Context: an optimization exercise on an open-source flow, tuned for small area, a short achievable clock period and few clock cycles. The choices shown serve that exercise and are no tape-out recipe. At most, simulation tests tie the RTL to the original design; equivalence was not proved. The series may have gaps, and a smaller design here may also do less where the tests do not look. Function not checked in runs 2 to 10: the RTL went through the layout flow alone. No activity file was given, so power comes from the tool's default toggle rates.

run_1/m2.png
Scale: 2 px per µm. Cells faint in the background.
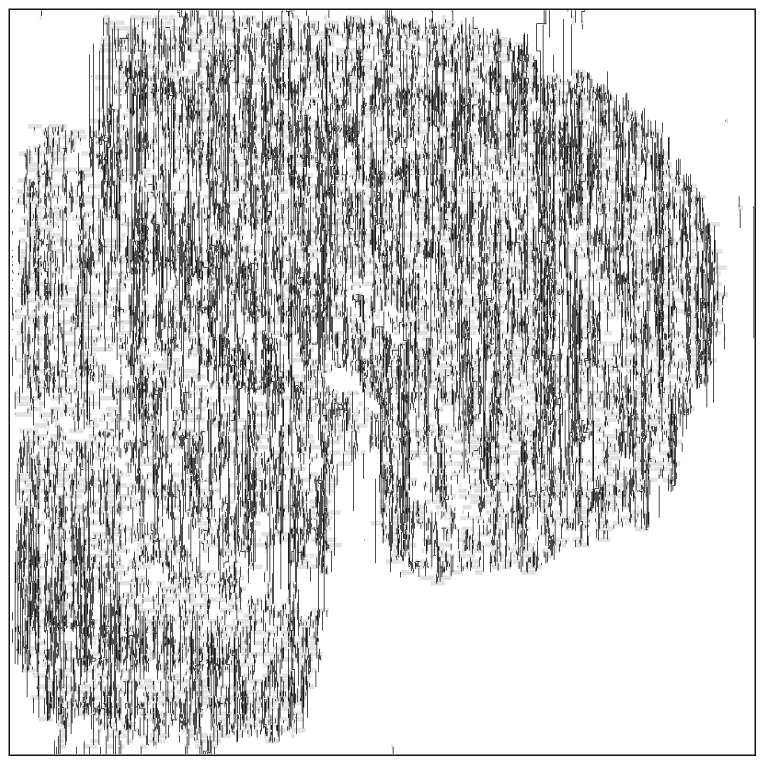
run_1/class_map.png
Scale: 1 px per µm. Fill, decap, tap and diode cells in grey.
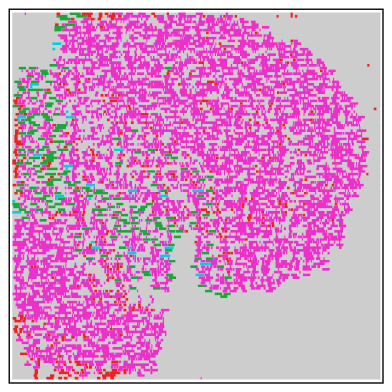
run_1/util_map.png
Scale: 1 px per µm. The die is cut into 37 by 37 equal tiles; black is low, pale yellow is high, 0 to 100% covered.
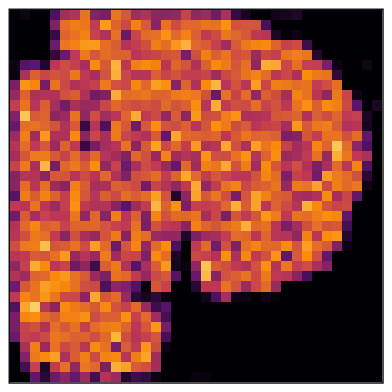
File: flow/design.v
module ECE564MyDesign
	    (
            input  wire               xxx__dut__run            ,             
            output reg                dut__xxx__busy           ,  
            input  wire               clk                      ,
            input  wire               reset_b                  ,
            output reg  [11:0]        dut__sram__write_address  ,
            output reg  [15:0]        dut__sram__write_data     ,
            output reg                dut__sram__write_enable   ,
            output reg  [11:0]        dut__sram__read_address   ,
            input  wire [15:0]        sram__dut__read_data      ,
            output reg  [11:0]        dut__gmem__read_address   ,
            input  wire [15:0]        gmem__dut__read_data      ,   
            output reg  [11:0]        dut__tanhmem__read_address     ,
            input  wire [15:0]        tanhmem__dut__read_data            
            );
reg [51:0] tanh_op_intermediate;
reg [51:0] tanh_op;
reg [35:0] tanhAddr_higher;
reg [35:0] tanhAddr_lower;
reg [35:0] pre_tanh_calc;
reg [35:0] tanh_post_negative;
reg [35:0] tanhAddr_calc;
reg [15:0] post_tanh_op;
reg [35:0] accumulator; 
reg [31:0] product;
reg [3:0] sram_address_increment;
reg [7:0] gmem_counter;
reg [3:0] accumulator_counter;
reg [8:0] tanh_counter;
reg [3:0] sram_counter;
reg [3:0] counter_inner;
reg	restart_calculation;
reg halt_tanh_calc;
reg begin_tanh;
reg tanh_write;
reg halt_op;
reg acc_full;
always@(posedge clk)
begin
	if(!reset_b)
		begin
		pre_tanh_calc <= 0;
		begin_tanh <= 0;
		dut__xxx__busy <= 1'b0;
		sram_counter <= 4'b0;
		tanh_op <= 0;
		restart_calculation <= 1;
		tanh_write <= 0;
		tanh_counter <= 0;
		accumulator_counter <= 4'b0;
		sram_address_increment <= 4'b0;
		accumulator <= 0;
		halt_tanh_calc <= 1;
		halt_op <= 1'b1;
		acc_full <= 1'b0;
		dut__sram__read_address <= 12'b0;
		dut__gmem__read_address <= 12'b0;
		end
	else
		begin
		if(dut__xxx__busy == 1)
			begin
			dut__sram__read_address <= 12'd32 * {8'h00, sram_address_increment};
			if(sram_counter != 0)
				begin
				dut__sram__read_address <= dut__sram__read_address + 2;
				end
			if(gmem_counter >= 255)
				begin
				sram_address_increment <= sram_address_increment + 1;
				end
			if(accumulator_counter == 4'd15)
				begin
				acc_full <= 1'b1;
				end
			sram_counter <= sram_counter + 1;
			if(accumulator_counter > 0)
			begin
				accumulator <= {{4{product[31]}}, product[31:0]} + accumulator;
			end	
			else
			begin
				accumulator <= {{4{product[31]}}, product[31:0]};
			end
			if(accumulator_counter > 0)
			begin
				halt_tanh_calc <= 1;
			end
			else
			begin
				if(acc_full)
				begin
					halt_tanh_calc <= 0;
				end
			end
			if(accumulator_counter == 0 && acc_full)
			begin
				pre_tanh_calc <= accumulator;
			end
			if(halt_tanh_calc == 0)
				begin
				begin_tanh <= 1'b1;
				end
			else
				begin
				begin_tanh <= 1'b0;
				end
			if(begin_tanh == 0)
				begin
				tanh_op <= tanh_op + (64*(tanhmem__dut__read_data*(tanhAddr_calc - tanhAddr_lower)));
				halt_op <= 1'b1;
				end
			else
				begin
				tanh_op <= 64*(tanhmem__dut__read_data*(tanhAddr_higher - tanhAddr_calc));
				halt_op <= 1'b0;
				end
			tanh_write <= ~halt_op;
			if (gmem_counter > 0)
				begin
				restart_calculation <= 0;
				end
end
			if (restart_calculation == 0) 
				begin
				accumulator_counter <= accumulator_counter + 1;
				end
			else 
				begin
				accumulator_counter <= 0;
				end
		end
		if(tanh_counter > 255)
			begin
			dut__xxx__busy <= 1'b0;
			end	
	if(!reset_b)
		begin
		dut__sram__write_address <= 12'b0;
		dut__sram__write_enable <= 1'b0;
		end
	else
		begin	
			if(xxx__dut__run == 1)
			begin
			dut__xxx__busy <= 1'b1;
			dut__sram__write_address <= 12'b000111111110;
			end
			if(tanh_write == 0)
				begin
				dut__sram__write_enable <= 1'b0;    
				end
			else if(tanh_write ==1)
				begin
				dut__sram__write_enable <= 1'b1;    
				end
			else
				begin
			    dut__sram__write_enable <= dut__sram__write_enable;
			    end
			if(tanh_write == 1)
			begin
			dut__sram__write_data <= post_tanh_op;
			end
			if(tanh_write == 1)
			begin
			dut__sram__write_address <= dut__sram__write_address + 2;
			end
			if(tanh_write == 1)
			begin
			tanh_counter <= tanh_counter + 1;    
			end
		end
	if(!reset_b)
		begin
		gmem_counter <= 8'b0;
		end
	else if(dut__xxx__busy == 1)
			begin
			if(gmem_counter > 0)
				begin
				dut__gmem__read_address <= dut__gmem__read_address + 2;
				end
			else
				begin
				dut__gmem__read_address <= 12'b0;
				end
			gmem_counter <= gmem_counter + 1;
			end	
 end
always@(*)
begin
dut__tanhmem__read_address = 0;
tanhAddr_higher = 0;
tanhAddr_lower = 0;
post_tanh_op = 0;
product = 32'b0;
tanh_post_negative = 36'b0;
tanhAddr_calc = 36'b0;
tanh_op_intermediate = 52'b0;
	if(dut__xxx__busy == 1)
		begin
			if (restart_calculation == 0)
			begin
			product = {{16{sram__dut__read_data[15]}}, sram__dut__read_data[15:0]} * {{16{gmem__dut__read_data[15]}}, gmem__dut__read_data[15:0]};
			end
		else 
			begin
			product = 32'b0;
			end
			if(halt_tanh_calc == 1 && pre_tanh_calc[35] == 0)
		        begin
				tanh_post_negative = pre_tanh_calc;
				end
			  else
				begin
				tanh_post_negative = ~pre_tanh_calc + 1;
				 end
              if(halt_tanh_calc == 1 && tanh_post_negative[34:23] > 12'h1ff)
				begin
				dut__tanhmem__read_address = 12'h1ff;
				end
			else if(halt_tanh_calc == 1 && tanh_post_negative[34:23] <= 12'h1ff)
				begin
				dut__tanhmem__read_address = tanh_post_negative[34:23] + 2;
				end			
				if(halt_tanh_calc == 0 && pre_tanh_calc[35] == 0)
				begin
				tanh_post_negative = pre_tanh_calc;
				end
			else
				begin
				tanh_post_negative = ~pre_tanh_calc[35:0] + 1;
				end
				if(halt_tanh_calc == 0 && tanh_post_negative[34:23] > 12'h1ff)
				begin
				dut__tanhmem__read_address = 12'h1ff;
				end
			else if(halt_tanh_calc == 0 && tanh_post_negative[34:23] <= 12'h1ff)
				begin
				dut__tanhmem__read_address = tanh_post_negative[34:23];
				end
			end
	else
		begin
	product = 32'b0;
		end
		if(begin_tanh == 0)
			begin
				if(pre_tanh_calc[35] == 0)
				begin
				tanhAddr_calc = pre_tanh_calc;
				end
			else
				begin
				tanhAddr_calc = ~pre_tanh_calc[35:0] + 1;
				end
			tanhAddr_lower = {tanhAddr_calc[35:24], 24'b0};
			end
		else
			begin
			if(pre_tanh_calc[35] == 0)
				begin
				tanhAddr_calc = pre_tanh_calc;
				end
			else
				begin
				tanhAddr_calc = ~pre_tanh_calc[35:0] + 1;
				end
			tanhAddr_higher = {(tanhAddr_calc[35:24] + 12'd1), 24'b0};
			end
		if(tanh_write == 1)
			begin
			if(pre_tanh_calc[35] == 0)
				begin
				post_tanh_op = tanh_op[45:30];
				end
			else
				begin
				tanh_op_intermediate = ~tanh_op + 1;
				post_tanh_op = tanh_op_intermediate[45:30];
				end
			end
end
endmodule
File: flow/run.sh
#!/bin/bash
# synth_recipe.tcl (not shown) runs the flow's synth.tcl, then flattens the netlist and writes it again
# the make line also repeats each setting of config.mk as NAME=value (left out here)
make -C /OpenROAD-flow-scripts/flow DESIGN_CONFIG=/design/flow/config.mk WORK_HOME=/design/flow/orfs CLKGATE_MAP_FILE= SYNTH_SCRIPT=/design/flow/synth_recipe.tcl finish
File: flow/config.mk
export PLATFORM = sky130hd
export DESIGN_NAME = ECE564MyDesign
export DESIGN_NICKNAME = ECE564MyDesign
export VERILOG_FILES = /design/flow/design.v
export SDC_FILE = /design/flow/constraint.sdc
export NUM_CORES = 4
export LEC_CHECK = 0
export CAP_MARGIN = 20
export CORE_MARGIN = 2
export CORE_UTILIZATION = 40
export SLEW_MARGIN = 20
File: flow/constraint.sdc
create_clock -name core_clock -period 11.0 [get_ports {clk}]
set_input_delay 2.2000 -clock core_clock [delete_from_list [all_inputs] [get_ports {clk}]]
set_output_delay 2.2000 -clock core_clock [all_outputs]
set_load 0.01 [all_outputs]
==> impl_metrics.ini, run 1 <==
[status]
outcome = no timing/DRC/antenna violations

[drt]
drc = 0
num_vias = 43559
viasPerCell = 5.21
ant_nets = 0
drt_iter0_drc = 2936
first_pass_iters = 6

[floorplan]
fp.dieH_um = 372
io_pins = 117
start_util_pct = 40.2
dieArea_um2 = 139000
rows = 135

[setup_path]
cp.arrival_ns = 10.98
r2r_slack_ns = 0.42
worstSetupPathType = reg2reg
r2r_cells = 37
required_ns = 11.41
crit_fanout = 13
worstSetupStartpointType = flip-flop
cpPeakStageDelay_ns = 0.58
crit_path_frequent_cell = fa_1
cp-end-kind = flip-flop

[sta]
finalHoldViolCount = 0
relSlewSlack_pct = 27.7
period_share_pct = 96.1
final-setup-viol-count = 0
slew_violations = 0

[yosys]
synth_compound_area_share_pct = 9.37
async_flop_share_pct = 0
syn_area_per_cell_um2 = 8.42
synthCells = 6443
ys_ff_latch = 199
synth_top_cell_by_area = fa_1
ys_types = 100
yosys.cell_count.top_type = inv_1
synthMuxAreaShare_pct = 0.263
synth_ff_type = dfxtp_1
yosys-top-cells-count = 1162 x inv_1, 1136 x nand2_1, 1096 x fa_1
yosys.area_share.simple_pct = 18.9
synth_edf_count = 17
synth.top_cell.area_share_pct = 40.4

[clock_tree]
cts_made_buffers = 17
cts_tree = built
cts-root-buf = clkbuf_16
htreeDepth = 4
clock-sinks = 199
clockBufferDepth = 2
clkSlewWorstSetupHoldPaths_ns = 0.10
cts-hold-fix-buffers = 0

[placed_design]
placedInstanceArea_um2 = 58700
gp_congestion = 0.911

[global_route]
grt_pass1_vias = 45391
grt_overflow = 0
antenna_found_initial = 8
grt.total_usage_pct = 22.9

[power]
leakage_uw = 0.0267
p_per_area_nw_per_um2 = 134
ir_worst_vdd_mv = 0.460

[cells_and_area]
n_fill_cell = 13402
design_area_um2 = 59500
register_area_um2 = 4160
nNetsFinal = 8034
multiInputGateArea_um2 = 44600

[min_path]
min_from = accumulator[7]$_SDFFE_PN0P_
min_path_cells = 2
hp-class = reg2reg

[flow_run]
maxCapViolCount = 0
Testbench counts for the RTL of run 1, summed over its fixed seeds: cycles 98,544.
Back to the opening pictures, m2.png:
- share of all routed wire: 47%
- nets with wire on the layer: 6694
- wire length on this layer: 72.4 mm
- main direction: vertical
- longest straight run: 97.9 µm

Back to the opening pictures, class_map.png:
- remaining buffers and delay cells: red (cells 427)
- clock drivers and dummy loads: cyan (cells 32)
- registers: green (cells 199)
- remaining logic cells: magenta (cells 5920)

Back to the opening pictures, util_map.png:
- mean over tiles: 41%
- fullest tile: 90%
- emptiest ninth of the die: bottom right
- nearly empty tiles: 24%
- tiles over 75% full: 6.5%

[run 1: cells in the final DEF (no fill, tap or decap), types with 79 or more instances in the layout]
cell / n
ha_1: 321
clkdlybuf4s50_1: 93
inv_1: 1160
dfxtp_1: 179
xor2_1: 108
and2_1: 369
xnor2_1: 201
o21ai_0: 164
a21oi_1: 259
fa_1: 1096
nor2_1: 261
nor3_1: 79
buf_4: 304
nand2_1: 1136
[run 1: through the flow]
stage | setup TNS, ns | power (µW) | cells | hold slack, ns
finish | 0 | 7990 | 8364 | 0.460
global placement | -0.325 | 7240 | 8323 | 0.449
CTS | 0 | 8060 | 8355 | 0.468
global route | -0.00941 | 8940 | 8362 | 0.499
detailed placement | -0.592 | 7340 | 8323 | 0.459
floorplan | 0 | 5440 | 6447 | 0.430
[run 1: worst max-delay path, delay by kind of cell, from the launching register on]
family                   cells  cell delay, ns
adder cells (fa/ha/maj)      8            3.56
AO/OA/AOI/OAI               15            3.45
AND/OR/NAND/NOR              7            2.15
buffers and inverters        5            0.52
XOR/XNOR                     2            0.47
flip-flops                   1            0.32
[run 1: power breakdown]
part | internal (µW) | total [µW] | switching, µW | leakage [µW]
Combinational | 3030 | 6490 | 3460 | 0.0248
Sequential | 773 | 831 | 58.6 | 0.00164
Clock | 338 | 665 | 327 | 0.000272
Total | 4140 | 7990 | 3840 | 0.0267
[run 1: area by class of cell]
class / instances / share of cell area (%)
Clock inverter: 13 / 0.246
Timing Repair Buffer: 427 / 5.90
Multi-Input combinational cell: 4756 / 75.0
Antenna cell: 5 / 0.0210
Inverter: 1164 / 7.35
Clock buffer: 19 / 0.727
Sequential cell: 199 / 6.99
Tap cell: 1781 / 3.74
[run 1: state kept, by name, indices dropped and copies added, names as in the netlist]
name                      cells
tanh_counter                  9
sram_address_increment        4
halt_tanh_calc                1
restart_calculation           1
accumulator_counter           4
halt_op                       1
dut__gmem__read_address      12
tanh_op                      40
begin_tanh                    1
dut__xxx__busy                1
dut__sram__read_address      11
pre_tanh_calc                36
sram_counter                  4
tanh_write                    1
dut__sram__write_data        16
dut__sram__write_enable       1
acc_full                      1
accumulator                  36
dut__sram__write_address     11
gmem_counter                  8
[run 1: per-layer routing]
layer	wire, µm	GRT usage (%)	vias to the layer above
met5	0	0	-
met4	3930	5.89	0
met3	9390	2.75	175
met2	72400	37.9	1239
met1	67200	31.7	22075
li1	-	-	20070
==> run 1 -> run 2 <==
==> flow/design.v (replaced) <==
module ECE564MyDesign
	    (
            input  wire               xxx__dut__run            ,
            output reg                dut__xxx__busy           ,
            input  wire               clk                      ,
            input  wire               reset_b                  ,
            output reg  [11:0]        dut__sram__write_address  ,
            output reg  [15:0]        dut__sram__write_data     ,
            output reg                dut__sram__write_enable   ,
            output wire [11:0]        dut__sram__read_address   ,
            input  wire [15:0]        sram__dut__read_data      ,
            output wire [11:0]        dut__gmem__read_address   ,
            input  wire [15:0]        gmem__dut__read_data      ,
            output wire [11:0]        dut__tanhmem__read_address     ,
            input  wire [15:0]        tanhmem__dut__read_data
            );
reg  [12:0] n;
wire [3:0]  p = n[3:0];
wire [8:0]  q = n[12:4];
always @(posedge clk)
	if (!reset_b)
		n <= 13'd0;
	else if (xxx__dut__run | dut__xxx__busy)
		n <= n + 13'd1;
assign dut__sram__read_address = {3'b000, n[11:8], n[3:0], 1'b0};
assign dut__gmem__read_address = {3'b000, n[7:4],  n[3:0], 1'b0};
reg signed [15:0] xr, gr;
reg        [15:0] tr;
always @(posedge clk) begin
	xr <= sram__dut__read_data;
	gr <= gmem__dut__read_data;
	tr <= tanhmem__dut__read_data;
end
reg signed [23:0] ph, pl;
reg signed [35:0] acc;
always @(posedge clk) begin
	ph  <= xr * $signed(gr[15:8]);
	pl  <= xr * $signed({1'b0, gr[7:0]});
	acc <= ((p == 4'd3) ? 36'sd0 : acc) + {{4{ph[23]}}, ph, 8'd0} + {{12{pl[23]}}, pl};
end
wire [35:0] A   = acc[35] ? -acc : acc;
wire        sat = |A[35:32];
reg         neg, sat_r;
reg  [23:0] F;
reg  [8:0]  taddr;
reg  [15:0] tL;
assign dut__tanhmem__read_address = {2'b00, taddr, 1'b0};
always @(posedge clk) begin
	if (p == 4'd3) begin
		neg   <= acc[35];
		sat_r <= sat;
		F     <= A[23:0];
		taddr <= sat ? 9'd255 : {1'b0, A[31:24]};
	end
	if (p == 4'd4 && !sat_r)
		taddr <= taddr + 9'd1;
	if (p == 4'd6)
		tL <= tr;
end
reg  [18:0] Dsh;
reg  signed [24:0] H;
reg         sticky;
wire signed [25:0] Fs = {2'b00, F};
reg  signed [26:0] bm;
always @(*) begin
	case (Dsh[2:0])
		3'b001, 3'b010: bm = Fs;
		3'b011:         bm = Fs <<< 1;
		3'b100:         bm = -(Fs <<< 1);
		3'b101, 3'b110: bm = -Fs;
		default:        bm = 27'sd0;
	endcase
end
wire signed [26:0] T = H + bm;
always @(posedge clk) begin
	if (p == 4'd7) begin
		Dsh    <= {{2{1'b0}}, tr, 1'b0} - {{2{1'b0}}, tL, 1'b0};
		H      <= 25'sd0;
		sticky <= 1'b0;
	end else if (p[3] || p == 4'd0) begin
		Dsh    <= {{2{Dsh[18]}}, Dsh[18:2]};
		H      <= T[26:2];
		sticky <= sticky | (|T[1:0]);
	end
end
wire [15:0] Wh = tL + H[21:6];
wire        st = sticky | (|H[5:0]);
wire [15:0] R  = neg ? ~(Wh + {16{~st}}) : Wh;
always @(posedge clk) begin
	if (!reset_b) begin
		dut__xxx__busy          <= 1'b0;
		dut__sram__write_enable <= 1'b0;
	end else begin
		if (xxx__dut__run)
			dut__xxx__busy <= 1'b1;
		else if (q == 9'd257 && p == 4'd2)
			dut__xxx__busy <= 1'b0;
		dut__sram__write_enable <= dut__xxx__busy && p == 4'd1 && q >= 9'd2 && q <= 9'd257;
	end
	if (p == 4'd1) begin
		dut__sram__write_data    <= R;
		dut__sram__write_address <= {3'b001, q[7:0] - 8'd2, 1'b0};
	end
end
endmodule
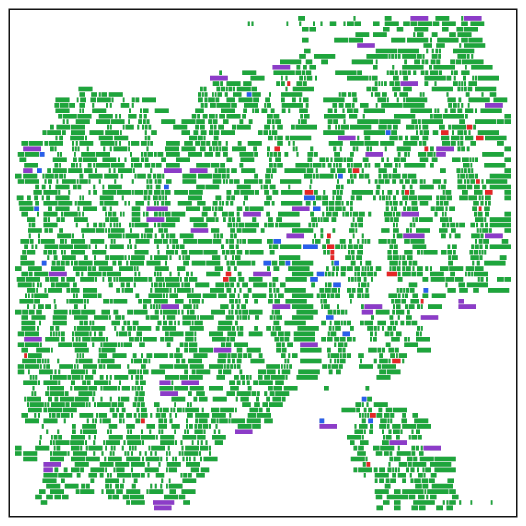
run_2/sizing.png
Scale: 2 px per µm.
- x6 and larger: purple (cells 47; share 1.7%; most used clkbuf_16)
- x3 and x4: blue (cells 24; share 0.86%; most used buf_4)
- x1 and smaller: green (cells 2691; share 97%; most used inv_1)
- x2: red (cells 25; share 0.90%; most used or2_2)

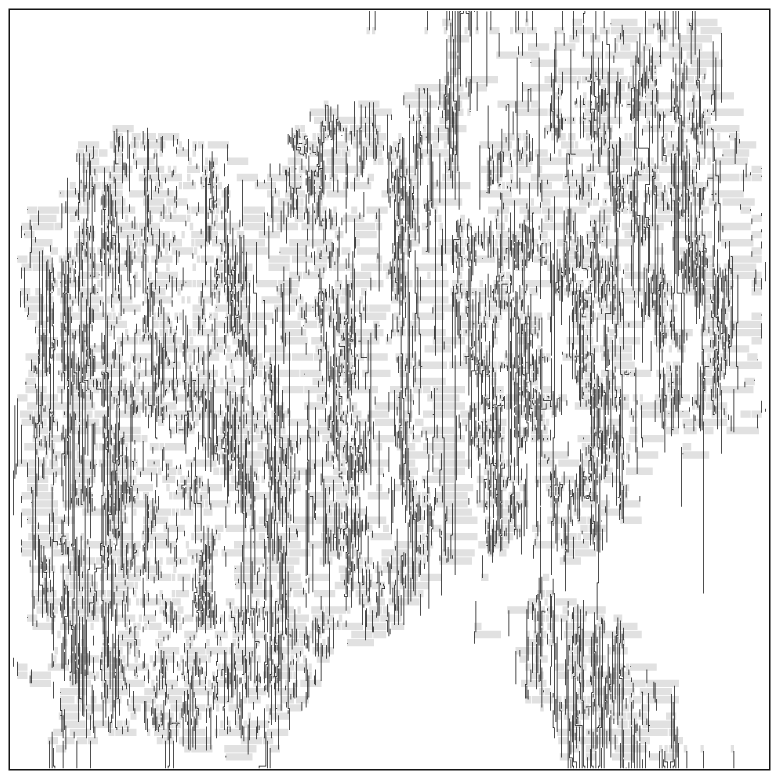
run_2/m2.png
Scale: 3 px per µm. Cells faint in the background.
- nets with wire on the layer: 2669
- main direction: vertical
- wire length on this layer: 27.7 mm
- share of all routed wire: 50%

==> run 2 against run 1 <==
  * Maximum frequency grew 70%
  * Worst hold slack worse by 0.020 ns
  * Utilization grew 0.87 points
  * First-iteration DRC count decreased by 71%
  * Die area is 54% lower
  * Total power rose by 8.8%
  * Sequential share of layout area up 16 points
  * Register-to-register slack better by 4.3 ns
  * Synthesized cell count fell by 58%
==> impl_metrics.ini, run 2 <==
[global_route]
grt.total_usage_pct = 17.9
antenna_found_initial = 0
grt_pass1_vias = 19044
grt_overflow = 0
busiest_layer = met2
use_met2_pct = 32.5
grt_util_met1_pct = 21.3

[drt]
num_vias = 18338
wl_met1_mm = 23.7
ant_nets = 0
viasPerCell = 5.13
drc = 0
dr_wl_met2_mm = 27.7
top_layer_used = met4

[sta]
finalHoldViolCount = 0
final-setup-viol-count = 0
setup_tns_ns = 0
slew_violations = 0

[setup_path]
worstSetupStartpointType = flip-flop
crit_fanout = 36
path_depth = 16
r2r_slack_ns = 4.77
crit_family = compound AO/OA/AOI/OAI gates
worstSetupPathType = reg2reg
cpPeakStageDelay_ns = 0.97
r2r_cells = 16
critPathBufInv = 1
cp.arrival_ns = 6.66
cp-end-kind = flip-flop
required_ns = 11.42

[cells_and_area]
mostFrequentLayoutCell = inv_1
final_cell_mix = 371 x inv_1, 235 x fa_1, 218 x nand2_1
largest_register_ffs = 36
stdcell_count = 3577

[floorplan]
rows = 91
dieArea_um2 = 64000
start_util_pct = 40.4

[power]
leakage_uw = 0.0122
p_per_area_nw_per_um2 = 315
ir_worst_vdd_mv = 0.170

[clock_tree]
htreeDepth = 2
clkSlewWorstSetupHoldPaths_ns = 0.06
cts_tree = built
cts-hold-fix-buffers = 0
clockBufferDepth = 3

[yosys]
synth_ff_type = dfxtp_1
ys_ff_latch = 267
synth_top_cell_by_area = fa_1
async_flop_share_pct = 0
synth.top_cell.area_share_pct = 19.0
yosys.cell_count.top_type = inv_1
ys_types = 73
synthCells = 2707
yosys-top-cells-count = 371 x inv_1, 235 x fa_1, 218 x nand2_1
syn_area_per_cell_um2 = 9.16

[flow_run]
maxCapViolCount = 0

[min_path]
min_from = tr[6]$_DFF_P_

[status]
outcome = no timing/DRC/antenna violations
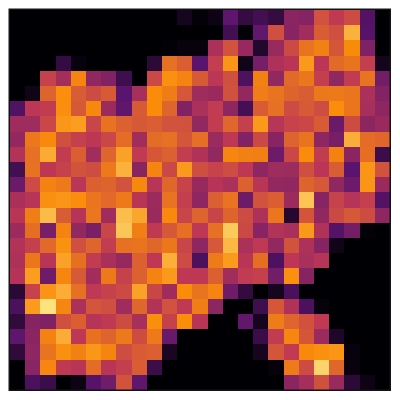
run_2/util_map.png
Scale: 1.5 px per µm. The die is cut into 25 by 25 equal tiles; black is low, pale yellow is high, 0 to 100% covered.
- mean over tiles: 42%
- nearly empty tiles: 20%
- fullest tile: 94%
- tiles over 75% full: 7.7%

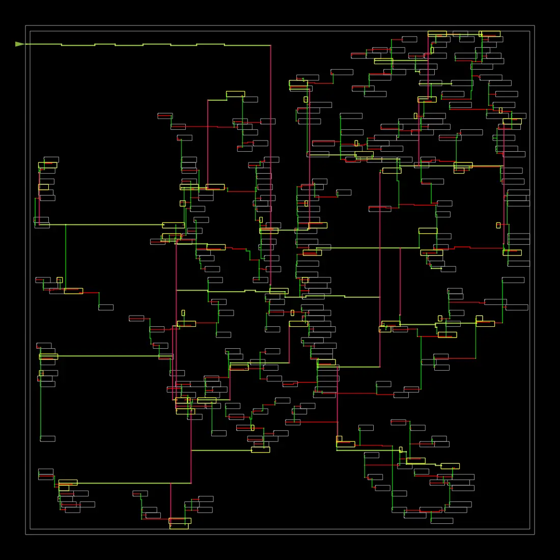
run_2/clock_nets.png
Clock Sinks: 267
reported clock group power: 1190 µW
Skew-Pair Late Insertion Delay: 0.57 ns
CTS buffer count: 38
Layout clock buffers: 50

[run 2: cell count changes in the layout (fill, tap and decap cells not counted), sizes merged, moves of 34 or more]
| cell | before | now |
|---|---|---|
| a21oi | 263 | 140 |
| and2 | 369 | 202 |
| and3 | 48 | 14 |
| buf | 330 | 10 |
| edfxtp | 17 | 94 |
| fa | 1096 | 235 |
| ha | 322 | 217 |
| inv | 1167 | 372 |
| nand2 | 1136 | 218 |
| nor2 | 262 | 139 |
| nor3 | 84 | 41 |
| o21ai | 173 | 113 |
| xnor2 | 214 | 146 |
| xor2 | 115 | 67 |
[run 2: worst min-delay path by stage]
stage               cells after the start         endpoint  slack (ns)
finish                                  0  tL[6]$_DFFE_PN_        0.44
floorplan                               0    neg$_DFFE_PP_        0.41
CTS                                     0  tL[6]$_DFFE_PN_        0.45
global route                            0  tL[6]$_DFFE_PN_        0.45
detailed placement                      0  tL[7]$_DFFE_PN_        0.44
global placement                        0  tL[6]$_DFFE_PN_        0.44
[run 2: cell type report]
cell class,instances,area (µm²)
Clock buffer,50,1030
Clock inverter,17,193
Fill cell,5923,33900
Inverter,371,1390
Multi-Input combinational cell,1971,16600
Sequential cell,267,6290
Tap cell,790,988
Timing Repair Buffer,111,1090
[run 2: metrics by stage]
step | utilization, % | power, µW | cell area [µm²] | hold slack, ns | setup WS (ns)
after CTS | 44.9 | 8760 | 27600 | 0.448 | 4.69
after detailed placement | 42.9 | 7490 | 26400 | 0.441 | 4.75
final | 44.9 | 8690 | 27600 | 0.440 | 4.77
after global placement | 42.9 | 7350 | 26400 | 0.436 | 4.88
after floorplan | - | 6310 | 24900 | 0.406 | 6.08
after global routing | 44.9 | 9670 | 27600 | 0.449 | 4.06
[run 2: logic make-up (layout without fill, tap and decap cells)]
family                   Yosys count  count (layout)  share of synthesized area (%)
AND/OR/NAND/NOR                  768             768                           15.8
AO/OA/AOI/OAI                    515             515                           13.3
buffers and inverters            482             549                           7.82
adder cells (fa/ha/maj)          452             452                           29.9
flip-flops                       267             267                           25.3
XOR/XNOR                         213             213                           7.52
multiplexers                       8               8                          0.338
other                              2              15                         0.0303
[run 2: power breakdown]
group          internal, µW  switching (µW)
Clock                   709             483
Sequential             1430             281
Combinational          2610            3180
Total                  4750            3940
==> run 2 -> run 3 <==
--- a/flow/design.v
+++ b/flow/design.v
@@ -14,6 +14,30 @@
             output wire [11:0]        dut__tanhmem__read_address     ,
             input  wire [15:0]        tanhmem__dut__read_data
             );
+function [23:0] booth4;
+	input [15:0] x;
+	input [8:0]  y;
+	integer k;
+	reg [2:0]  d;
+	reg        ng;
+	reg [16:0] mag, pk;
+	reg [23:0] s;
+	begin
+		s = 24'd0 - 24'h550000;
+		for (k = 0; k < 4; k = k + 1) begin
+			d  = y[2*k +: 3];
+			ng = d[2] & ~(d[1] & d[0]);
+			case (d)
+				3'b001, 3'b010, 3'b101, 3'b110: mag = {x[15], x};
+				3'b011, 3'b100:                 mag = {x, 1'b0};
+				default:                        mag = 17'd0;
+			endcase
+			pk = mag ^ {17{ng}};
+			s  = s + ({7'd0, ~pk[16], pk[15:0]} << (2*k)) + ({23'd0, ng} << (2*k));
+		end
+		booth4 = s;
+	end
+endfunction
 reg  [12:0] n;
 wire [3:0]  p = n[3:0];
 wire [8:0]  q = n[12:4];
@@ -24,21 +48,30 @@
 		n <= n + 13'd1;
 assign dut__sram__read_address = {3'b000, n[11:8], n[3:0], 1'b0};
 assign dut__gmem__read_address = {3'b000, n[7:4],  n[3:0], 1'b0};
-reg signed [15:0] xr, gr;
-reg        [15:0] tr;
+reg ph_first, ph_cap, ph_up, ph_tl, ph_ld, ph_step, ph_wr;
+always @(posedge clk) begin
+	ph_first <= (p == 4'd2);                
+	ph_cap   <= (p == 4'd2);                
+	ph_up    <= (p == 4'd3);
+	ph_tl    <= (p == 4'd5);
+	ph_ld    <= (p == 4'd6);
+	ph_step  <= p[3] | (p == 4'd7);
+	ph_wr    <= (p == 4'd0);
+end
+reg [15:0] xr, gr, tr;
 always @(posedge clk) begin
 	xr <= sram__dut__read_data;
 	gr <= gmem__dut__read_data;
 	tr <= tanhmem__dut__read_data;
 end
-reg signed [23:0] ph, pl;
-reg signed [35:0] acc;
+reg  [23:0] h0, h1;
+reg  [35:0] acc;
 always @(posedge clk) begin
-	ph  <= xr * $signed(gr[15:8]);
-	pl  <= xr * $signed({1'b0, gr[7:0]});
-	acc <= ((p == 4'd3) ? 36'sd0 : acc) + {{4{ph[23]}}, ph, 8'd0} + {{12{pl[23]}}, pl};
+	h0  <= booth4(xr, {gr[7:0], 1'b0});
+	h1  <= booth4(xr, gr[15:7]);
+	acc <= (ph_first ? 36'd0 : acc) + {{4{h1[23]}}, h1, 8'd0} + {{12{h0[23]}}, h0};
 end
-wire [35:0] A   = acc[35] ? -acc : acc;
+wire [35:0] A   = acc[35] ? (36'd0 - acc) : acc;
 wire        sat = |A[35:32];
 reg         neg, sat_r;
 reg  [23:0] F;
@@ -46,15 +79,15 @@
 reg  [15:0] tL;
 assign dut__tanhmem__read_address = {2'b00, taddr, 1'b0};
 always @(posedge clk) begin
-	if (p == 4'd3) begin
+	if (ph_cap) begin
 		neg   <= acc[35];
 		sat_r <= sat;
 		F     <= A[23:0];
 		taddr <= sat ? 9'd255 : {1'b0, A[31:24]};
 	end
-	if (p == 4'd4 && !sat_r)
+	if (ph_up && !sat_r)
 		taddr <= taddr + 9'd1;
-	if (p == 4'd6)
+	if (ph_tl)
 		tL <= tr;
 end
 reg  [18:0] Dsh;
@@ -73,11 +106,11 @@
 end
 wire signed [26:0] T = H + bm;
 always @(posedge clk) begin
-	if (p == 4'd7) begin
-		Dsh    <= {{2{1'b0}}, tr, 1'b0} - {{2{1'b0}}, tL, 1'b0};
+	if (ph_ld) begin
+		Dsh    <= {2'b00, tr, 1'b0} - {2'b00, tL, 1'b0};
 		H      <= 25'sd0;
 		sticky <= 1'b0;
-	end else if (p[3] || p == 4'd0) begin
+	end else if (ph_step) begin
 		Dsh    <= {{2{Dsh[18]}}, Dsh[18:2]};
 		H      <= T[26:2];
 		sticky <= sticky | (|T[1:0]);
@@ -97,7 +130,7 @@
 			dut__xxx__busy <= 1'b0;
 		dut__sram__write_enable <= dut__xxx__busy && p == 4'd1 && q >= 9'd2 && q <= 9'd257;
 	end
-	if (p == 4'd1) begin
+	if (ph_wr) begin
 		dut__sram__write_data    <= R;
 		dut__sram__write_address <= {3'b001, q[7:0] - 8'd2, 1'b0};
 	end
--- a/flow/config.mk
+++ b/flow/config.mk
@@ -5,7 +5,9 @@
 export SDC_FILE = /design/flow/constraint.sdc
 export NUM_CORES = 4
 export LEC_CHECK = 0
+export ABC_CLOCK_PERIOD_IN_PS = 3500
 export CAP_MARGIN = 20
 export CORE_MARGIN = 2
 export CORE_UTILIZATION = 40
+export SETUP_SLACK_MARGIN = 5
 export SLEW_MARGIN = 20
==> run 3 against run 2 <==
  * Sequential share of layout area is 2.6 points higher
  * Wire length is 8.9% lower
  * First-iteration DRC count rose by 8.2%
  * Via count is 6.1% lower
==> impl_metrics.ini, run 3 <==
[setup_path]
crit_family = adder cells
required_ns = 11.43
critPathBufInv = 2
cp-end-kind = flip-flop
cp.arrival_ns = 5.96
worstSetupStartpointType = flip-flop
cpPeakStageDelay_ns = 0.82
crit_chain = ha_1, nor2_2, xnor2_1, fa_1, inv_1, fa_1, fa_1, inv_1, ha_1, a21oi_1, a21oi_1, a311o_1, o22ai_1, o211ai_1, a31o_2, nand4_1, nand3_1, xor2_1
r2r_cells = 18
r2r_slack_ns = 5.48
crit_path_frequent_cell = fa_1
crit_fanout = 18
path_depth = 18
worstSetupPathType = reg2reg

[global_route]
grt_util_met1_pct = 20.2
use_met3_pct = 2.14
antenna_found_initial = 0
grt.total_usage_pct = 17.1
grt_overflow = 0
grt_max_degree = 64
busiest_layer = met2
grt_pass1_vias = 17366

[placed_design]
placed_cells = 3213
pre_cts_ws_ns = 4.82
dp_hpwl_mm = 39.0
io_buffers = 101
placedInstanceArea_um2 = 24100
gp_congestion = 0.857

[yosys]
ys_types = 77
synth_top_family_by_area = adder cells
synth_top_cell_by_area = dfxtp_1
syn_area_per_cell_um2 = 9.12
ys_seq_area_share_pct = 28.3
synthCells = 2481
yosys.area_share.simple_pct = 12.4
yosys-top-cells-count = 239 x ha_1, 219 x xnor2_1, 180 x inv_1
synthMuxAreaShare_pct = 1.47
synth_fa_ha_area_share_pct = 21.2
yosys.cell_count.top_type = ha_1
synth_edf_count = 94
async_flop_share_pct = 0
synth_ff_type = dfxtp_1
synthXorXnorAreaFrac_pct = 12.9
synth.top_cell.area_share_pct = 15.8
synth_compound_area_share_pct = 17.6
ys_ff_latch = 273

[floorplan]
fp.dieH_um = 242
start_util_pct = 40.3
coreArea_um2 = 56200
rows = 87
io_pins = 117
die_x_um = 242
dieArea_um2 = 58500

[clock_tree]
cts_tree = built
clkSlewWorstSetupHoldPaths_ns = 0.06
cts-root-buf = clkbuf_16
clockBufferDepth = 3
cts_setup_buffers = 0
htreeDepth = 2

[sta]
setup_tns_ns = 0
period_share_pct = 50.2
finalHoldViolCount = 0
final-setup-viol-count = 0
layout_setup_ws_ns = 5.48
relSlewSlack_pct = 27.4
max_freq_mhz = 181
tightest_slew_ns = 1.09
fin_hold_ws_ns = 0.441
slew_violations = 0

[cells_and_area]
n_antenna_cell = 0
largest_register_ffs = 36
largest_register = acc
mostFrequentLayoutCell = ha_1
final_util_pct = 45.1
design_area_um2 = 25300
stdcell_count = 3277
nNetsFinal = 2874
final_cell_mix = 238 x ha_1, 219 x xnor2_1, 180 x inv_1
drive_gt1_share_pct = 4.84

[power]
clockPowerShare_pct = 15.2
p_total_uw = 8000
seq_power_share_pct = 20.7
ir_worst_vdd_mv = 0.156
switching_share_pct = 43.3
share_comb_of_total_power_pct = 64.1
leakage_uw = 0.0106
p_int_uw = 4530
p_sw_uw = 3470
p_per_area_nw_per_um2 = 316

[drt]
met3RoutedLength_mm = 1.68
dr_wl_met2_mm = 25.6
drc = 0
viasPerCell = 5.26
first_pass_iters = 8
top_layer_used = met4
drt_iter0_drc = 912
wl_met1_mm = 21.9
ant_nets = 0

[flow_run]
maxCapViolCount = 0

[min_path]
hp-class = reg2reg

[status]
outcome = no timing/DRC/antenna violations
[run 3: cell count changes after synthesis, moves of 44 or more]
cell / previous run / this run
inv_1: 371 / 180
and2_1: 202 / 16
fa_1: 235 / 90
a22oi_1: 14 / 127
xnor2_1: 146 / 219
nand2_1: 218 / 148
xor2_1: 67 / 113
clkbuf_1: 70 / 114
[run 3: worst min path at each step]
stage	start	end	slack [ns]	cells past startpoint
finish	tr[15]$_DFF_P_	tL[15]$_DFFE_PP_	0.44	0
detailed placement	tr[15]$_DFF_P_	tL[15]$_DFFE_PP_	0.43	0
global placement	tr[14]$_DFF_P_	tL[14]$_DFFE_PP_	0.43	0
CTS	tr[15]$_DFF_P_	tL[15]$_DFFE_PP_	0.44	0
global route	tr[14]$_DFF_P_	tL[14]$_DFFE_PP_	0.46	0
floorplan	acc[35]$_DFF_P_	neg$_DFFE_PP_	0.41	0
[run 3: power groups by stage]
stage | clock, µW | combinational (µW) | sequential, µW
floorplan | 0 | 4100 | 1620
global route | 1290 | 5810 | 1700
CTS | 1250 | 5120 | 1670
finish | 1210 | 5130 | 1660
detailed placement | 0 | 5070 | 1690
global placement | 0 | 4990 | 1680
[run 3: worst reg2reg max path, delay by kind of cell (launching register included)]
kind / cells / cell delay (ns)
AND/OR/NAND/NOR: 3 / 1.00
XOR/XNOR: 2 / 0.38
adder cells (fa/ha/maj): 5 / 2.15
AO/OA/AOI/OAI: 6 / 1.46
flip-flops: 1 / 0.34
buffers and inverters: 2 / 0.09
[run 3: cell type report]
type                    instances  area [µm²]
clock buffers                  46        1030
fillers                      5429       30800
repair buffers                114        1110
clock inverters                18         218
well taps                     756         946
flip-flops and latches        273        6410
inverters                     180         676
multi-input cells            1890       14900
[run 3: what timing repair did]
| action | 4_1_cts | 5_1_grt |
|---|---|---|
| hold buffers | 0 | 0 |
| resized for setup | 1 | 4 |
| endpoints found under the setup margin | 2 | 3 |
[run 3: kinds of logic (layout without fill, tap and decap cells)]
family / count (synthesis) / in the layout
compound gates: 613 / 613
simple gates: 569 / 569
xor+xnor: 333 / 333
buf+inv: 331 / 358
fa+ha+maj: 329 / 329
flops: 273 / 273
mux: 31 / 31
other cells: 2 / 15
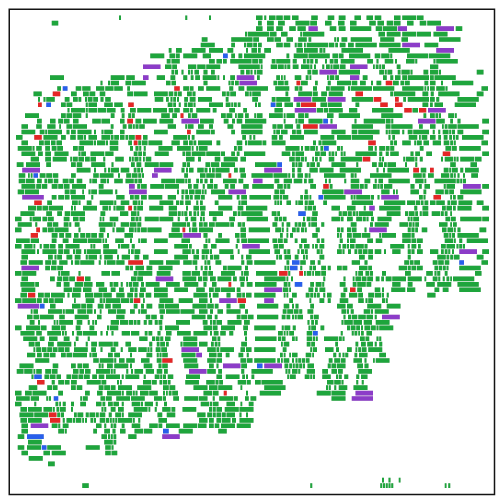
run_3/sizing.png
Scale: 2 px per µm.
- x3 and x4: blue (cells 22; share 0.87%; most used buf_4)
- x1 and smaller: green (cells 2399; share 95%; most used ha_1)
- x2: red (cells 48; share 1.9%; most used mux2_2)
- x6 and larger: purple (cells 52; share 2.1%; most used clkbuf_16)

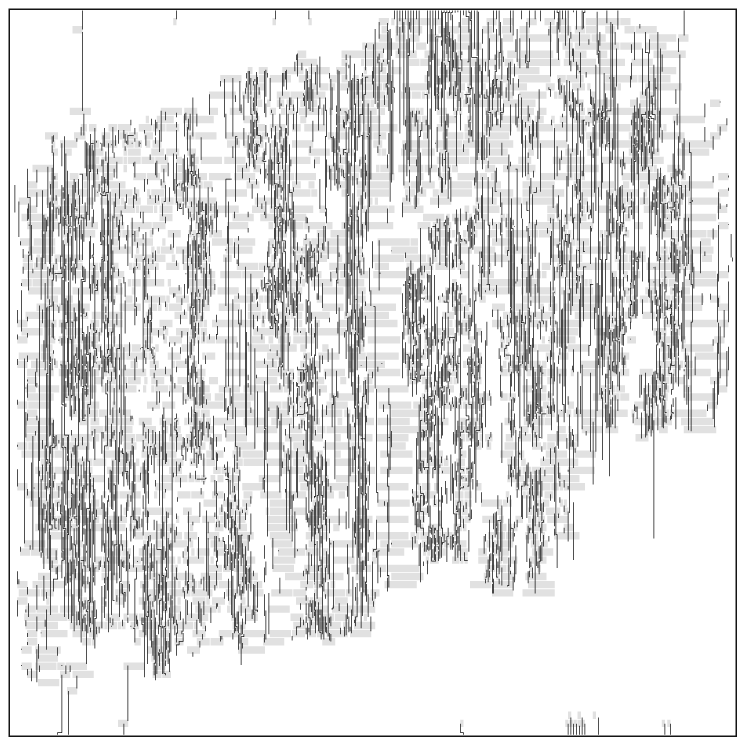
run_3/m2.png
Scale: 3 px per µm. Cells faint in the background.
met2 Usage GRT: 31.7%
via count: 17226
final WL: 50.5 mm

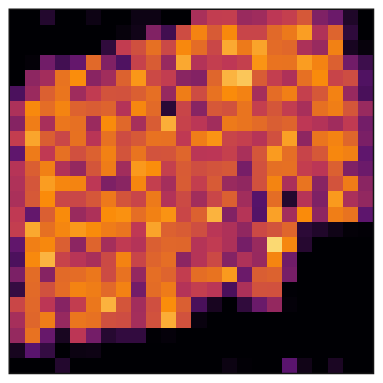
run_3/util_map.png
Scale: 1.5 px per µm. The die is cut into 24 by 24 equal tiles; black is low, pale yellow is high, 0 to 100% covered.
- mean over tiles: 42%
- fullest tile: 92%
- nearly empty tiles: 21%
- emptiest ninth of the die: bottom right
- tiles over 75% full: 5.7%

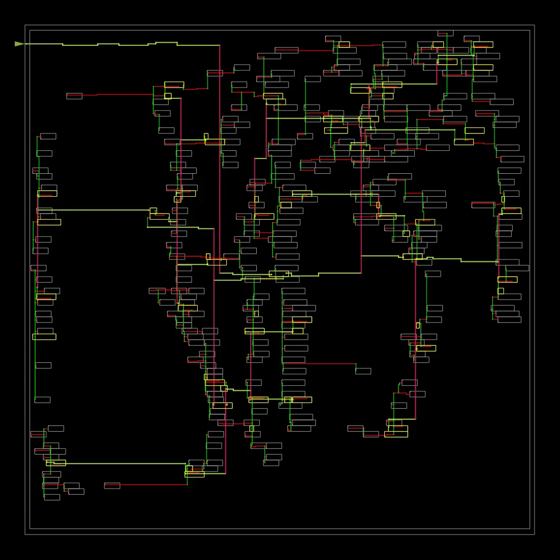
run_3/clock_nets.png
Clock Sinks: 273
reported clock group power: 1210 µW
Skew-Pair Late Insertion Delay: 0.54 ns
CTS buffer count: 35
Final Skew: 0.0168 ns

run_3/class_map.png
Scale: 1.5 px per µm. Fill, decap, tap and diode cells in grey.
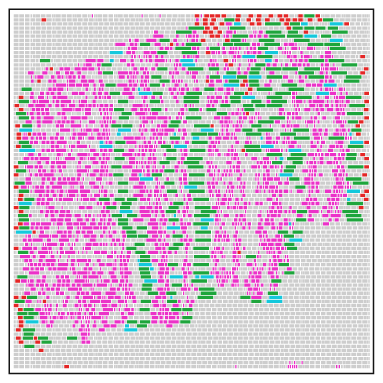

==> run 3 -> run 4 <==
--- a/flow/config.mk
+++ b/flow/config.mk
@@ -5,9 +5,7 @@
 export SDC_FILE = /design/flow/constraint.sdc
 export NUM_CORES = 4
 export LEC_CHECK = 0
-export ABC_CLOCK_PERIOD_IN_PS = 3500
 export CAP_MARGIN = 20
 export CORE_MARGIN = 2
 export CORE_UTILIZATION = 40
-export SETUP_SLACK_MARGIN = 5
 export SLEW_MARGIN = 20
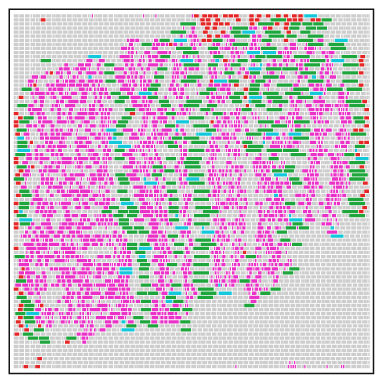
run_4/class_map.png
Scale: 1.5 px per µm. Fill, decap, tap and diode cells in grey.
row cnt: 87
Core ar.: 56200 µm²

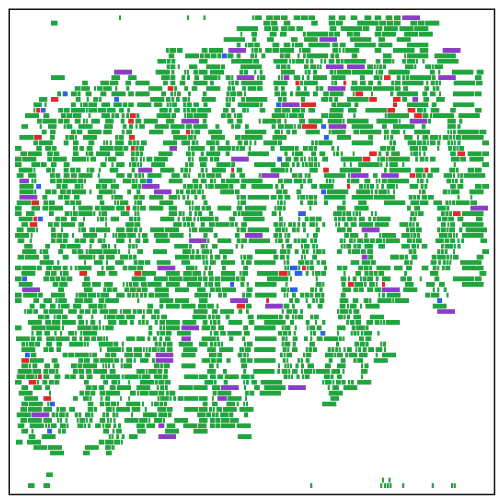
run_4/sizing.png
Scale: 2 px per µm.
- x6 and larger: purple (cells 47; share 1.9%; most used clkbuf_16)
- x2: red (cells 46; share 1.8%; most used mux2_2)
- x1 and smaller: green (cells 2405; share 95%; most used ha_1)
- x3 and x4: blue (cells 23; share 0.91%; most used buf_4)

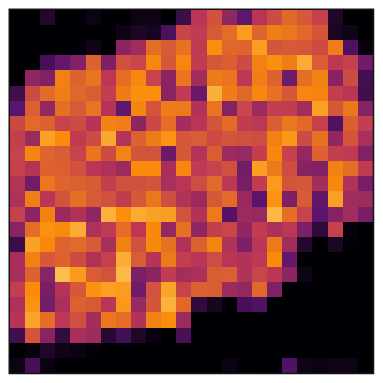
run_4/util_map.png
Scale: 1.5 px per µm. The die is cut into 24 by 24 equal tiles; black is low, pale yellow is high, 0 to 100% covered.
- tiles over 75% full: 6.8%
- fullest tile: 86%
- nearly empty tiles: 20%
- mean over tiles: 42%

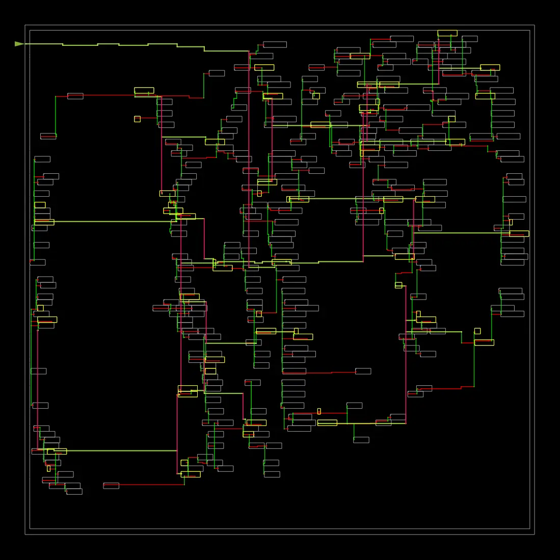
run_4/clock_nets.png
reported clock group power: 1120 µW
Skew-Pair Late Insertion Delay: 0.55 ns
Layout clock buffers: 45
CTS buffer count: 34

==> run 4 against run 3 <==
  * Largest cell class unchanged
  * Sequential share of layout area rose by 0.097 points
  * Total power fell by 1.3%
  * Clock power fell by 7%
  * Wire length rose by 0.63%
  * Non-clock buffer count rose by 2
  * Maximum frequency fell by 11%
  * Utilization fell by 0.21 points
==> impl_metrics.ini, run 4 <==
[status]
outcome = no timing/DRC/antenna violations

[yosys]
yosys-top-cells-count = 239 x ha_1, 219 x xnor2_1, 180 x inv_1
ys_seq_area_share_pct = 28.3
async_flop_share_pct = 0
syn_area_per_cell_um2 = 9.12
synth_edf_count = 94
yosys.cell_count.top_type = ha_1
synth.top_cell.area_share_pct = 15.8
synth_top_cell_by_area = dfxtp_1
synth_area_leaders = dfxtp_1 16%, ha_1 13%, edfxtp_1 12%, xnor2_1 8.5%, fa_1 8.0%
ys_types = 77
synth_ff_type = dfxtp_1
ys_ff_latch = 273

[drt]
drt_iter0_drc = 933
viasPerCell = 5.28
first_pass_iters = 6
num_vias = 17312
ant_nets = 0
totalWireLength_mm = 50.9

[clock_tree]
clock-sinks = 273
cts-hold-fix-buffers = 0
cts_setup_buffers = 0
clockBufferDepth = 3
htreeDepth = 2
cts-root-buf = clkbuf_16
cts_tree = built

[cells_and_area]
register_area_um2 = 6410
final_cell_mix = 239 x ha_1, 219 x xnor2_1, 180 x inv_1
drive_gt1_share_pct = 4.60
area_growth_pct = 11.4
largest_register = acc
n_antenna_cell = 0
multiInputGateArea_um2 = 14900
nNetsFinal = 2875
mostFrequentLayoutCell = ha_1
n_fill_cell = 5416
stdcell_count = 3277
largest_register_ffs = 36

[min_path]
hp-class = reg2reg

[sta]
fin_skew_ns = 0.0246
period_share_pct = 56.5
layout_setup_ws_ns = 4.78
max_freq_mhz = 161
slew_violations = 0
setup_tns_ns = 0
finalHoldViolCount = 0
relSlewSlack_pct = 25.7
tightest_slew_ns = 1.11

[global_route]
grt_overflow = 0
grt_max_degree = 64
antenna_found_initial = 0
grt_pass1_vias = 17421
grt.total_usage_pct = 17.3

[floorplan]
dieArea_um2 = 58500
fp.dieH_um = 242
io_pins = 117
die_x_um = 242
start_util_pct = 40.3

[power]
p_int_uw = 4430
share_comb_of_total_power_pct = 64.9
switching_share_pct = 43.9
ir_worst_vdd_mv = 0.162
leakage_uw = 0.0106
seq_power_share_pct = 20.9
clockPowerShare_pct = 14.2
p_per_area_nw_per_um2 = 313
p_sw_uw = 3460

[placed_design]
gp_congestion = 0.862
placed_cells = 3214
pre_cts_ws_ns = 4.84
dp_hpwl_mm = 39.1

[setup_path]
cp.arrival_ns = 6.70
path_depth = 19
worstSetupStartpointType = flip-flop
critPathBufInv = 3
crit_chain = inv_1, ha_1, a22oi_1, xnor2_1, fa_1, inv_1, fa_1, fa_1, inv_1, ha_1, a21oi_1, a21boi_0, a311oi_1, a211oi_1, o41ai_1, o2bb2ai_1, o21bai_1, a21oi_1, xnor2_1
crit_fanout = 20
r2r_slack_ns = 4.78
crit_family = adder cells
worstSetupPathType = reg2reg
required_ns = 11.48
cp-end-kind = flip-flop
cpPeakStageDelay_ns = 0.92
run 4: changes by cell type in the layout (fill, tap and decap cells not counted), moves of 2 or more:
cell / delta
clkinvlp_4: +2
dfxtp_1: +2
bufinv_16: -4
clkbuf_8: -2
run 4: cell type report:
cell class	instances	area share, %
sequential	273	25.4
clock inverter	17	0.496
timing repair buffer	116	4.47
clock buffer	45	4.00
multi-input combinational	1890	59.2
tap	756	3.75
inverter	180	2.68
run 4: routing by layer:
| layer | vias up | GRT usage, % | share of wire, % |
|---|---|---|---|
| li1 | 8704 | - | - |
| met5 | - | 0 | 0 |
| met4 | 0 | 6.23 | 2.9 |
| met2 | 315 | 31.5 | 50 |
| met3 | 99 | 2.20 | 3.4 |
| met1 | 8194 | 21.0 | 43 |
run 4: how the worst min path moves through the flow:
stage,from,to,slack [ns],depth (start not counted)
floorplan,acc[35]$_DFF_P_,neg$_DFFE_PP_,0.41,0
global placement,tr[15]$_DFF_P_,tL[15]$_DFFE_PP_,0.43,0
detailed placement,tr[15]$_DFF_P_,tL[15]$_DFFE_PP_,0.43,0
CTS,tr[15]$_DFF_P_,tL[15]$_DFFE_PP_,0.45,0
global route,tr[15]$_DFF_P_,tL[15]$_DFFE_PP_,0.45,0
finish,tr[15]$_DFF_P_,tL[15]$_DFFE_PP_,0.44,0
run 4: power groups by stage:
stage | logic [µW] | registers, µW | clock network (µW)
2_1_floorplan | 4100 | 1620 | 0
3_3_place_gp | 4980 | 1680 | 0
3_5_place_dp | 5070 | 1690 | 0
4_1_cts | 5130 | 1670 | 1160
5_1_grt | 5840 | 1690 | 1200
6_report | 5120 | 1650 | 1120
run 4: through the flow:
| stage | cell area, µm² | util, % | hold WS [ns] |
|---|---|---|---|
| after floorplan | 22700 | - | 0.406 |
| after detailed placement | 24100 | 42.8 | 0.428 |
| after global placement | 24100 | 42.8 | 0.431 |
| after CTS | 25200 | 44.9 | 0.446 |
| after global routing | 25200 | 44.9 | 0.452 |
| final | 25200 | 44.9 | 0.442 |
run 4: kinds of logic (layout without fill, tap and decap cells):
family / Yosys count / count (layout) / synth area share (%)
flops: 273 / 273 / 28.3
simple gates: 569 / 569 / 12.4
fa+ha+maj: 329 / 329 / 21.2
mux: 31 / 31 / 1.47
compound gates: 613 / 613 / 17.6
other cells: 2 / 15 / 0.0332
xor+xnor: 333 / 333 / 12.9
buf+inv: 331 / 358 / 6.04
==> run 4 -> run 5 <==
==> flow/flow/run.sh (new file) <==
#!/bin/bash
set -euo pipefail
bash standard.sh SETUP_SLACK_MARGIN=7 finish > flow_standard.log 2>&1
==> flow/standard.sh (new file) <==
#!/bin/bash
# synth_recipe.tcl (not shown) runs the flow's synth.tcl, then flattens the netlist and writes it again
# the make line also repeats each setting of config.mk as NAME=value (left out here)
make -C /OpenROAD-flow-scripts/flow DESIGN_CONFIG=/design/flow/config.mk WORK_HOME=/design/flow/orfs CLKGATE_MAP_FILE= SYNTH_SCRIPT=/design/flow/synth_recipe.tcl "${@:-finish}"
--- a/flow/config.mk
+++ b/flow/config.mk
@@ -5,6 +5,7 @@
 export SDC_FILE = /design/flow/constraint.sdc
 export NUM_CORES = 4
 export LEC_CHECK = 0
+export ABC_CLOCK_PERIOD_IN_PS = 3500
 export CAP_MARGIN = 20
 export CORE_MARGIN = 2
 export CORE_UTILIZATION = 40
removed: flow/run.sh
==> run 5 against run 4 <==
  * Still clean on timing, DRC and antenna
  * First-iteration DRC count grew 16%
  * Critical path depth rose by 1
  * Register-to-register slack better by 1.5 ns
  * Total power is 12% higher
  * Cell area increased by 10%
  * Clock power rose by 7%
  * Combinational power increased by 17%
  * Sequential cell count stayed put
  * Synthesized area stayed put
  * Count of clock-buffer cells in the layout fell by 2
  * Clock skew increased by 0.0063 ns
==> impl_metrics.ini, run 5 <==
[setup_path]
r2r_slack_ns = 6.29
crit_family = adder cells
cpPeakStageDelay_ns = 0.53
worstSetupStartpoint = gr[3]$_DFF_P_
crit_path_frequent_cell = fa_1
worstSetupStartpointType = flip-flop
worstSetupPathType = reg2reg
path_depth = 20
cp.arrival_ns = 5.16
crit_fanout = 6
required_ns = 11.45
cp-end-kind = flip-flop
critPathBufInv = 3
r2r_cells = 20
crit_chain = inv_4, ha_4, mux2_4, a22oi_2, xnor2_2, fa_1, inv_1, fa_1, fa_1, inv_2, ha_4, a21oi_2, a21boi_2, a311oi_2, a211oi_2, o41ai_2, o2bb2ai_2, o21bai_1, a21oi_1, xnor2_1

[yosys]
synth_top_family_by_area = adder cells
synth_area_leaders = dfxtp_1 16%, ha_1 13%, edfxtp_1 12%, xnor2_1 8.5%, fa_1 8.0%
yosys-top-cells-count = 239 x ha_1, 219 x xnor2_1, 180 x inv_1
synth_top_cell_by_area = dfxtp_1
synthMuxAreaShare_pct = 1.47
synth_compound_area_share_pct = 17.6
yosys.cell_count.top_type = ha_1
synth_edf_count = 94
ys_seq_area_share_pct = 28.3
synth.top_cell.area_share_pct = 15.8
async_flop_share_pct = 0
synthXorXnorAreaFrac_pct = 12.9
ys_ff_latch = 273
synth_ff_type = dfxtp_1
synthCells = 2481
ys_types = 77
syn_area_per_cell_um2 = 9.12
yosys.area_share.simple_pct = 12.4
synth_fa_ha_area_share_pct = 21.2

[cells_and_area]
buffers = 268
multiInputGateArea_um2 = 16100
clock_area_share_pct = 4.33
final_cell_mix = 208 x ha_1, 204 x xnor2_1, 166 x inv_1
mostFrequentLayoutCell = ha_1
nMultiInputCombCells = 1894
biggestCellCategory = multi-input gates
n_antenna_cell = 0
area_growth_pct = 22.8
n_fill_cell = 5156
final-nonclk-buf-share_pct = 8.46
sh_seq_area_pct = 23.2
multi_input_area_share_pct = 58.1
register_area_um2 = 6450
largest_register_ffs = 36
largest_register = acc
nNetsFinal = 3032
inv_count = 180
drive_gt1_share_pct = 18.3
final_util_pct = 49.5

[floorplan]
dieArea_um2 = 58500
coreArea_um2 = 56200
fp.dieH_um = 242
die_x_um = 242
start_util_pct = 40.3
rows = 87
io_pins = 117
taps = 756

[sta]
grt_setup_unrepaired = yes
setup_tns_ns = 0
period_share_pct = 42.8
final-setup-viol-count = 0
layout_min_cycle_time_ns = 4.71
tightest_slew_ns = 0.832
relSlewSlack_pct = 44.4
slew_violations = 0
max_freq_mhz = 213
finalHoldViolCount = 0

[placed_design]
dp_hpwl_mm = 39.2
gp_congestion = 0.882
io_buffers = 101

[drt]
first_pass_iters = 5
wire_per_inst_um = 16.3
totalWireLength_mm = 55.9
num_vias = 18324
ant_nets = 0
viasPerCell = 5.34
drt_iter0_drc = 1078
drc = 0

[clock_tree]
htreeDepth = 2
cts-root-buf = clkbuf_16
clkSlewWorstSetupHoldPaths_ns = 0.06
clockBufferDepth = 3
cts_tree = built
clock-sinks = 273
cts-hold-fix-buffers = 0

[status]
outcome = no timing/DRC/antenna violations

[power]
ir_worst_vdd_mv = 0.165
p_per_area_nw_per_um2 = 319
share_comb_of_total_power_pct = 67.5
switching_share_pct = 43.3
p_int_uw = 5030
p_sw_uw = 3840
clockPowerShare_pct = 13.5
seq_power_share_pct = 18.9
leakage_uw = 0.0116

[global_route]
grt.total_usage_pct = 18.4
grt_overflow = 0
antenna_found_initial = 0
grt_max_degree = 39
grt_pass1_vias = 18395

[min_path]
hp-class = reg2reg

[flow_run]
maxCapViolCount = 0
## run 5: cell count changes in the layout (fill, tap and decap cells not counted), sizes merged
cell,previous run,this run
buf,15,167
bufinv,0,4
mux2,18,22
inv,186,183
clkinvlp,3,4
clkbuf,45,43
## run 5: cells by family after synthesis
| group | Yosys count |
|---|---|
| buffers and inverters | 331 |
| flip-flops | 273 |
| AND/OR/NAND/NOR | 569 |
| AO/OA/AOI/OAI | 613 |
| XOR/XNOR | 333 |
| other | 2 |
| adder cells (fa/ha/maj) | 329 |
| multiplexers | 31 |
## run 5: routing by layer
| layer | track usage, % | wire length [µm] | vias to the layer above |
|---|---|---|---|
| li1 | - | - | 9040 |
| met3 | 2.35 | 2180 | 121 |
| met4 | 6.72 | 1730 | 0 |
| met2 | 34.1 | 28400 | 443 |
| met1 | 21.7 | 23500 | 8720 |
| met5 | 0 | 0 | - |
## run 5: through the flow
stage,hold WS [ns],area (µm²),setup slack (ns),power [µW],std cells
2_1_floorplan,0.406,23000,6.24,5860,2494
3_3_place_gp,0.429,24200,5.79,6810,3207
3_5_place_dp,0.428,24200,5.74,6910,3207
4_1_cts,0.443,26900,6.32,8490,3381
5_1_grt,0.457,27800,6.07,9660,3433
6_report,0.438,27800,6.29,8870,3433
## run 5: how the worst min path moves through the flow
stage,from,to,slack (ns),depth (start not counted)
floorplan,acc[35]$_DFF_P_,neg$_DFFE_PP_,0.41,0
global placement,tr[15]$_DFF_P_,tL[15]$_DFFE_PP_,0.43,0
detailed placement,tr[10]$_DFF_P_,tL[10]$_DFFE_PP_,0.43,0
CTS,tr[13]$_DFF_P_,tL[13]$_DFFE_PP_,0.44,0
global route,tr[14]$_DFF_P_,tL[14]$_DFFE_PP_,0.46,0
finish,tr[15]$_DFF_P_,tL[15]$_DFFE_PP_,0.44,0
## run 5: what timing repair did
item / in CTS / in global routing
gates cloned: 4 / 0
gates resized for setup: 160 / 110
pin swaps: 107 / 78
setup endpoints to repair: 54 / 49
buffers inserted: 108 / 52
## run 5: power groups by stage
stage | clock network [µW] | logic, µW | registers [µW]
after global placement | 0 | 5110 | 1700
final | 1200 | 5990 | 1680
after CTS | 1230 | 5570 | 1680
after floorplan | 0 | 4240 | 1620
after global routing | 1270 | 6670 | 1720
after detailed placement | 0 | 5200 | 1710
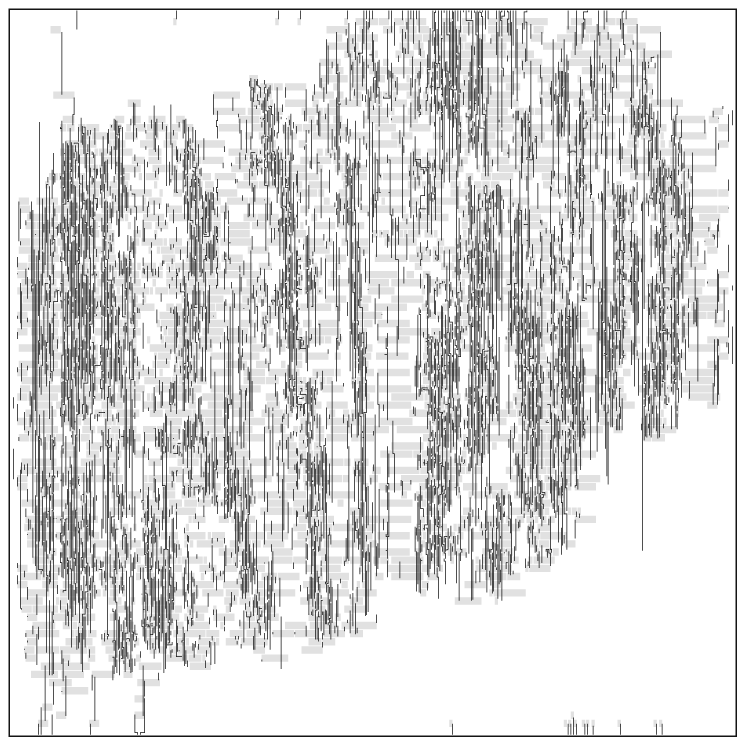
run_5/m2.png
Scale: 3 px per µm. Cells faint in the background.
- nets with wire on the layer: 2475
- wire length on this layer: 28.4 mm
- share of all routed wire: 51%
- longest straight run: 116 µm
- main direction: vertical

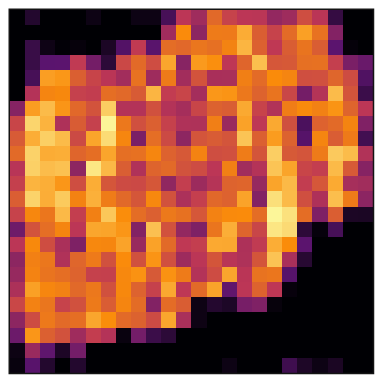
run_5/util_map.png
Scale: 1.5 px per µm. The die is cut into 24 by 24 equal tiles; black is low, pale yellow is high, 0 to 100% covered.
- emptiest ninth of the die: bottom right
- fullest tile: 98%
- nearly empty tiles: 20%
- densest ninth of the die: left middle

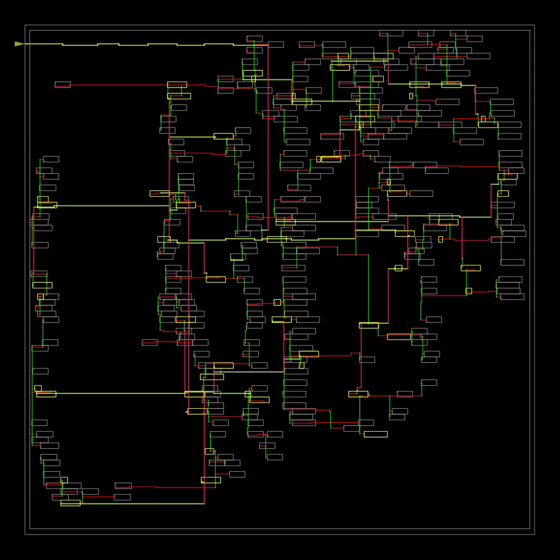
run_5/clock_nets.png
Final Skew: 0.0309 ns
CTS buffer count: 35
seq_cells: 273
Layout clock buffers: 43
Skew-Pair Late Insertion Delay: 0.56 ns

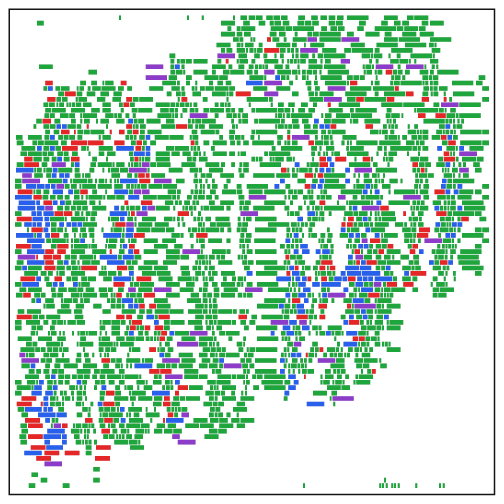
run_5/sizing.png
Scale: 2 px per µm.
- x3 and x4: blue (cells 238; share 8.9%; most used buf_4)
- x2: red (cells 186; share 6.9%; most used a21oi_2)
- x1 and smaller: green (cells 2187; share 82%; most used ha_1)
- x6 and larger: purple (cells 66; share 2.5%; most used clkbuf_16)

==> run 5 -> run 6 <==
--- a/flow/design.v
+++ b/flow/design.v
@@ -14,28 +14,48 @@
             output wire [11:0]        dut__tanhmem__read_address     ,
             input  wire [15:0]        tanhmem__dut__read_data
             );
-function [23:0] booth4;
+function [71:0] csa;
+	input [35:0] x, y, z;
+	begin
+		csa = {(x & y) | (x & z) | (y & z), x ^ y ^ z};
+	end
+endfunction
+function [71:0] booth8;
 	input [15:0] x;
-	input [8:0]  y;
+	input [15:0] y;
 	integer k;
 	reg [2:0]  d;
-	reg        ng;
+	reg [7:0]  ng;
 	reg [16:0] mag, pk;
-	reg [23:0] s;
+	reg [35:0] r0, r1, r2, r3, r4, r5, r6, r7, r8, rk;
+	reg [71:0] a1, a2, a3, b1, b2, c1, e1;
 	begin
-		s = 24'd0 - 24'h550000;
-		for (k = 0; k < 4; k = k + 1) begin
-			d  = y[2*k +: 3];
-			ng = d[2] & ~(d[1] & d[0]);
+		for (k = 0; k < 8; k = k + 1) begin
+			d  = (k == 0) ? {y[1:0], 1'b0} : y[2*k-1 +: 3];
+			ng[k] = d[2] & ~(d[1] & d[0]);
 			case (d)
 				3'b001, 3'b010, 3'b101, 3'b110: mag = {x[15], x};
 				3'b011, 3'b100:                 mag = {x, 1'b0};
 				default:                        mag = 17'd0;
 			endcase
-			pk = mag ^ {17{ng}};
-			s  = s + ({7'd0, ~pk[16], pk[15:0]} << (2*k)) + ({23'd0, ng} << (2*k));
+			pk = mag ^ {17{ng[k]}};
+			rk = {19'd0, ~pk[16], pk[15:0]} << (2*k);
+			if (k > 0)
+				rk = rk | ({35'd0, ng[k-1]} << (2*k-2));
+			case (k)
+				0: r0 = rk;  1: r1 = rk;  2: r2 = rk;  3: r3 = rk;
+				4: r4 = rk;  5: r5 = rk;  6: r6 = rk;  default: r7 = rk;
+			endcase
 		end
-		booth4 = s;
+		r8 = 36'hFAAAB0000 | {21'd0, ng[7], 14'd0};
+		a1 = csa(r0, r1, r2);
+		a2 = csa(r3, r4, r5);
+		a3 = csa(r6, r7, r8);
+		b1 = csa(a1[35:0], {a1[70:36], 1'b0}, a2[35:0]);
+		b2 = csa({a2[70:36], 1'b0}, a3[35:0], {a3[70:36], 1'b0});
+		c1 = csa(b1[35:0], {b1[70:36], 1'b0}, b2[35:0]);
+		e1 = csa(c1[35:0], {c1[70:36], 1'b0}, {b2[70:36], 1'b0});
+		booth8 = {e1[70:36], 1'b0, e1[35:0]};
 	end
 endfunction
 reg  [12:0] n;
@@ -64,12 +84,11 @@
 	gr <= gmem__dut__read_data;
 	tr <= tanhmem__dut__read_data;
 end
-reg  [23:0] h0, h1;
+reg  [35:0] ms, mc;
 reg  [35:0] acc;
 always @(posedge clk) begin
-	h0  <= booth4(xr, {gr[7:0], 1'b0});
-	h1  <= booth4(xr, gr[15:7]);
-	acc <= (ph_first ? 36'd0 : acc) + {{4{h1[23]}}, h1, 8'd0} + {{12{h0[23]}}, h0};
+	{mc, ms} <= booth8(xr, gr);
+	acc <= (ph_first ? 36'd0 : acc) + ms + mc;
 end
 wire [35:0] A   = acc[35] ? (36'd0 - acc) : acc;
 wire        sat = |A[35:32];
@@ -91,24 +110,16 @@
 		tL <= tr;
 end
 reg  [18:0] Dsh;
-reg  signed [24:0] H;
+reg  [24:0] H;
 reg         sticky;
-wire signed [25:0] Fs = {2'b00, F};
-reg  signed [26:0] bm;
-always @(*) begin
-	case (Dsh[2:0])
-		3'b001, 3'b010: bm = Fs;
-		3'b011:         bm = Fs <<< 1;
-		3'b100:         bm = -(Fs <<< 1);
-		3'b101, 3'b110: bm = -Fs;
-		default:        bm = 27'sd0;
-	endcase
-end
-wire signed [26:0] T = H + bm;
+wire        ng0 = Dsh[2] & ~(Dsh[1] & Dsh[0]);
+wire [24:0] mg0 = (Dsh[2:0] == 3'b011 || Dsh[2:0] == 3'b100) ? {F, 1'b0} :
+                  (Dsh[1] ^ Dsh[0]) ? {1'b0, F} : 25'd0;
+wire [26:0] T   = {{2{H[24]}}, H} + ({2'd0, mg0} ^ {27{ng0}}) + {26'd0, ng0};
 always @(posedge clk) begin
 	if (ph_ld) begin
 		Dsh    <= {2'b00, tr, 1'b0} - {2'b00, tL, 1'b0};
-		H      <= 25'sd0;
+		H      <= 25'd0;
 		sticky <= 1'b0;
 	end else if (ph_step) begin
 		Dsh    <= {{2{Dsh[18]}}, Dsh[18:2]};
@@ -116,9 +127,8 @@
 		sticky <= sticky | (|T[1:0]);
 	end
 end
-wire [15:0] Wh = tL + H[21:6];
 wire        st = sticky | (|H[5:0]);
-wire [15:0] R  = neg ? ~(Wh + {16{~st}}) : Wh;
+wire [15:0] R  = (tL + H[21:6] + {16{neg & ~st}}) ^ {16{neg}};
 always @(posedge clk) begin
 	if (!reset_b) begin
 		dut__xxx__busy          <= 1'b0;
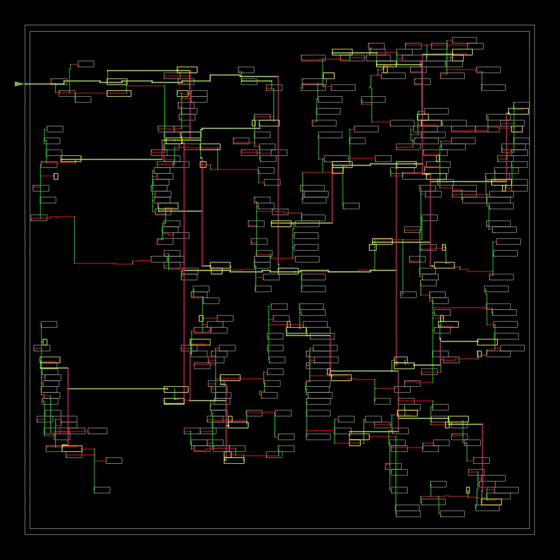
run_6/clock_nets.png
reported clock group power: 1190 µW
CTS buffer count: 37
Clock Sinks: 285
Skew-Pair Late Insertion Delay: 0.58 ns
seq_cells: 285

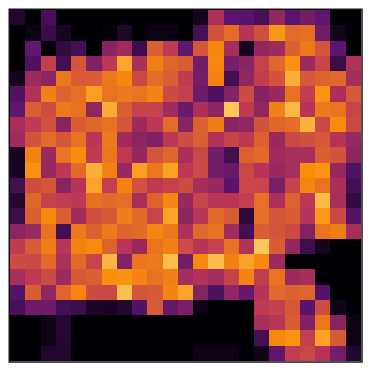
run_6/util_map.png
Scale: 1.5 px per µm. The die is cut into 23 by 23 equal tiles; black is low, pale yellow is high, 0 to 100% covered.
- nearly empty tiles: 15%
- fullest tile: 88%
- tiles over 75% full: 5.9%
- mean over tiles: 42%

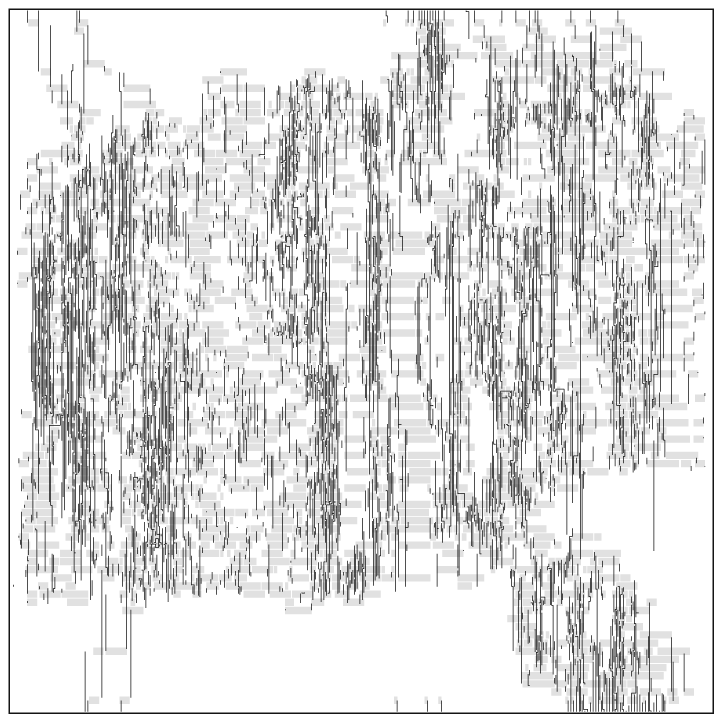
run_6/m2.png
Scale: 3 px per µm. Cells faint in the background.
- nets with wire on the layer: 2008
- share of all routed wire: 48%

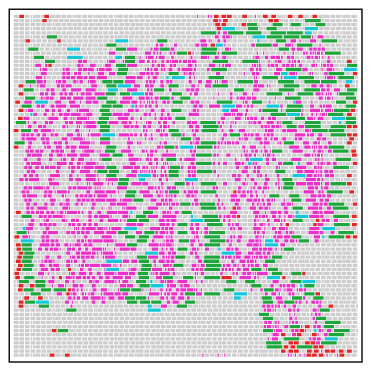
run_6/class_map.png
Scale: 1.5 px per µm. Fill, decap, tap and diode cells in grey.
- remaining buffers and delay cells: red (cells 117)
- remaining logic cells: magenta (cells 1722)
- registers: green (cells 285)
- clock drivers and dummy loads: cyan (cells 67)

==> run 6 against run 5 <==
  * First-iteration DRC count down 34%
  * Cell count down 16%
  * Utilization down 3.8 points
  * Highest routed layer unchanged
==> impl_metrics.ini, run 6 <==
[status]
outcome = no timing/DRC/antenna violations

[setup_path]
r2r_cells = 13
cp-end-kind = primary output
cpPeakStageDelay_ns = 0.62
critPathBufInv = 1
worstSetupStartpointType = flip-flop
worstSetupPathType = reg2out
crit_family = buffers and inverters
crit_fanout = 10
cp.arrival_ns = 1.74

[drt]
wl_met1_mm = 20.6
drc = 0
top_layer_used = met4
totalWireLength_mm = 46.0
viasPerCell = 5.19
first_pass_iters = 5

[yosys]
async_flop_share_pct = 0
synth_top_cell_by_area = dfxtp_1
ys_seq_area_share_pct = 31.4
synth_ff_type = dfxtp_1
synth_edf_count = 94
synth_area_leaders = dfxtp_1 18%, edfxtp_1 13%, fa_1 12%, ha_1 10%, xnor2_1 8.8%
yosys-top-cells-count = 212 x xnor2_1, 191 x dfxtp_1, 175 x ha_1
ys_ff_latch = 285
yosys.cell_count.top_type = xnor2_1
synthCells = 2141
ys_types = 84

[sta]
setup_tns_ns = 0
relSlewSlack_pct = 39.0
slew_violations = 0
fin_skew_ns = 0.0333
finalHoldViolCount = 0
layout_min_cycle_time_ns = 3.94
grt_setup_unrepaired = yes

[power]
p_seq_uw = 1680
switching_share_pct = 42.2
p_int_uw = 3860
seq_power_share_pct = 25.1
leakage_uw = 0.00999
p_total_uw = 6690
p_sw_uw = 2820
pg_comb_uw = 3810
ir_worst_vdd_mv = 0.171
share_comb_of_total_power_pct = 57.0
clockPowerShare_pct = 17.9

[clock_tree]
htreeDepth = 2
cts-root-buf = clkbuf_16
cts_tree = built
clkSlewWorstSetupHoldPaths_ns = 0.06

[placed_design]
io_buffers = 101
dp_hpwl_mm = 35.4

[cells_and_area]
n_fill_cell = 4940
mostFrequentLayoutCell = xnor2_1
nNetsFinal = 2518
largest_register = acc
largest_register_ffs = 36
final_util_pct = 45.7

[global_route]
grt_overflow = 0
grt_pass1_vias = 15193

[floorplan]
io_pins = 117
die_x_um = 234
dieArea_um2 = 54800
coreArea_um2 = 52400
rows = 84
fp.dieH_um = 234

[min_path]
min_path_cells = 0
hold_end = tL[7]$_DFFE_PP_
min_from = tr[7]$_DFF_P_

[flow_run]
maxCapViolCount = 0
run 6: cell type report:
cell class / instances / area (µm²) / share of cell area [%]
sequential: 285 / 6650 / 27.8
clock buffer: 52 / 1060 / 4.44
tap: 688 / 861 / 3.60
clock inverter: 15 / 160 / 0.669
multi-input combinational: 1546 / 13400 / 56.0
timing repair buffer: 117 / 1140 / 4.78
inverter: 176 / 666 / 2.78
run 6: worst max path at each step:
stage	startpoint	endpoint	slack [ns]	cells after the start
floorplan	gr[1]$_DFF_P_	ms[14]$_DFF_P_	7.00	14
global placement	gr[1]$_DFF_P_	ms[14]$_DFF_P_	6.42	10
detailed placement	gr[1]$_DFF_P_	ms[15]$_DFF_P_	6.29	10
CTS	Dsh[1]$_DFFE_PP_	H[23]$_SDFFE_PP0P_	7.01	15
global route	ph_first$_DFF_P_	acc[29]$_DFF_P_	6.96	13
finish	n[2]$_SDFFE_PN0P_	dut__gmem__read_address[3]	7.06	1
run 6: per-layer routing:
metal / vias to the layer above / global-route usage (%)
met3: 86 / 2.30
li1: 7435 / -
met2: 295 / 29.5
met1: 7119 / 21.0
met4: 0 / 7.48
met5: - / 0
run 6: stage by stage:
| stage | instances | setup WS (ns) | instance area (µm²) | hold slack (ns) |
|---|---|---|---|---|
| after CTS | 2875 | 7.01 | 23800 | 0.444 |
| final | 2879 | 7.06 | 23900 | 0.441 |
| after global routing | 2879 | 6.96 | 23900 | 0.457 |
| after global placement | 2805 | 6.42 | 22500 | 0.434 |
| after floorplan | 2154 | 7.00 | 21200 | 0.408 |
| after detailed placement | 2805 | 6.29 | 22500 | 0.430 |
run 6: timing repair:
action / 4_1_cts / 5_1_grt
gates cloned: 0 / 0
pin swaps: 1 / 3
buffers inserted: 3 / 4
endpoints found under the setup margin: 59 / 29
hold buffers: 0 / 0
endpoints found under the hold margin: 0 / 0
resized for setup: 14 / 23
run 6: logic make-up after synthesis:
| group | count (synthesis) | share of synthesized area [%] |
|---|---|---|
| AO/OA/AOI/OAI | 482 | 15.6 |
| AND/OR/NAND/NOR | 420 | 10.5 |
| buffers and inverters | 323 | 6.31 |
| adder cells (fa/ha/maj) | 304 | 22.5 |
| XOR/XNOR | 297 | 12.3 |
| flip-flops | 285 | 31.4 |
| multiplexers | 28 | 1.41 |
| other | 2 | 0.0354 |
==> run 6 -> run 7 <==
--- a/flow/design.v
+++ b/flow/design.v
@@ -64,11 +64,11 @@
 always @(posedge clk)
 	if (!reset_b)
 		n <= 13'd0;
-	else if (xxx__dut__run | dut__xxx__busy)
-		n <= n + 13'd1;
+	else
+		n <= (n + 13'd1) & {13{xxx__dut__run | dut__xxx__busy}};
 assign dut__sram__read_address = {3'b000, n[11:8], n[3:0], 1'b0};
 assign dut__gmem__read_address = {3'b000, n[7:4],  n[3:0], 1'b0};
-reg ph_first, ph_cap, ph_up, ph_tl, ph_ld, ph_step, ph_wr;
+reg ph_first, ph_cap, ph_up, ph_tl, ph_ld, ph_step;
 always @(posedge clk) begin
 	ph_first <= (p == 4'd2);                
 	ph_cap   <= (p == 4'd2);                
@@ -76,7 +76,6 @@
 	ph_tl    <= (p == 4'd5);
 	ph_ld    <= (p == 4'd6);
 	ph_step  <= p[3] | (p == 4'd7);
-	ph_wr    <= (p == 4'd0);
 end
 reg [15:0] xr, gr, tr;
 always @(posedge clk) begin
@@ -140,9 +139,7 @@
 			dut__xxx__busy <= 1'b0;
 		dut__sram__write_enable <= dut__xxx__busy && p == 4'd1 && q >= 9'd2 && q <= 9'd257;
 	end
-	if (ph_wr) begin
-		dut__sram__write_data    <= R;
-		dut__sram__write_address <= {3'b001, q[7:0] - 8'd2, 1'b0};
-	end
+	dut__sram__write_data    <= R;
+	dut__sram__write_address <= {3'b001, q[7:0] - 8'd2, 1'b0};
 end
 endmodule
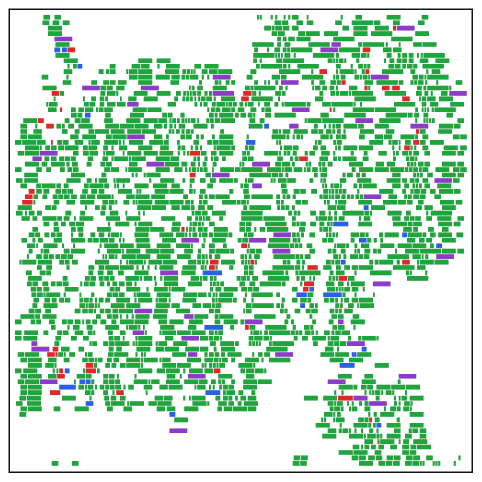
run_7/sizing.png
Scale: 2 px per µm.
- x2: red (cells 50; share 2.3%; most used mux2_2)
- x3 and x4: blue (cells 29; share 1.3%; most used buf_4)
- x1 and smaller: green (cells 2038; share 94%; most used dfxtp_1)
- x6 and larger: purple (cells 50; share 2.3%; most used clkbuf_16)

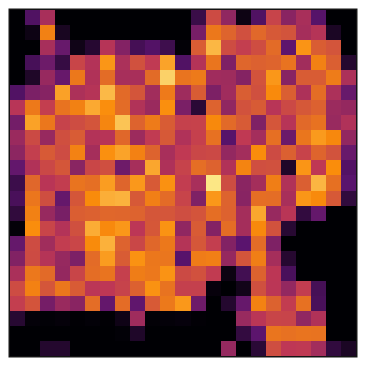
run_7/util_map.png
Scale: 1.5 px per µm. The die is cut into 23 by 23 equal tiles; black is low, pale yellow is high, 0 to 100% covered.
fin util: 45.6%
Core ar.: 51100 µm²

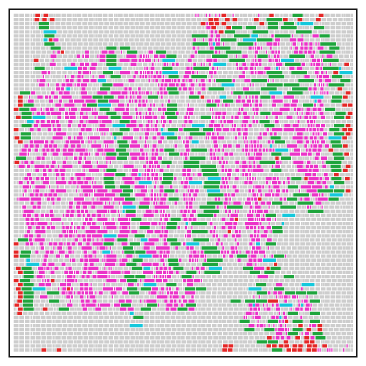
run_7/class_map.png
Scale: 1.5 px per µm. Fill, decap, tap and diode cells in grey.
Post-Layout Inst Area: 23300 µm²
row cnt: 83
sequential share of cell area: 27.5%

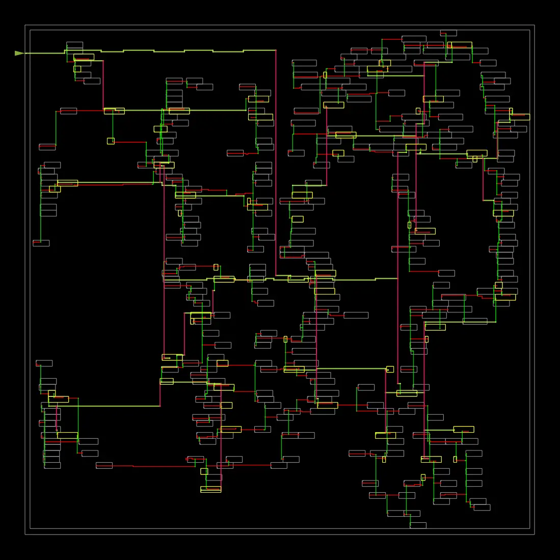
run_7/clock_nets.png
reported clock group power: 1180 µW
Layout clock buffers: 54
Final Skew: 0.0267 ns

==> run 7 against run 6 <==
  * Still clean on timing, DRC and antenna
  * Non-clock buffer count shrank 2
  * Clock skew shrank 0.0066 ns
  * Via count shrank 1.5%
  * Largest power group unchanged
  * Worst hold slack lost 0.0058 ns
  * Cell count shrank 1.1%
  * Utilization shrank 0.090 points
  * Setup slack gained 0.045 ns
  * Critical path depth is the same
  * First-iteration DRC count grew 30%
==> impl_metrics.ini, run 7 <==
[status]
outcome = no timing/DRC/antenna violations

[yosys]
ys_ff_latch = 284
yosys-top-cells-count = 214 x dfxtp_1, 208 x xnor2_1, 176 x inv_1
yosys_warnings = 1
ys_seq_area_share_pct = 31.1
synth_ff_type = dfxtp_1
synth_edf_count = 70
syn_area_per_cell_um2 = 9.73
synth_top_cell_by_area = dfxtp_1
ys_types = 74
async_flop_share_pct = 0
synthesis.area_um2 = 20600
synthCells = 2114
yosys.cell_count.top_type = dfxtp_1
synth_area_leaders = dfxtp_1 21%, fa_1 13%, ha_1 11%, edfxtp_1 10%, xnor2_1 8.9%
synth.top_cell.area_share_pct = 20.8

[placed_design]
placedInstanceArea_um2 = 21900
io_buffers = 101
dp_hpwl_mm = 34.8
gp_congestion = 0.888

[drt]
drt_iter0_drc = 924
ant_nets = 0
totalWireLength_mm = 45.3
first_pass_iters = 6
wire_per_inst_um = 15.9
wl_met1_mm = 20.3
top_layer_used = met4
drc = 0
num_vias = 14716
viasPerCell = 5.17
met3RoutedLength_mm = 2.06
dr_wl_met2_mm = 21.7

[global_route]
antenna_found_initial = 0
grt_pass1_wl_mm = 74.5
grt_pass1_vias = 14739
grt_overflow = 0
grt_max_degree = 64
grt.total_usage_pct = 17.0

[cells_and_area]
n_antenna_cell = 0
mostFrequentLayoutCell = dfxtp_1
largest_register = acc
final_cell_mix = 212 x dfxtp_1, 208 x xnor2_1, 176 x inv_1
largest_register_ffs = 36
area_growth_pct = 13.2
nNetsFinal = 2492
n_fill_cell = 4888
drive_gt1_share_pct = 5.95

[clock_tree]
cts-hold-fix-buffers = 0
htreeDepth = 2
clk_latency_ns = 0.57
clkSlewWorstSetupHoldPaths_ns = 0.05
cts_tree = built
cts-root-buf = clkbuf_16
cts_made_buffers = 37
clock-sinks = 284
clockBufferDepth = 3

[floorplan]
dieArea_um2 = 53200
start_util_pct = 40.3
fp.dieH_um = 231
die_x_um = 231
io_pins = 117

[sta]
fin_hold_ws_ns = 0.435
finalHoldViolCount = 0
setup_tns_ns = 0
grt_setup_unrepaired = yes
relSlewSlack_pct = 36.3
final-setup-viol-count = 0
slew_violations = 0
layout_min_cycle_time_ns = 3.89
period_share_pct = 35.4
max_freq_mhz = 257
tightest_slew_ns = 0.953

[setup_path]
worstSetupStartpointType = flip-flop
slowest_stage = clkdlybuf4s50_1
crit_chain = clkdlybuf4s50_1
crit_family = buffers and inverters
cp.arrival_ns = 1.69
critPathBufInv = 1
worstSetupPathType = reg2out
crit_fanout = 9
cp-end-kind = primary output
r2r_slack_ns = 7.14
cpPeakStageDelay_ns = 0.62
required_ns = 8.80

[power]
p_per_area_nw_per_um2 = 274
leakage_uw = 0.00974
p_total_uw = 6380
ir_worst_vdd_mv = 0.158

[min_path]
hp-class = reg2reg

[flow_run]
maxCapViolCount = 0
[run 7: cell types whose count changed in the layout (fill, tap and decap cells not counted), moves of 7 or more]
| cell | previous run | this run |
|---|---|---|
| a21o_1 | 48 | 36 |
| a31oi_1 | 9 | 20 |
| a31oi_2 | 8 | 1 |
| and2_1 | 22 | 7 |
| dfxtp_1 | 188 | 212 |
| edfxtp_1 | 94 | 70 |
| nand2b_1 | 16 | 27 |
| nand4_1 | 18 | 10 |
| nor2_1 | 79 | 93 |
| nor3_1 | 23 | 38 |
[run 7: path summary, 6_finish.rpt]
path / from / endpoint / cells after the start
max reg2reg: Dsh[1]$_DFFE_PP_ / H[23]$_SDFFE_PP0P_ / 15
max: n[2]$_SDFF_PN0_ / dut__gmem__read_address[3] / 1
min: tr[6]$_DFF_P_ / tL[6]$_DFFE_PP_ / 0
min reg2reg: tr[6]$_DFF_P_ / tL[6]$_DFFE_PP_ / 0
[run 7: timing repair]
item,in CTS,in global routing
endpoints found under the setup margin,50,29
gates resized for setup,11,18
pin swaps,1,1
setup buffers,2,2
cloned,0,0
[run 7: final cells by class]
type	count	area, µm²	share of cell area (%)
inverters	181	684	2.94
repair buffers	115	1130	4.85
clock inverters	14	140	0.602
clock buffers	54	1070	4.60
well taps	680	851	3.65
multi-input cells	1519	13000	55.9
flip-flops and latches	284	6390	27.5
[run 7: logic make-up (layout without fill, tap and decap cells)]
kind of cell             Yosys count  in the layout  share of synthesized area (%)
AO/OA/AOI/OAI                    458            458                           15.1
AND/OR/NAND/NOR                  427            427                           10.5
buffers and inverters            324            364                           6.50
adder cells (fa/ha/maj)          303            303                           23.1
XOR/XNOR                         290            290                           12.4
flip-flops                       284            284                           31.1
multiplexers                      26             26                           1.36
other                              2             15                         0.0365
[run 7: stage by stage]
step           worst slack (ns)  cells
6_report                   7.11   2847
5_1_grt                    6.92   2847
4_1_cts                    7.01   2845
3_5_place_dp               6.29   2775
3_3_place_gp               6.43   2775
2_1_floorplan              7.00   2127
[run 7: routing by layer]
metal | global-route usage [%] | vias to the layer above
li1 | - | 7292
met1 | 21.5 | 7007
met2 | 29.5 | 335
met3 | 2.45 | 82
met4 | 6.29 | 0
met5 | 0 | -
[run 7: where the power goes]
part | total, µW | internal, µW | switching [µW]
clock | 1180 | 707 | 473
sequential | 1580 | 1390 | 185
combinational | 3620 | 1620 | 2000
total | 6380 | 3720 | 2660
==> run 7 -> run 8 <==
==> flow/flow/run.sh (replaced) <==
#!/bin/bash
set -euo pipefail
bash standard.sh SETUP_SLACK_MARGIN=8 finish > flow_standard.log 2>&1
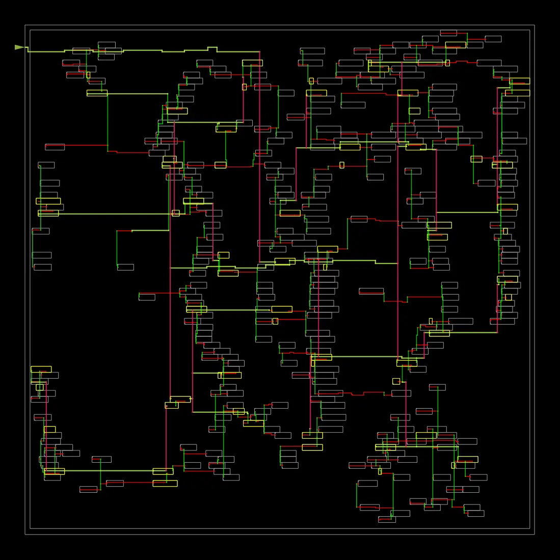
run_8/clock_nets.png
seq_cells: 284
Clock Sinks: 284

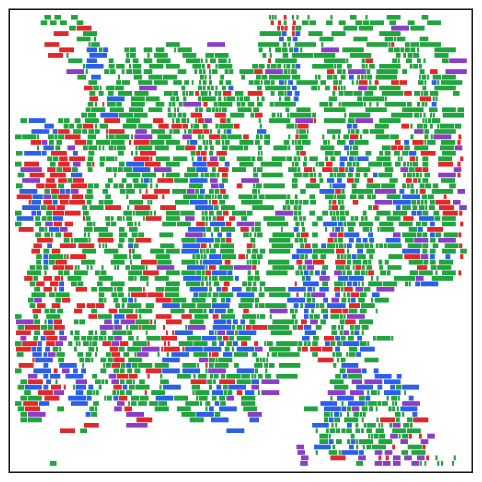
run_8/sizing.png
Scale: 2 px per µm.
Buffers, non-clock: 289
Setup WS post-layout: 7.44 ns

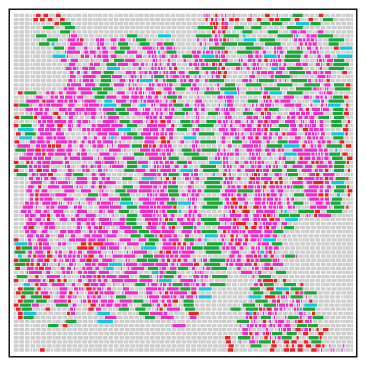
run_8/class_map.png
Scale: 1.5 px per µm. Fill, decap, tap and diode cells in grey.
- registers: green (cells 284)
- clock drivers and dummy loads: cyan (cells 68)
- remaining buffers and delay cells: red (cells 289)
- remaining logic cells: magenta (cells 1705)

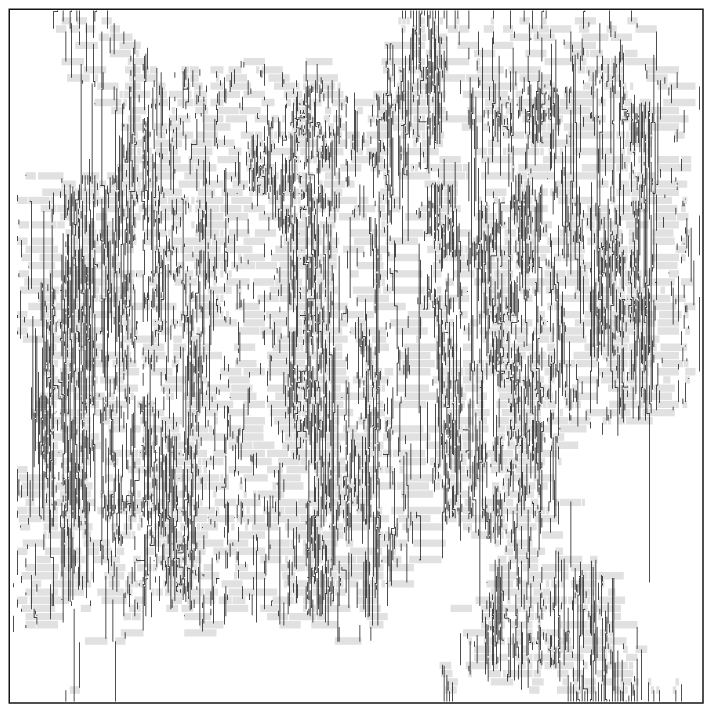
run_8/m2.png
Scale: 3 px per µm. Cells faint in the background.
- share of all routed wire: 50%
- nets with wire on the layer: 2245
- wire length on this layer: 26.3 mm
- longest straight run: 85.7 µm

==> run 8 against run 7 <==
  * Still clean
  * Sequential cell count did not move
  * Wire length up 15%
  * Cell area grew 15%
  * Largest cell class unchanged
==> impl_metrics.ini, run 8 <==
[floorplan]
fp.dieH_um = 231
io_pins = 117
coreArea_um2 = 51100
rows = 83
start_util_pct = 40.3
die_x_um = 231

[drt]
drt_iter0_drc = 862
ant_nets = 0
totalWireLength_mm = 52.3
drc = 0
wire_per_inst_um = 17.3
first_pass_iters = 7

[yosys]
yosys-top-cells-count = 214 x dfxtp_1, 208 x xnor2_1, 176 x inv_1
ys_seq_area_share_pct = 31.1
synthCells = 2114
synth_ff_type = dfxtp_1
synthesis.area_um2 = 20600
synth_edf_count = 70
synth_compound_area_share_pct = 15.1
synth_top_cell_by_area = dfxtp_1
synthXorXnorAreaFrac_pct = 12.4
synth_top_family_by_area = adder cells
async_flop_share_pct = 0

[placed_design]
gp_congestion = 0.881
io_buffers = 101
placed_cells = 2771

[setup_path]
path_depth = 16
worstSetupStartpointType = flip-flop
cpPeakStageDelay_ns = 0.45
critPathBufInv = 2
crit_family = compound AO/OA/AOI/OAI gates
crit_fanout = 7
r2r_slack_ns = 7.44
r2r-start = Dsh[0]$_SDFFCE_PP0P_
cp.arrival_ns = 4.01
r2r_cells = 16

[cells_and_area]
drive_gt1_share_pct = 30.8
stdcell_count = 3026
mostFrequentLayoutCell = xnor2_1
nNetsFinal = 2671
largest_register_ffs = 36
area_growth_pct = 30.5
n_antenna_cell = 0

[clock_tree]
clkSlewWorstSetupHoldPaths_ns = 0.06
cts_tree = built
htreeDepth = 2
clk_latency_ns = 0.57

[power]
p_sw_uw = 3170
leakage_uw = 0.0110
p_int_uw = 4560
share_comb_of_total_power_pct = 62.9

[status]
outcome = no timing/DRC/antenna violations

[global_route]
use_met2_pct = 35.4
use_met3_pct = 2.41
grt_overflow = 0
grt_max_degree = 45
grt_pass1_wl_mm = 84.3
antenna_found_initial = 0

[min_path]
min_from = tr[2]$_DFF_P_
min_path_cells = 0
hp-class = reg2reg
hold_end = tL[2]$_DFFE_PP_

[flow_run]
maxCapViolCount = 0

[sta]
fin_skew_ns = 0.0232
max_freq_mhz = 281
finalHoldViolCount = 0
layout_min_cycle_time_ns = 3.56
final-setup-viol-count = 0
grt_setup_unrepaired = yes
## run 8: changes by cell type in the layout (fill, tap and decap cells not counted), moves of 45 or more
cell,delta
a22oi_1,-45
a22oi_2,+45
buf_4,+125
buf_6,+64
clkdlybuf4s50_1,-51
dfxtp_1,-49
ha_1,-57
ha_4,+50
## run 8: power groups by stage
| stage | clock, µW | combinational (µW) | sequential (µW) |
|---|---|---|---|
| after floorplan | 0 | 3010 | 1550 |
| after global placement | 0 | 3640 | 1630 |
| after detailed placement | 0 | 3720 | 1630 |
| after CTS | 1300 | 4550 | 1600 |
| after global routing | 1340 | 5400 | 1640 |
| final | 1260 | 4860 | 1610 |
## run 8: per-stage QoR
step / total power, µW / cell area [µm²] / hold WS (ns) / worst slack [ns] / utilization (%)
2_1_floorplan: 4560 / 21400 / 0.388 / 7.43 / -
3_3_place_gp: 5270 / 22300 / 0.431 / 7.04 / 43.7
3_5_place_dp: 5350 / 22300 / 0.427 / 6.99 / 43.7
4_1_cts: 7450 / 25900 / 0.446 / 7.51 / 50.8
5_1_grt: 8380 / 26800 / 0.462 / 7.30 / 52.5
6_report: 7730 / 26800 / 0.443 / 7.44 / 52.5
## run 8: layout make-up
type | count | area (µm²)
well taps | 680 | 851
clock inverters | 16 | 218
fillers | 4464 | 24300
repair buffers | 289 | 2580
flip-flops and latches | 284 | 6500
inverters | 181 | 704
clock buffers | 52 | 1060
multi-input cells | 1524 | 14900
## run 8: how the worst max path moves through the flow
stage	slack (ns)	end	from
2_1_floorplan	7.43	ms[14]$_DFF_P_	gr[1]$_DFF_P_
3_3_place_gp	7.04	ms[11]$_DFF_P_	gr[1]$_DFF_P_
3_5_place_dp	6.99	ms[11]$_DFF_P_	gr[1]$_DFF_P_
4_1_cts	7.51	H[17]$_SDFFE_PP0P_	Dsh[0]$_SDFFCE_PP0P_
5_1_grt	7.30	H[18]$_SDFFE_PP0P_	Dsh[1]$_DFFE_PP_
6_report	7.44	H[18]$_SDFFE_PP0P_	Dsh[0]$_SDFFCE_PP0P_
## run 8: per-layer routing
| layer | part of all wire [%] | routed length, µm |
|---|---|---|
| met4 | 3.8 | 1990 |
| met3 | 3.6 | 1910 |
| met5 | 0 | 0 |
| met2 | 50 | 26300 |
| met1 | 42 | 22100 |
## run 8: repair_timing
action                     in CTS  in global routing
buffers inserted              134                 48
pin swaps                     174                105
cloned                          5                  0
resized for setup             540                124
setup endpoints to repair     158                154
==> run 8 -> run 9 <==
--- a/flow/design.v
+++ b/flow/design.v
@@ -73,15 +73,14 @@
 	ph_first <= (p == 4'd2);                
 	ph_cap   <= (p == 4'd2);                
 	ph_up    <= (p == 4'd3);
-	ph_tl    <= (p == 4'd5);
-	ph_ld    <= (p == 4'd6);
-	ph_step  <= p[3] | (p == 4'd7);
+	ph_tl    <= (p == 4'd4);
+	ph_ld    <= (p == 4'd5);
+	ph_step  <= (p >= 4'd6) & (p != 4'd15);
 end
-reg [15:0] xr, gr, tr;
+reg [15:0] xr, gr;
 always @(posedge clk) begin
 	xr <= sram__dut__read_data;
 	gr <= gmem__dut__read_data;
-	tr <= tanhmem__dut__read_data;
 end
 reg  [35:0] ms, mc;
 reg  [35:0] acc;
@@ -106,7 +105,7 @@
 	if (ph_up && !sat_r)
 		taddr <= taddr + 9'd1;
 	if (ph_tl)
-		tL <= tr;
+		tL <= tanhmem__dut__read_data;
 end
 reg  [18:0] Dsh;
 reg  [24:0] H;
@@ -117,7 +116,7 @@
 wire [26:0] T   = {{2{H[24]}}, H} + ({2'd0, mg0} ^ {27{ng0}}) + {26'd0, ng0};
 always @(posedge clk) begin
 	if (ph_ld) begin
-		Dsh    <= {2'b00, tr, 1'b0} - {2'b00, tL, 1'b0};
+		Dsh    <= {2'b00, tanhmem__dut__read_data, 1'b0} - {2'b00, tL, 1'b0};
 		H      <= 25'd0;
 		sticky <= 1'b0;
 	end else if (ph_step) begin
@@ -135,9 +134,9 @@
 	end else begin
 		if (xxx__dut__run)
 			dut__xxx__busy <= 1'b1;
-		else if (q == 9'd257 && p == 4'd2)
+		else if (q == 9'd257 && p == 4'd1)
 			dut__xxx__busy <= 1'b0;
-		dut__sram__write_enable <= dut__xxx__busy && p == 4'd1 && q >= 9'd2 && q <= 9'd257;
+		dut__sram__write_enable <= dut__xxx__busy && p == 4'd0 && q >= 9'd2 && q <= 9'd257;
 	end
 	dut__sram__write_data    <= R;
 	dut__sram__write_address <= {3'b001, q[7:0] - 8'd2, 1'b0};
==> flow/flow/run.sh (replaced) <==
#!/bin/bash
# Standard layout (standard.sh, the design's constraint.sdc), with
#  - the port buffers made with the smallest plain buffer.
set -euo pipefail
bash standard.sh SETUP_SLACK_MARGIN=6.3 \
  "BUFFER_PORTS_ARGS=-buffer_cell sky130_fd_sc_hd__buf_1" \
  finish > flow_standard.log 2>&1
--- a/flow/config.mk
+++ b/flow/config.mk
@@ -9,4 +9,5 @@
 export CAP_MARGIN = 20
 export CORE_MARGIN = 2
 export CORE_UTILIZATION = 40
+export CTS_BUF_LIST = sky130_fd_sc_hd__clkbuf_4 sky130_fd_sc_hd__clkbuf_8
 export SLEW_MARGIN = 20
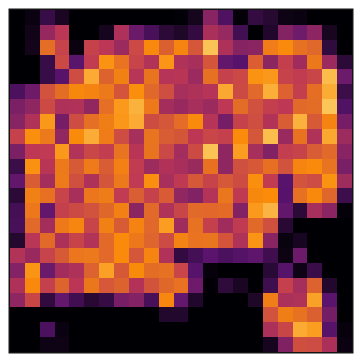
run_9/util_map.png
Scale: 1.5 px per µm. The die is cut into 23 by 23 equal tiles; black is low, pale yellow is high, 0 to 100% covered.
- nearly empty tiles: 18%
- tiles over 75% full: 7.2%
- mean over tiles: 41%
- fullest tile: 87%

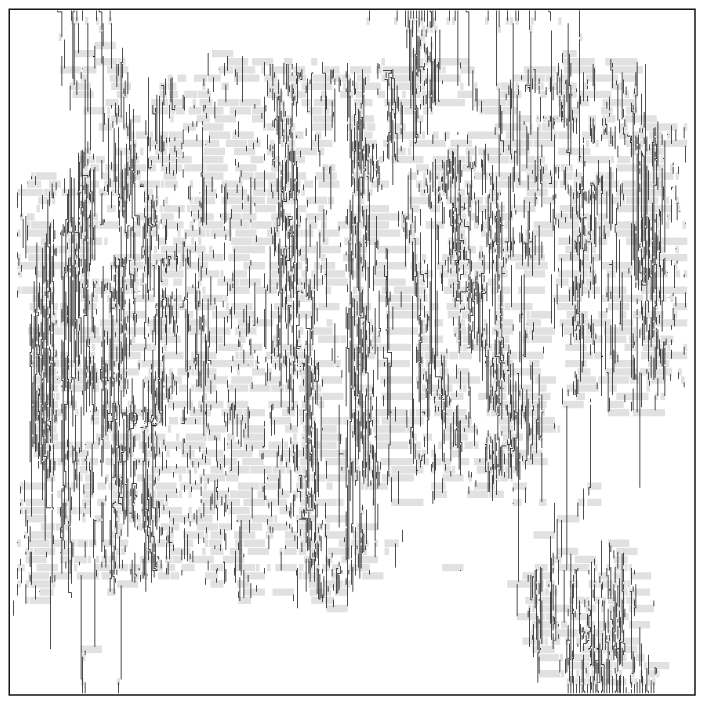
run_9/m2.png
Scale: 3 px per µm. Cells faint in the background.
- wire length on this layer: 20.3 mm
- share of all routed wire: 47%
- main direction: vertical
- nets with wire on the layer: 1952

==> run 9 against run 8 <==
  * Still clean
  * Worst hold slack worse by 0.0027 ns
  * Global-route usage decreased by 2.8 points
  * Register-to-register slack worse by 0.88 ns
  * Die area is 2.3% lower
  * Wire length is 18% lower
  * Total power decreased by 17%
  * Sequential power hardly changed
  * Setup slack got worse by 0.88 ns
  * Utilization down 8.5 points
  * Count of clock-buffer cells in the layout increased by 22
  * Cell area decreased by 18%
  * Critical path type unchanged
  * Largest cell class unchanged
  * Highest routed layer unchanged
==> impl_metrics.ini, run 9 <==
[power]
p_int_uw = 3720
p_per_area_nw_per_um2 = 291
leakage_uw = 0.00934

[sta]
relSlewSlack_pct = 27.8
final-setup-viol-count = 0
tightest_slew_ns = 1.08
period_share_pct = 40.4

[placed_design]
placed_cells = 2706
dp_hpwl_mm = 32.7

[clock_tree]
htreeDepth = 2
cts-root-buf = clkbuf_8
cts-hold-fix-buffers = 0
cts_tree = built
clk_latency_ns = 0.65

[cells_and_area]
final_cell_mix = 213 x xnor2_1, 195 x dfxtp_1, 174 x ha_1
register_area_um2 = 6070
area_growth_pct = 9.41
n_fill_cell = 4900
nNetsFinal = 2443
stdcell_count = 2800

[yosys]
synth_compound_area_share_pct = 14.8
yosys-top-cells-count = 213 x xnor2_1, 198 x dfxtp_1, 175 x ha_1
synth.top_cell.area_share_pct = 19.7
synthesis.area_um2 = 20100
synth_top_cell_by_area = dfxtp_1
yosys_warnings = 1
synth_area_leaders = dfxtp_1 20%, fa_1 13%, ha_1 11%, edfxtp_1 10%, xnor2_1 9.3%
synth_top_family_by_area = adder cells
ys_seq_area_share_pct = 30.2

[drt]
first_pass_iters = 5
viasPerCell = 5.07

[setup_path]
slowest_stage = and4_2
cp.arrival_ns = 5.03
crit_chain = nor4_1, and4_2, fa_1, ha_1, fa_1, a21o_1, a21o_1, a21o_1, a21o_1, a21o_1, a41oi_1, a21oi_1, a21o_1, a21oi_1, xnor2_1
worstSetupPathType = reg2reg

[floorplan]
coreArea_um2 = 49900

[status]
outcome = no timing/DRC/antenna violations

[min_path]
hp-class = reg2reg
min_from = acc[0]$_DFF_P_

[global_route]
grt_pass1_vias = 14508
antenna_found_initial = 0
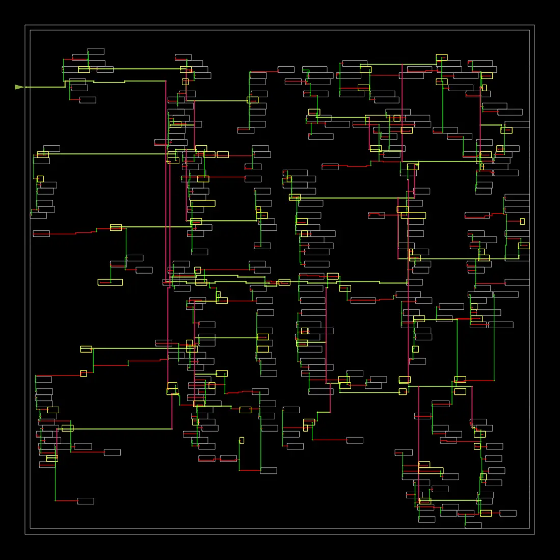
run_9/clock_nets.png
reported clock group power: 1110 µW
seq_cells: 268
Clock Sinks: 268
Layout clock buffers: 74

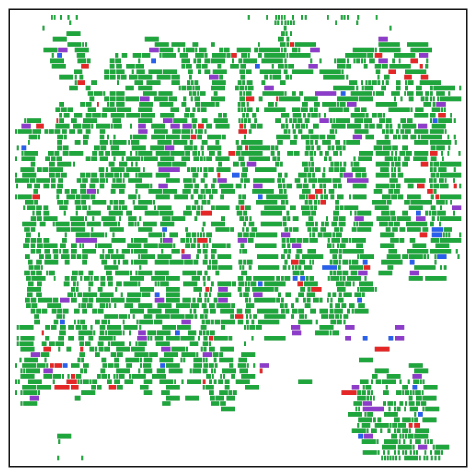
run_9/sizing.png
Scale: 2 px per µm.
- x2: red (cells 61; share 2.9%; most used mux2_2)
- x3 and x4: blue (cells 30; share 1.4%; most used clkbuf_4)
- x1 and smaller: green (cells 1969; share 93%; most used xnor2_1)
- x6 and larger: purple (cells 68; share 3.2%; most used clkbuf_8)

run 9: cell count changes after synthesis, moves of 6 or more:
cell / delta
nor3_1: -22
dfxtp_1: -16
a21o_1: +13
nand2_1: -12
a21oi_1: -10
clkbuf_1: -9
and3_1: -8
o21ai_0: +7
mux2i_1: +6
o211ai_1: -6
o31ai_1: -6
run 9: worst max path at each step:
stage / startpoint / end / slack [ns] / cells after the start
finish: H[0]$_SDFFE_PP0P_ / dut__sram__write_data[15]$_DFF_P_ / 6.56 / 15
global route: H[0]$_SDFFE_PP0P_ / dut__sram__write_data[15]$_DFF_P_ / 6.34 / 15
CTS: neg$_DFFE_PP_ / dut__sram__write_data[15]$_DFF_P_ / 6.30 / 14
detailed placement: gr[1]$_DFF_P_ / ms[16]$_DFF_P_ / 5.87 / 10
global placement: tanhmem__dut__read_data[0] / Dsh[15]$_DFFE_PP_ / 6.06 / 14
floorplan: tanhmem__dut__read_data[1] / Dsh[16]$_DFFE_PP_ / 6.33 / 11
run 9: routing by layer:
layer / global-route usage [%] / vias to the layer above / wire [µm]
met1: 20.8 / 6772 / 19400
met4: 5.94 / 0 / 1230
met5: 0 / - / 0
met3: 3.04 / 74 / 2080
li1: - / 7066 / -
met2: 29.1 / 287 / 20300
run 9: repair_timing:
item	in CTS	in global routing
gates cloned	0	0
setup buffers	0	1
setup endpoints to repair	26	17
gates resized for setup	3	2
run 9: cells by family after synthesis:
group | Yosys count
compound gates | 439
xor+xnor | 297
fa+ha+maj | 304
buf+inv | 312
flops | 268
mux | 35
other cells | 2
simple gates | 390
run 9: metrics by stage:
stage	util, %	setup WS, ns
2_1_floorplan	-	6.33
3_3_place_gp	41.7	6.06
3_5_place_dp	41.7	5.87
4_1_cts	44.0	6.30
5_1_grt	44.1	6.34
6_report	44.1	6.56
run 9: power by group through the flow:
stage	logic, µW	clock network, µW	registers, µW
final	3680	1110	1600
after global routing	4250	1200	1640
after CTS	3710	1150	1610
after detailed placement	3680	0	1630
after global placement	3610	0	1620
after floorplan	2980	0	1560
run 9: area by class of cell:
type | instances | area share [%]
Clock buffer | 74 | 4.21
Sequential cell | 268 | 27.6
Multi-Input combinational cell | 1480 | 58.2
Timing Repair Buffer | 111 | 2.08
Clock inverter | 18 | 1.05
Tap cell | 672 | 3.83
Inverter | 177 | 3.03
run_9/class_map.png
Scale: 1.5 px per µm. Fill, decap, tap and diode cells in grey.
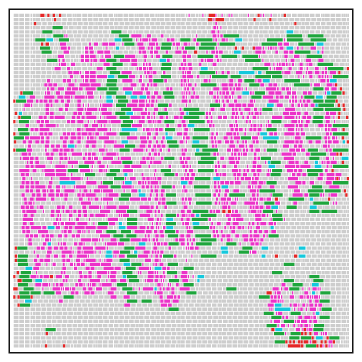

==> run 9 -> run 10 <==
==> flow/flow/run.sh (replaced) <==
#!/bin/bash
# Standard layout (standard.sh, the design's constraint.sdc), with
#  - the port buffers made with the smallest plain buffer.
set -euo pipefail
bash standard.sh SETUP_SLACK_MARGIN=7 \
  "BUFFER_PORTS_ARGS=-buffer_cell sky130_fd_sc_hd__buf_1" \
  finish > flow_standard.log 2>&1
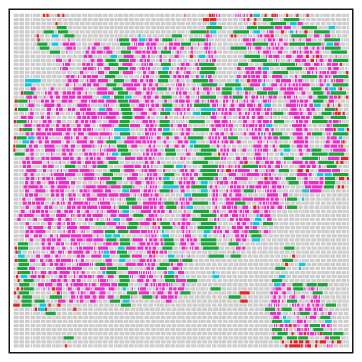
run_10/class_map.png
Scale: 1.5 px per µm. Fill, decap, tap and diode cells in grey.
sequential share of cell area: 27.1%
Post-Layout Inst Area: 22500 µm²
Core ar.: 49900 µm²

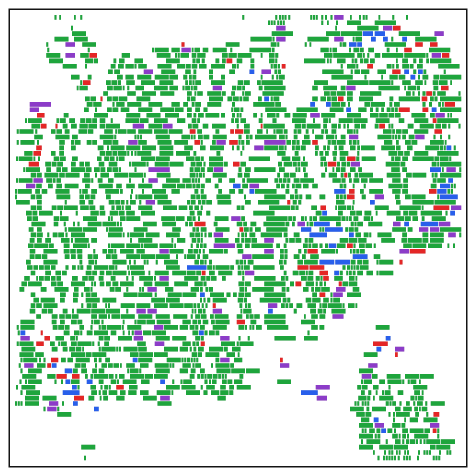
run_10/sizing.png
Scale: 2 px per µm.
- x6 and larger: purple (cells 80; share 3.7%; most used clkbuf_8)
- x3 and x4: blue (cells 60; share 2.8%; most used buf_4)
- x2: red (cells 77; share 3.6%; most used mux2_2)
- x1 and smaller: green (cells 1931; share 90%; most used xnor2_1)

==> run 10 against run 9 <==
  * Still clean on timing, DRC and antenna
  * Sequential power hardly changed
  * Setup slack better by 0.35 ns
  * Utilization is 0.97 points higher
  * Global-route usage hardly changed
  * Largest cell class unchanged
  * Highest routed layer unchanged
==> impl_metrics.ini, run 10 <==
[global_route]
use_met2_pct = 30.1
antenna_found_initial = 0
grt_overflow = 0
grt_pass1_vias = 14518
grt_util_met1_pct = 19.9
grt_pass1_wl_mm = 72.2
use_met3_pct = 2.81
busiest_layer = met2
grt.total_usage_pct = 16.7
grt_max_degree = 50

[yosys]
async_flop_share_pct = 0
ys_seq_area_share_pct = 30.2
synth_top_cell_by_area = dfxtp_1
ys_types = 83
synth.top_cell.area_share_pct = 19.7
synthesis.area_um2 = 20100
yosys.cell_count.top_type = xnor2_1
synth_ff_type = dfxtp_1
yosys_warnings = 1
ys_ff_latch = 268
syn_area_per_cell_um2 = 9.81
synth_area_leaders = dfxtp_1 20%, fa_1 13%, ha_1 11%, edfxtp_1 10%, xnor2_1 9.3%
yosys-top-cells-count = 213 x xnor2_1, 198 x dfxtp_1, 175 x ha_1
synthCells = 2047
synth_edf_count = 70

[floorplan]
io_pins = 117
die_x_um = 228
rows = 82
fp.dieH_um = 228
dieArea_um2 = 52000

[flow_run]
maxCapViolCount = 0

[sta]
relSlewSlack_pct = 29.6
grt_setup_unrepaired = yes
final-setup-viol-count = 0
max_freq_mhz = 244
layout_min_cycle_time_ns = 4.09
tightest_slew_ns = 1.06
fin_skew_ns = 0.0474
setup_tns_ns = 0
period_share_pct = 37.2
slew_violations = 0
finalHoldViolCount = 0

[clock_tree]
cts_tree = built
cts-root-buf = clkbuf_8
clkSlewWorstSetupHoldPaths_ns = 0.06
clk_latency_ns = 0.66
clockBufferDepth = 3
cts-hold-fix-buffers = 0
htreeDepth = 2
clock-sinks = 268

[min_path]
hp-class = reg2reg
min_path_cells = 0

[setup_path]
path_depth = 12
slowest_stage = or4_1
crit_fanout = 3
cp.arrival_ns = 4.48
crit_chain = buf_8, ha_4, nor2b_4, o21a_4, o21ai_4, a21oi_2, o41a_1, a41o_1, or4_1, a31oi_1, xor2_1, mux2i_1
r2r_cells = 17
cpPeakStageDelay_ns = 0.41
cp-end-kind = flip-flop
crit_family = compound AO/OA/AOI/OAI gates
worstSetupStartpointType = input pin
critPathBufInv = 1
worstSetupPathType = in2reg
r2r_slack_ns = 7.19
required_ns = 11.38

[cells_and_area]
n_antenna_cell = 0
final_cell_mix = 212 x xnor2_1, 194 x dfxtp_1, 171 x inv_1
largest_register = acc
drive_gt1_share_pct = 10.1
largest_register_ffs = 36
area_growth_pct = 11.8
register_area_um2 = 6080
n_fill_cell = 4826
multiInputGateArea_um2 = 13000
nNetsFinal = 2463
stdcell_count = 2820
mostFrequentLayoutCell = xnor2_1

[drt]
viasPerCell = 5.10
ant_nets = 0
num_vias = 14376
wire_per_inst_um = 15.6
drc = 0
first_pass_iters = 5
totalWireLength_mm = 44.0
drt_iter0_drc = 695

[power]
leakage_uw = 0.00950
p_total_uw = 6470
p_per_area_nw_per_um2 = 288
ir_worst_vdd_mv = 0.148

[status]
outcome = no timing/DRC/antenna violations

[placed_design]
dp_hpwl_mm = 32.7
gp_congestion = 0.848
placed_cells = 2706
placedInstanceArea_um2 = 20900
io_buffers = 101
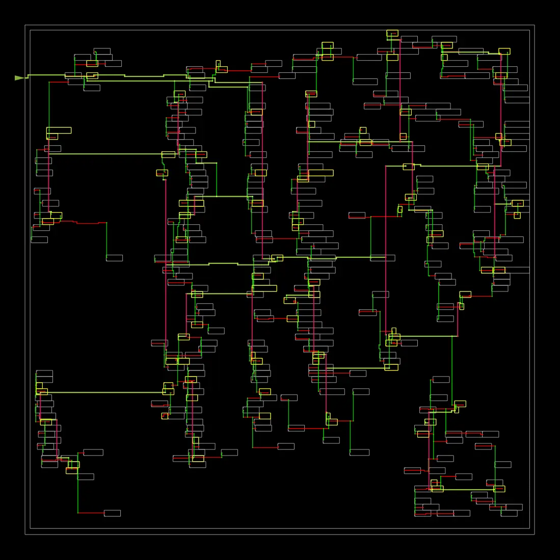
run_10/clock_nets.png
CTS buffer count: 51
Layout clock buffers: 77

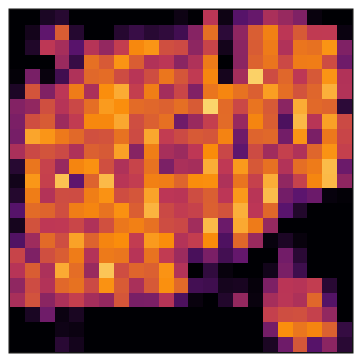
run_10/util_map.png
Scale: 1.5 px per µm. The die is cut into 23 by 23 equal tiles; black is low, pale yellow is high, 0 to 100% covered.
Initial Utilization: 40.3%
fin util: 45.0%

==> run 10: cell counts after synthesis <==
No cell type changed its count.
==> run 10: stage by stage <==
| stage | hold WS, ns | setup slack (ns) |
|---|---|---|
| floorplan | 0.408 | 6.44 |
| global placement | 0.436 | 5.98 |
| detailed placement | 0.434 | 5.97 |
| CTS | 0.453 | 6.94 |
| global route | 0.472 | 6.84 |
| finish | 0.440 | 6.91 |
==> run 10: worst reg2reg max path: cells and delay by family (launching register included) <==
kind	cells	cell delay, ns
compound gates	8	1.51
fa+ha+maj	2	0.55
simple gates	3	0.70
buf+inv	2	0.28
xor+xnor	1	0.09
mux	1	0.08
flops	1	0.48
==> run 10: worst paths after layout <==
check                       end                        from
max           Dsh[16]$_DFFE_PP_  tanhmem__dut__read_data[1]
min              F[0]$_DFFE_PP_              acc[0]$_DFF_P_
max reg2reg  H[21]$_SDFFE_PP0P_            Dsh[1]$_DFFE_PP_
min reg2reg      F[0]$_DFFE_PP_              acc[0]$_DFF_P_
==> run 10: timing repair <==
action                                  CTS  global route
buffers inserted                         10            10
pin swaps                                13            16
endpoints found under the setup margin   57            34
cloned                                    0             1
resized for setup                        24            27
==> run 10: area by class of cell <==
class | instances | area share (%)
inverter | 177 | 3.04
clock buffer | 77 | 4.41
sequential | 268 | 27.1
timing repair buffer | 130 | 2.85
tap | 672 | 3.74
clock inverter | 16 | 0.953
multi-input combinational | 1480 | 57.9
==> run 10: kinds of logic (layout without fill, tap and decap cells) <==
family,after synthesis,count (layout),synth area share [%]
compound gates,439,439,14.8
xor+xnor,297,297,13.0
fa+ha+maj,304,304,23.8
buf+inv,312,400,6.45
flops,268,268,30.2
mux,35,35,1.86
other cells,2,15,0.0374
simple gates,390,390,9.91
==> run 10: routing by layer <==
layer / part of all wire, % / vias to the layer above
met4: 3.1 / 0
li1: - / 7107
met2: 50 / 305
met1: 43 / 6866
met3: 4.4 / 98
met5: 0 / -
==> run 10: report_power, final <==
group	switching (µW)	internal [µW]	leakage (µW)	total, µW
clock	446	674	0.000629	1120
sequential	225	1380	0.00229	1600
combinational	2030	1720	0.00658	3750

## separate check: timing with driven ports
In the flow no input, the clock included, has a driving cell. The finished layouts below were timed again as built, in two steps.
Step 1: set_driving_cell puts a clkbuf_16 on clk and a buf_2 on each other input, an assumption about the parent block.
Step 2 also shifts input and output timing later by t, the mid clock arrival at the registers, as if the neighbouring blocks saw the same clock.
Slacks: ideal ports / drivers / drivers and shift; pairs: ideal ports / drivers.
| run | t (ns) | setup slack, ns | worst register clock-pin slew, ns | worst data-port slew with drivers (ns) | pins driven straight from the clock port |
|---|---|---|---|---|---|
| run 1 | 0.548 | 0.425 / 0.425 / 0.008 | 0.10 / 0.10 | 0.13 | 1 |
| run 2 | 0.611 | 4.766 / 4.766 / 4.766 | 0.06 / 0.06 | 0.04 | 1 |
| run 3 | 0.592 | 5.477 / 5.477 / 5.477 | 0.06 / 0.06 | 0.06 | 1 |
| run 4 | 0.589 | 4.780 / 4.780 / 4.780 | 0.06 / 0.06 | 0.06 | 1 |
| run 5 | 0.603 | 6.295 / 6.295 / 6.295 | 0.07 / 0.07 | 0.06 | 1 |
| run 6 | 0.615 | 7.061 / 7.005 / 6.903 | 0.06 / 0.06 | 0.05 | 1 |
| run 7 | 0.609 | 7.106 / 7.049 / 7.137 | 0.06 / 0.06 | 0.04 | 1 |
| run 8 | 0.610 | 7.443 / 7.443 / 7.443 | 0.06 / 0.06 | 0.04 | 1 |
| run 9 | 0.690 | 6.560 / 6.560 / 5.991 | 0.07 / 0.07 | 0.04 | 1 |
| run 10 | 0.682 | 6.905 / 6.915 / 6.233 | 0.06 / 0.06 | 0.05 | 1 |
After both steps setup and hold are still met in every run listed. The setup slack of run 10, which loses most, moves by +0.010 ns with the drivers and by -0.672 ns with both steps.
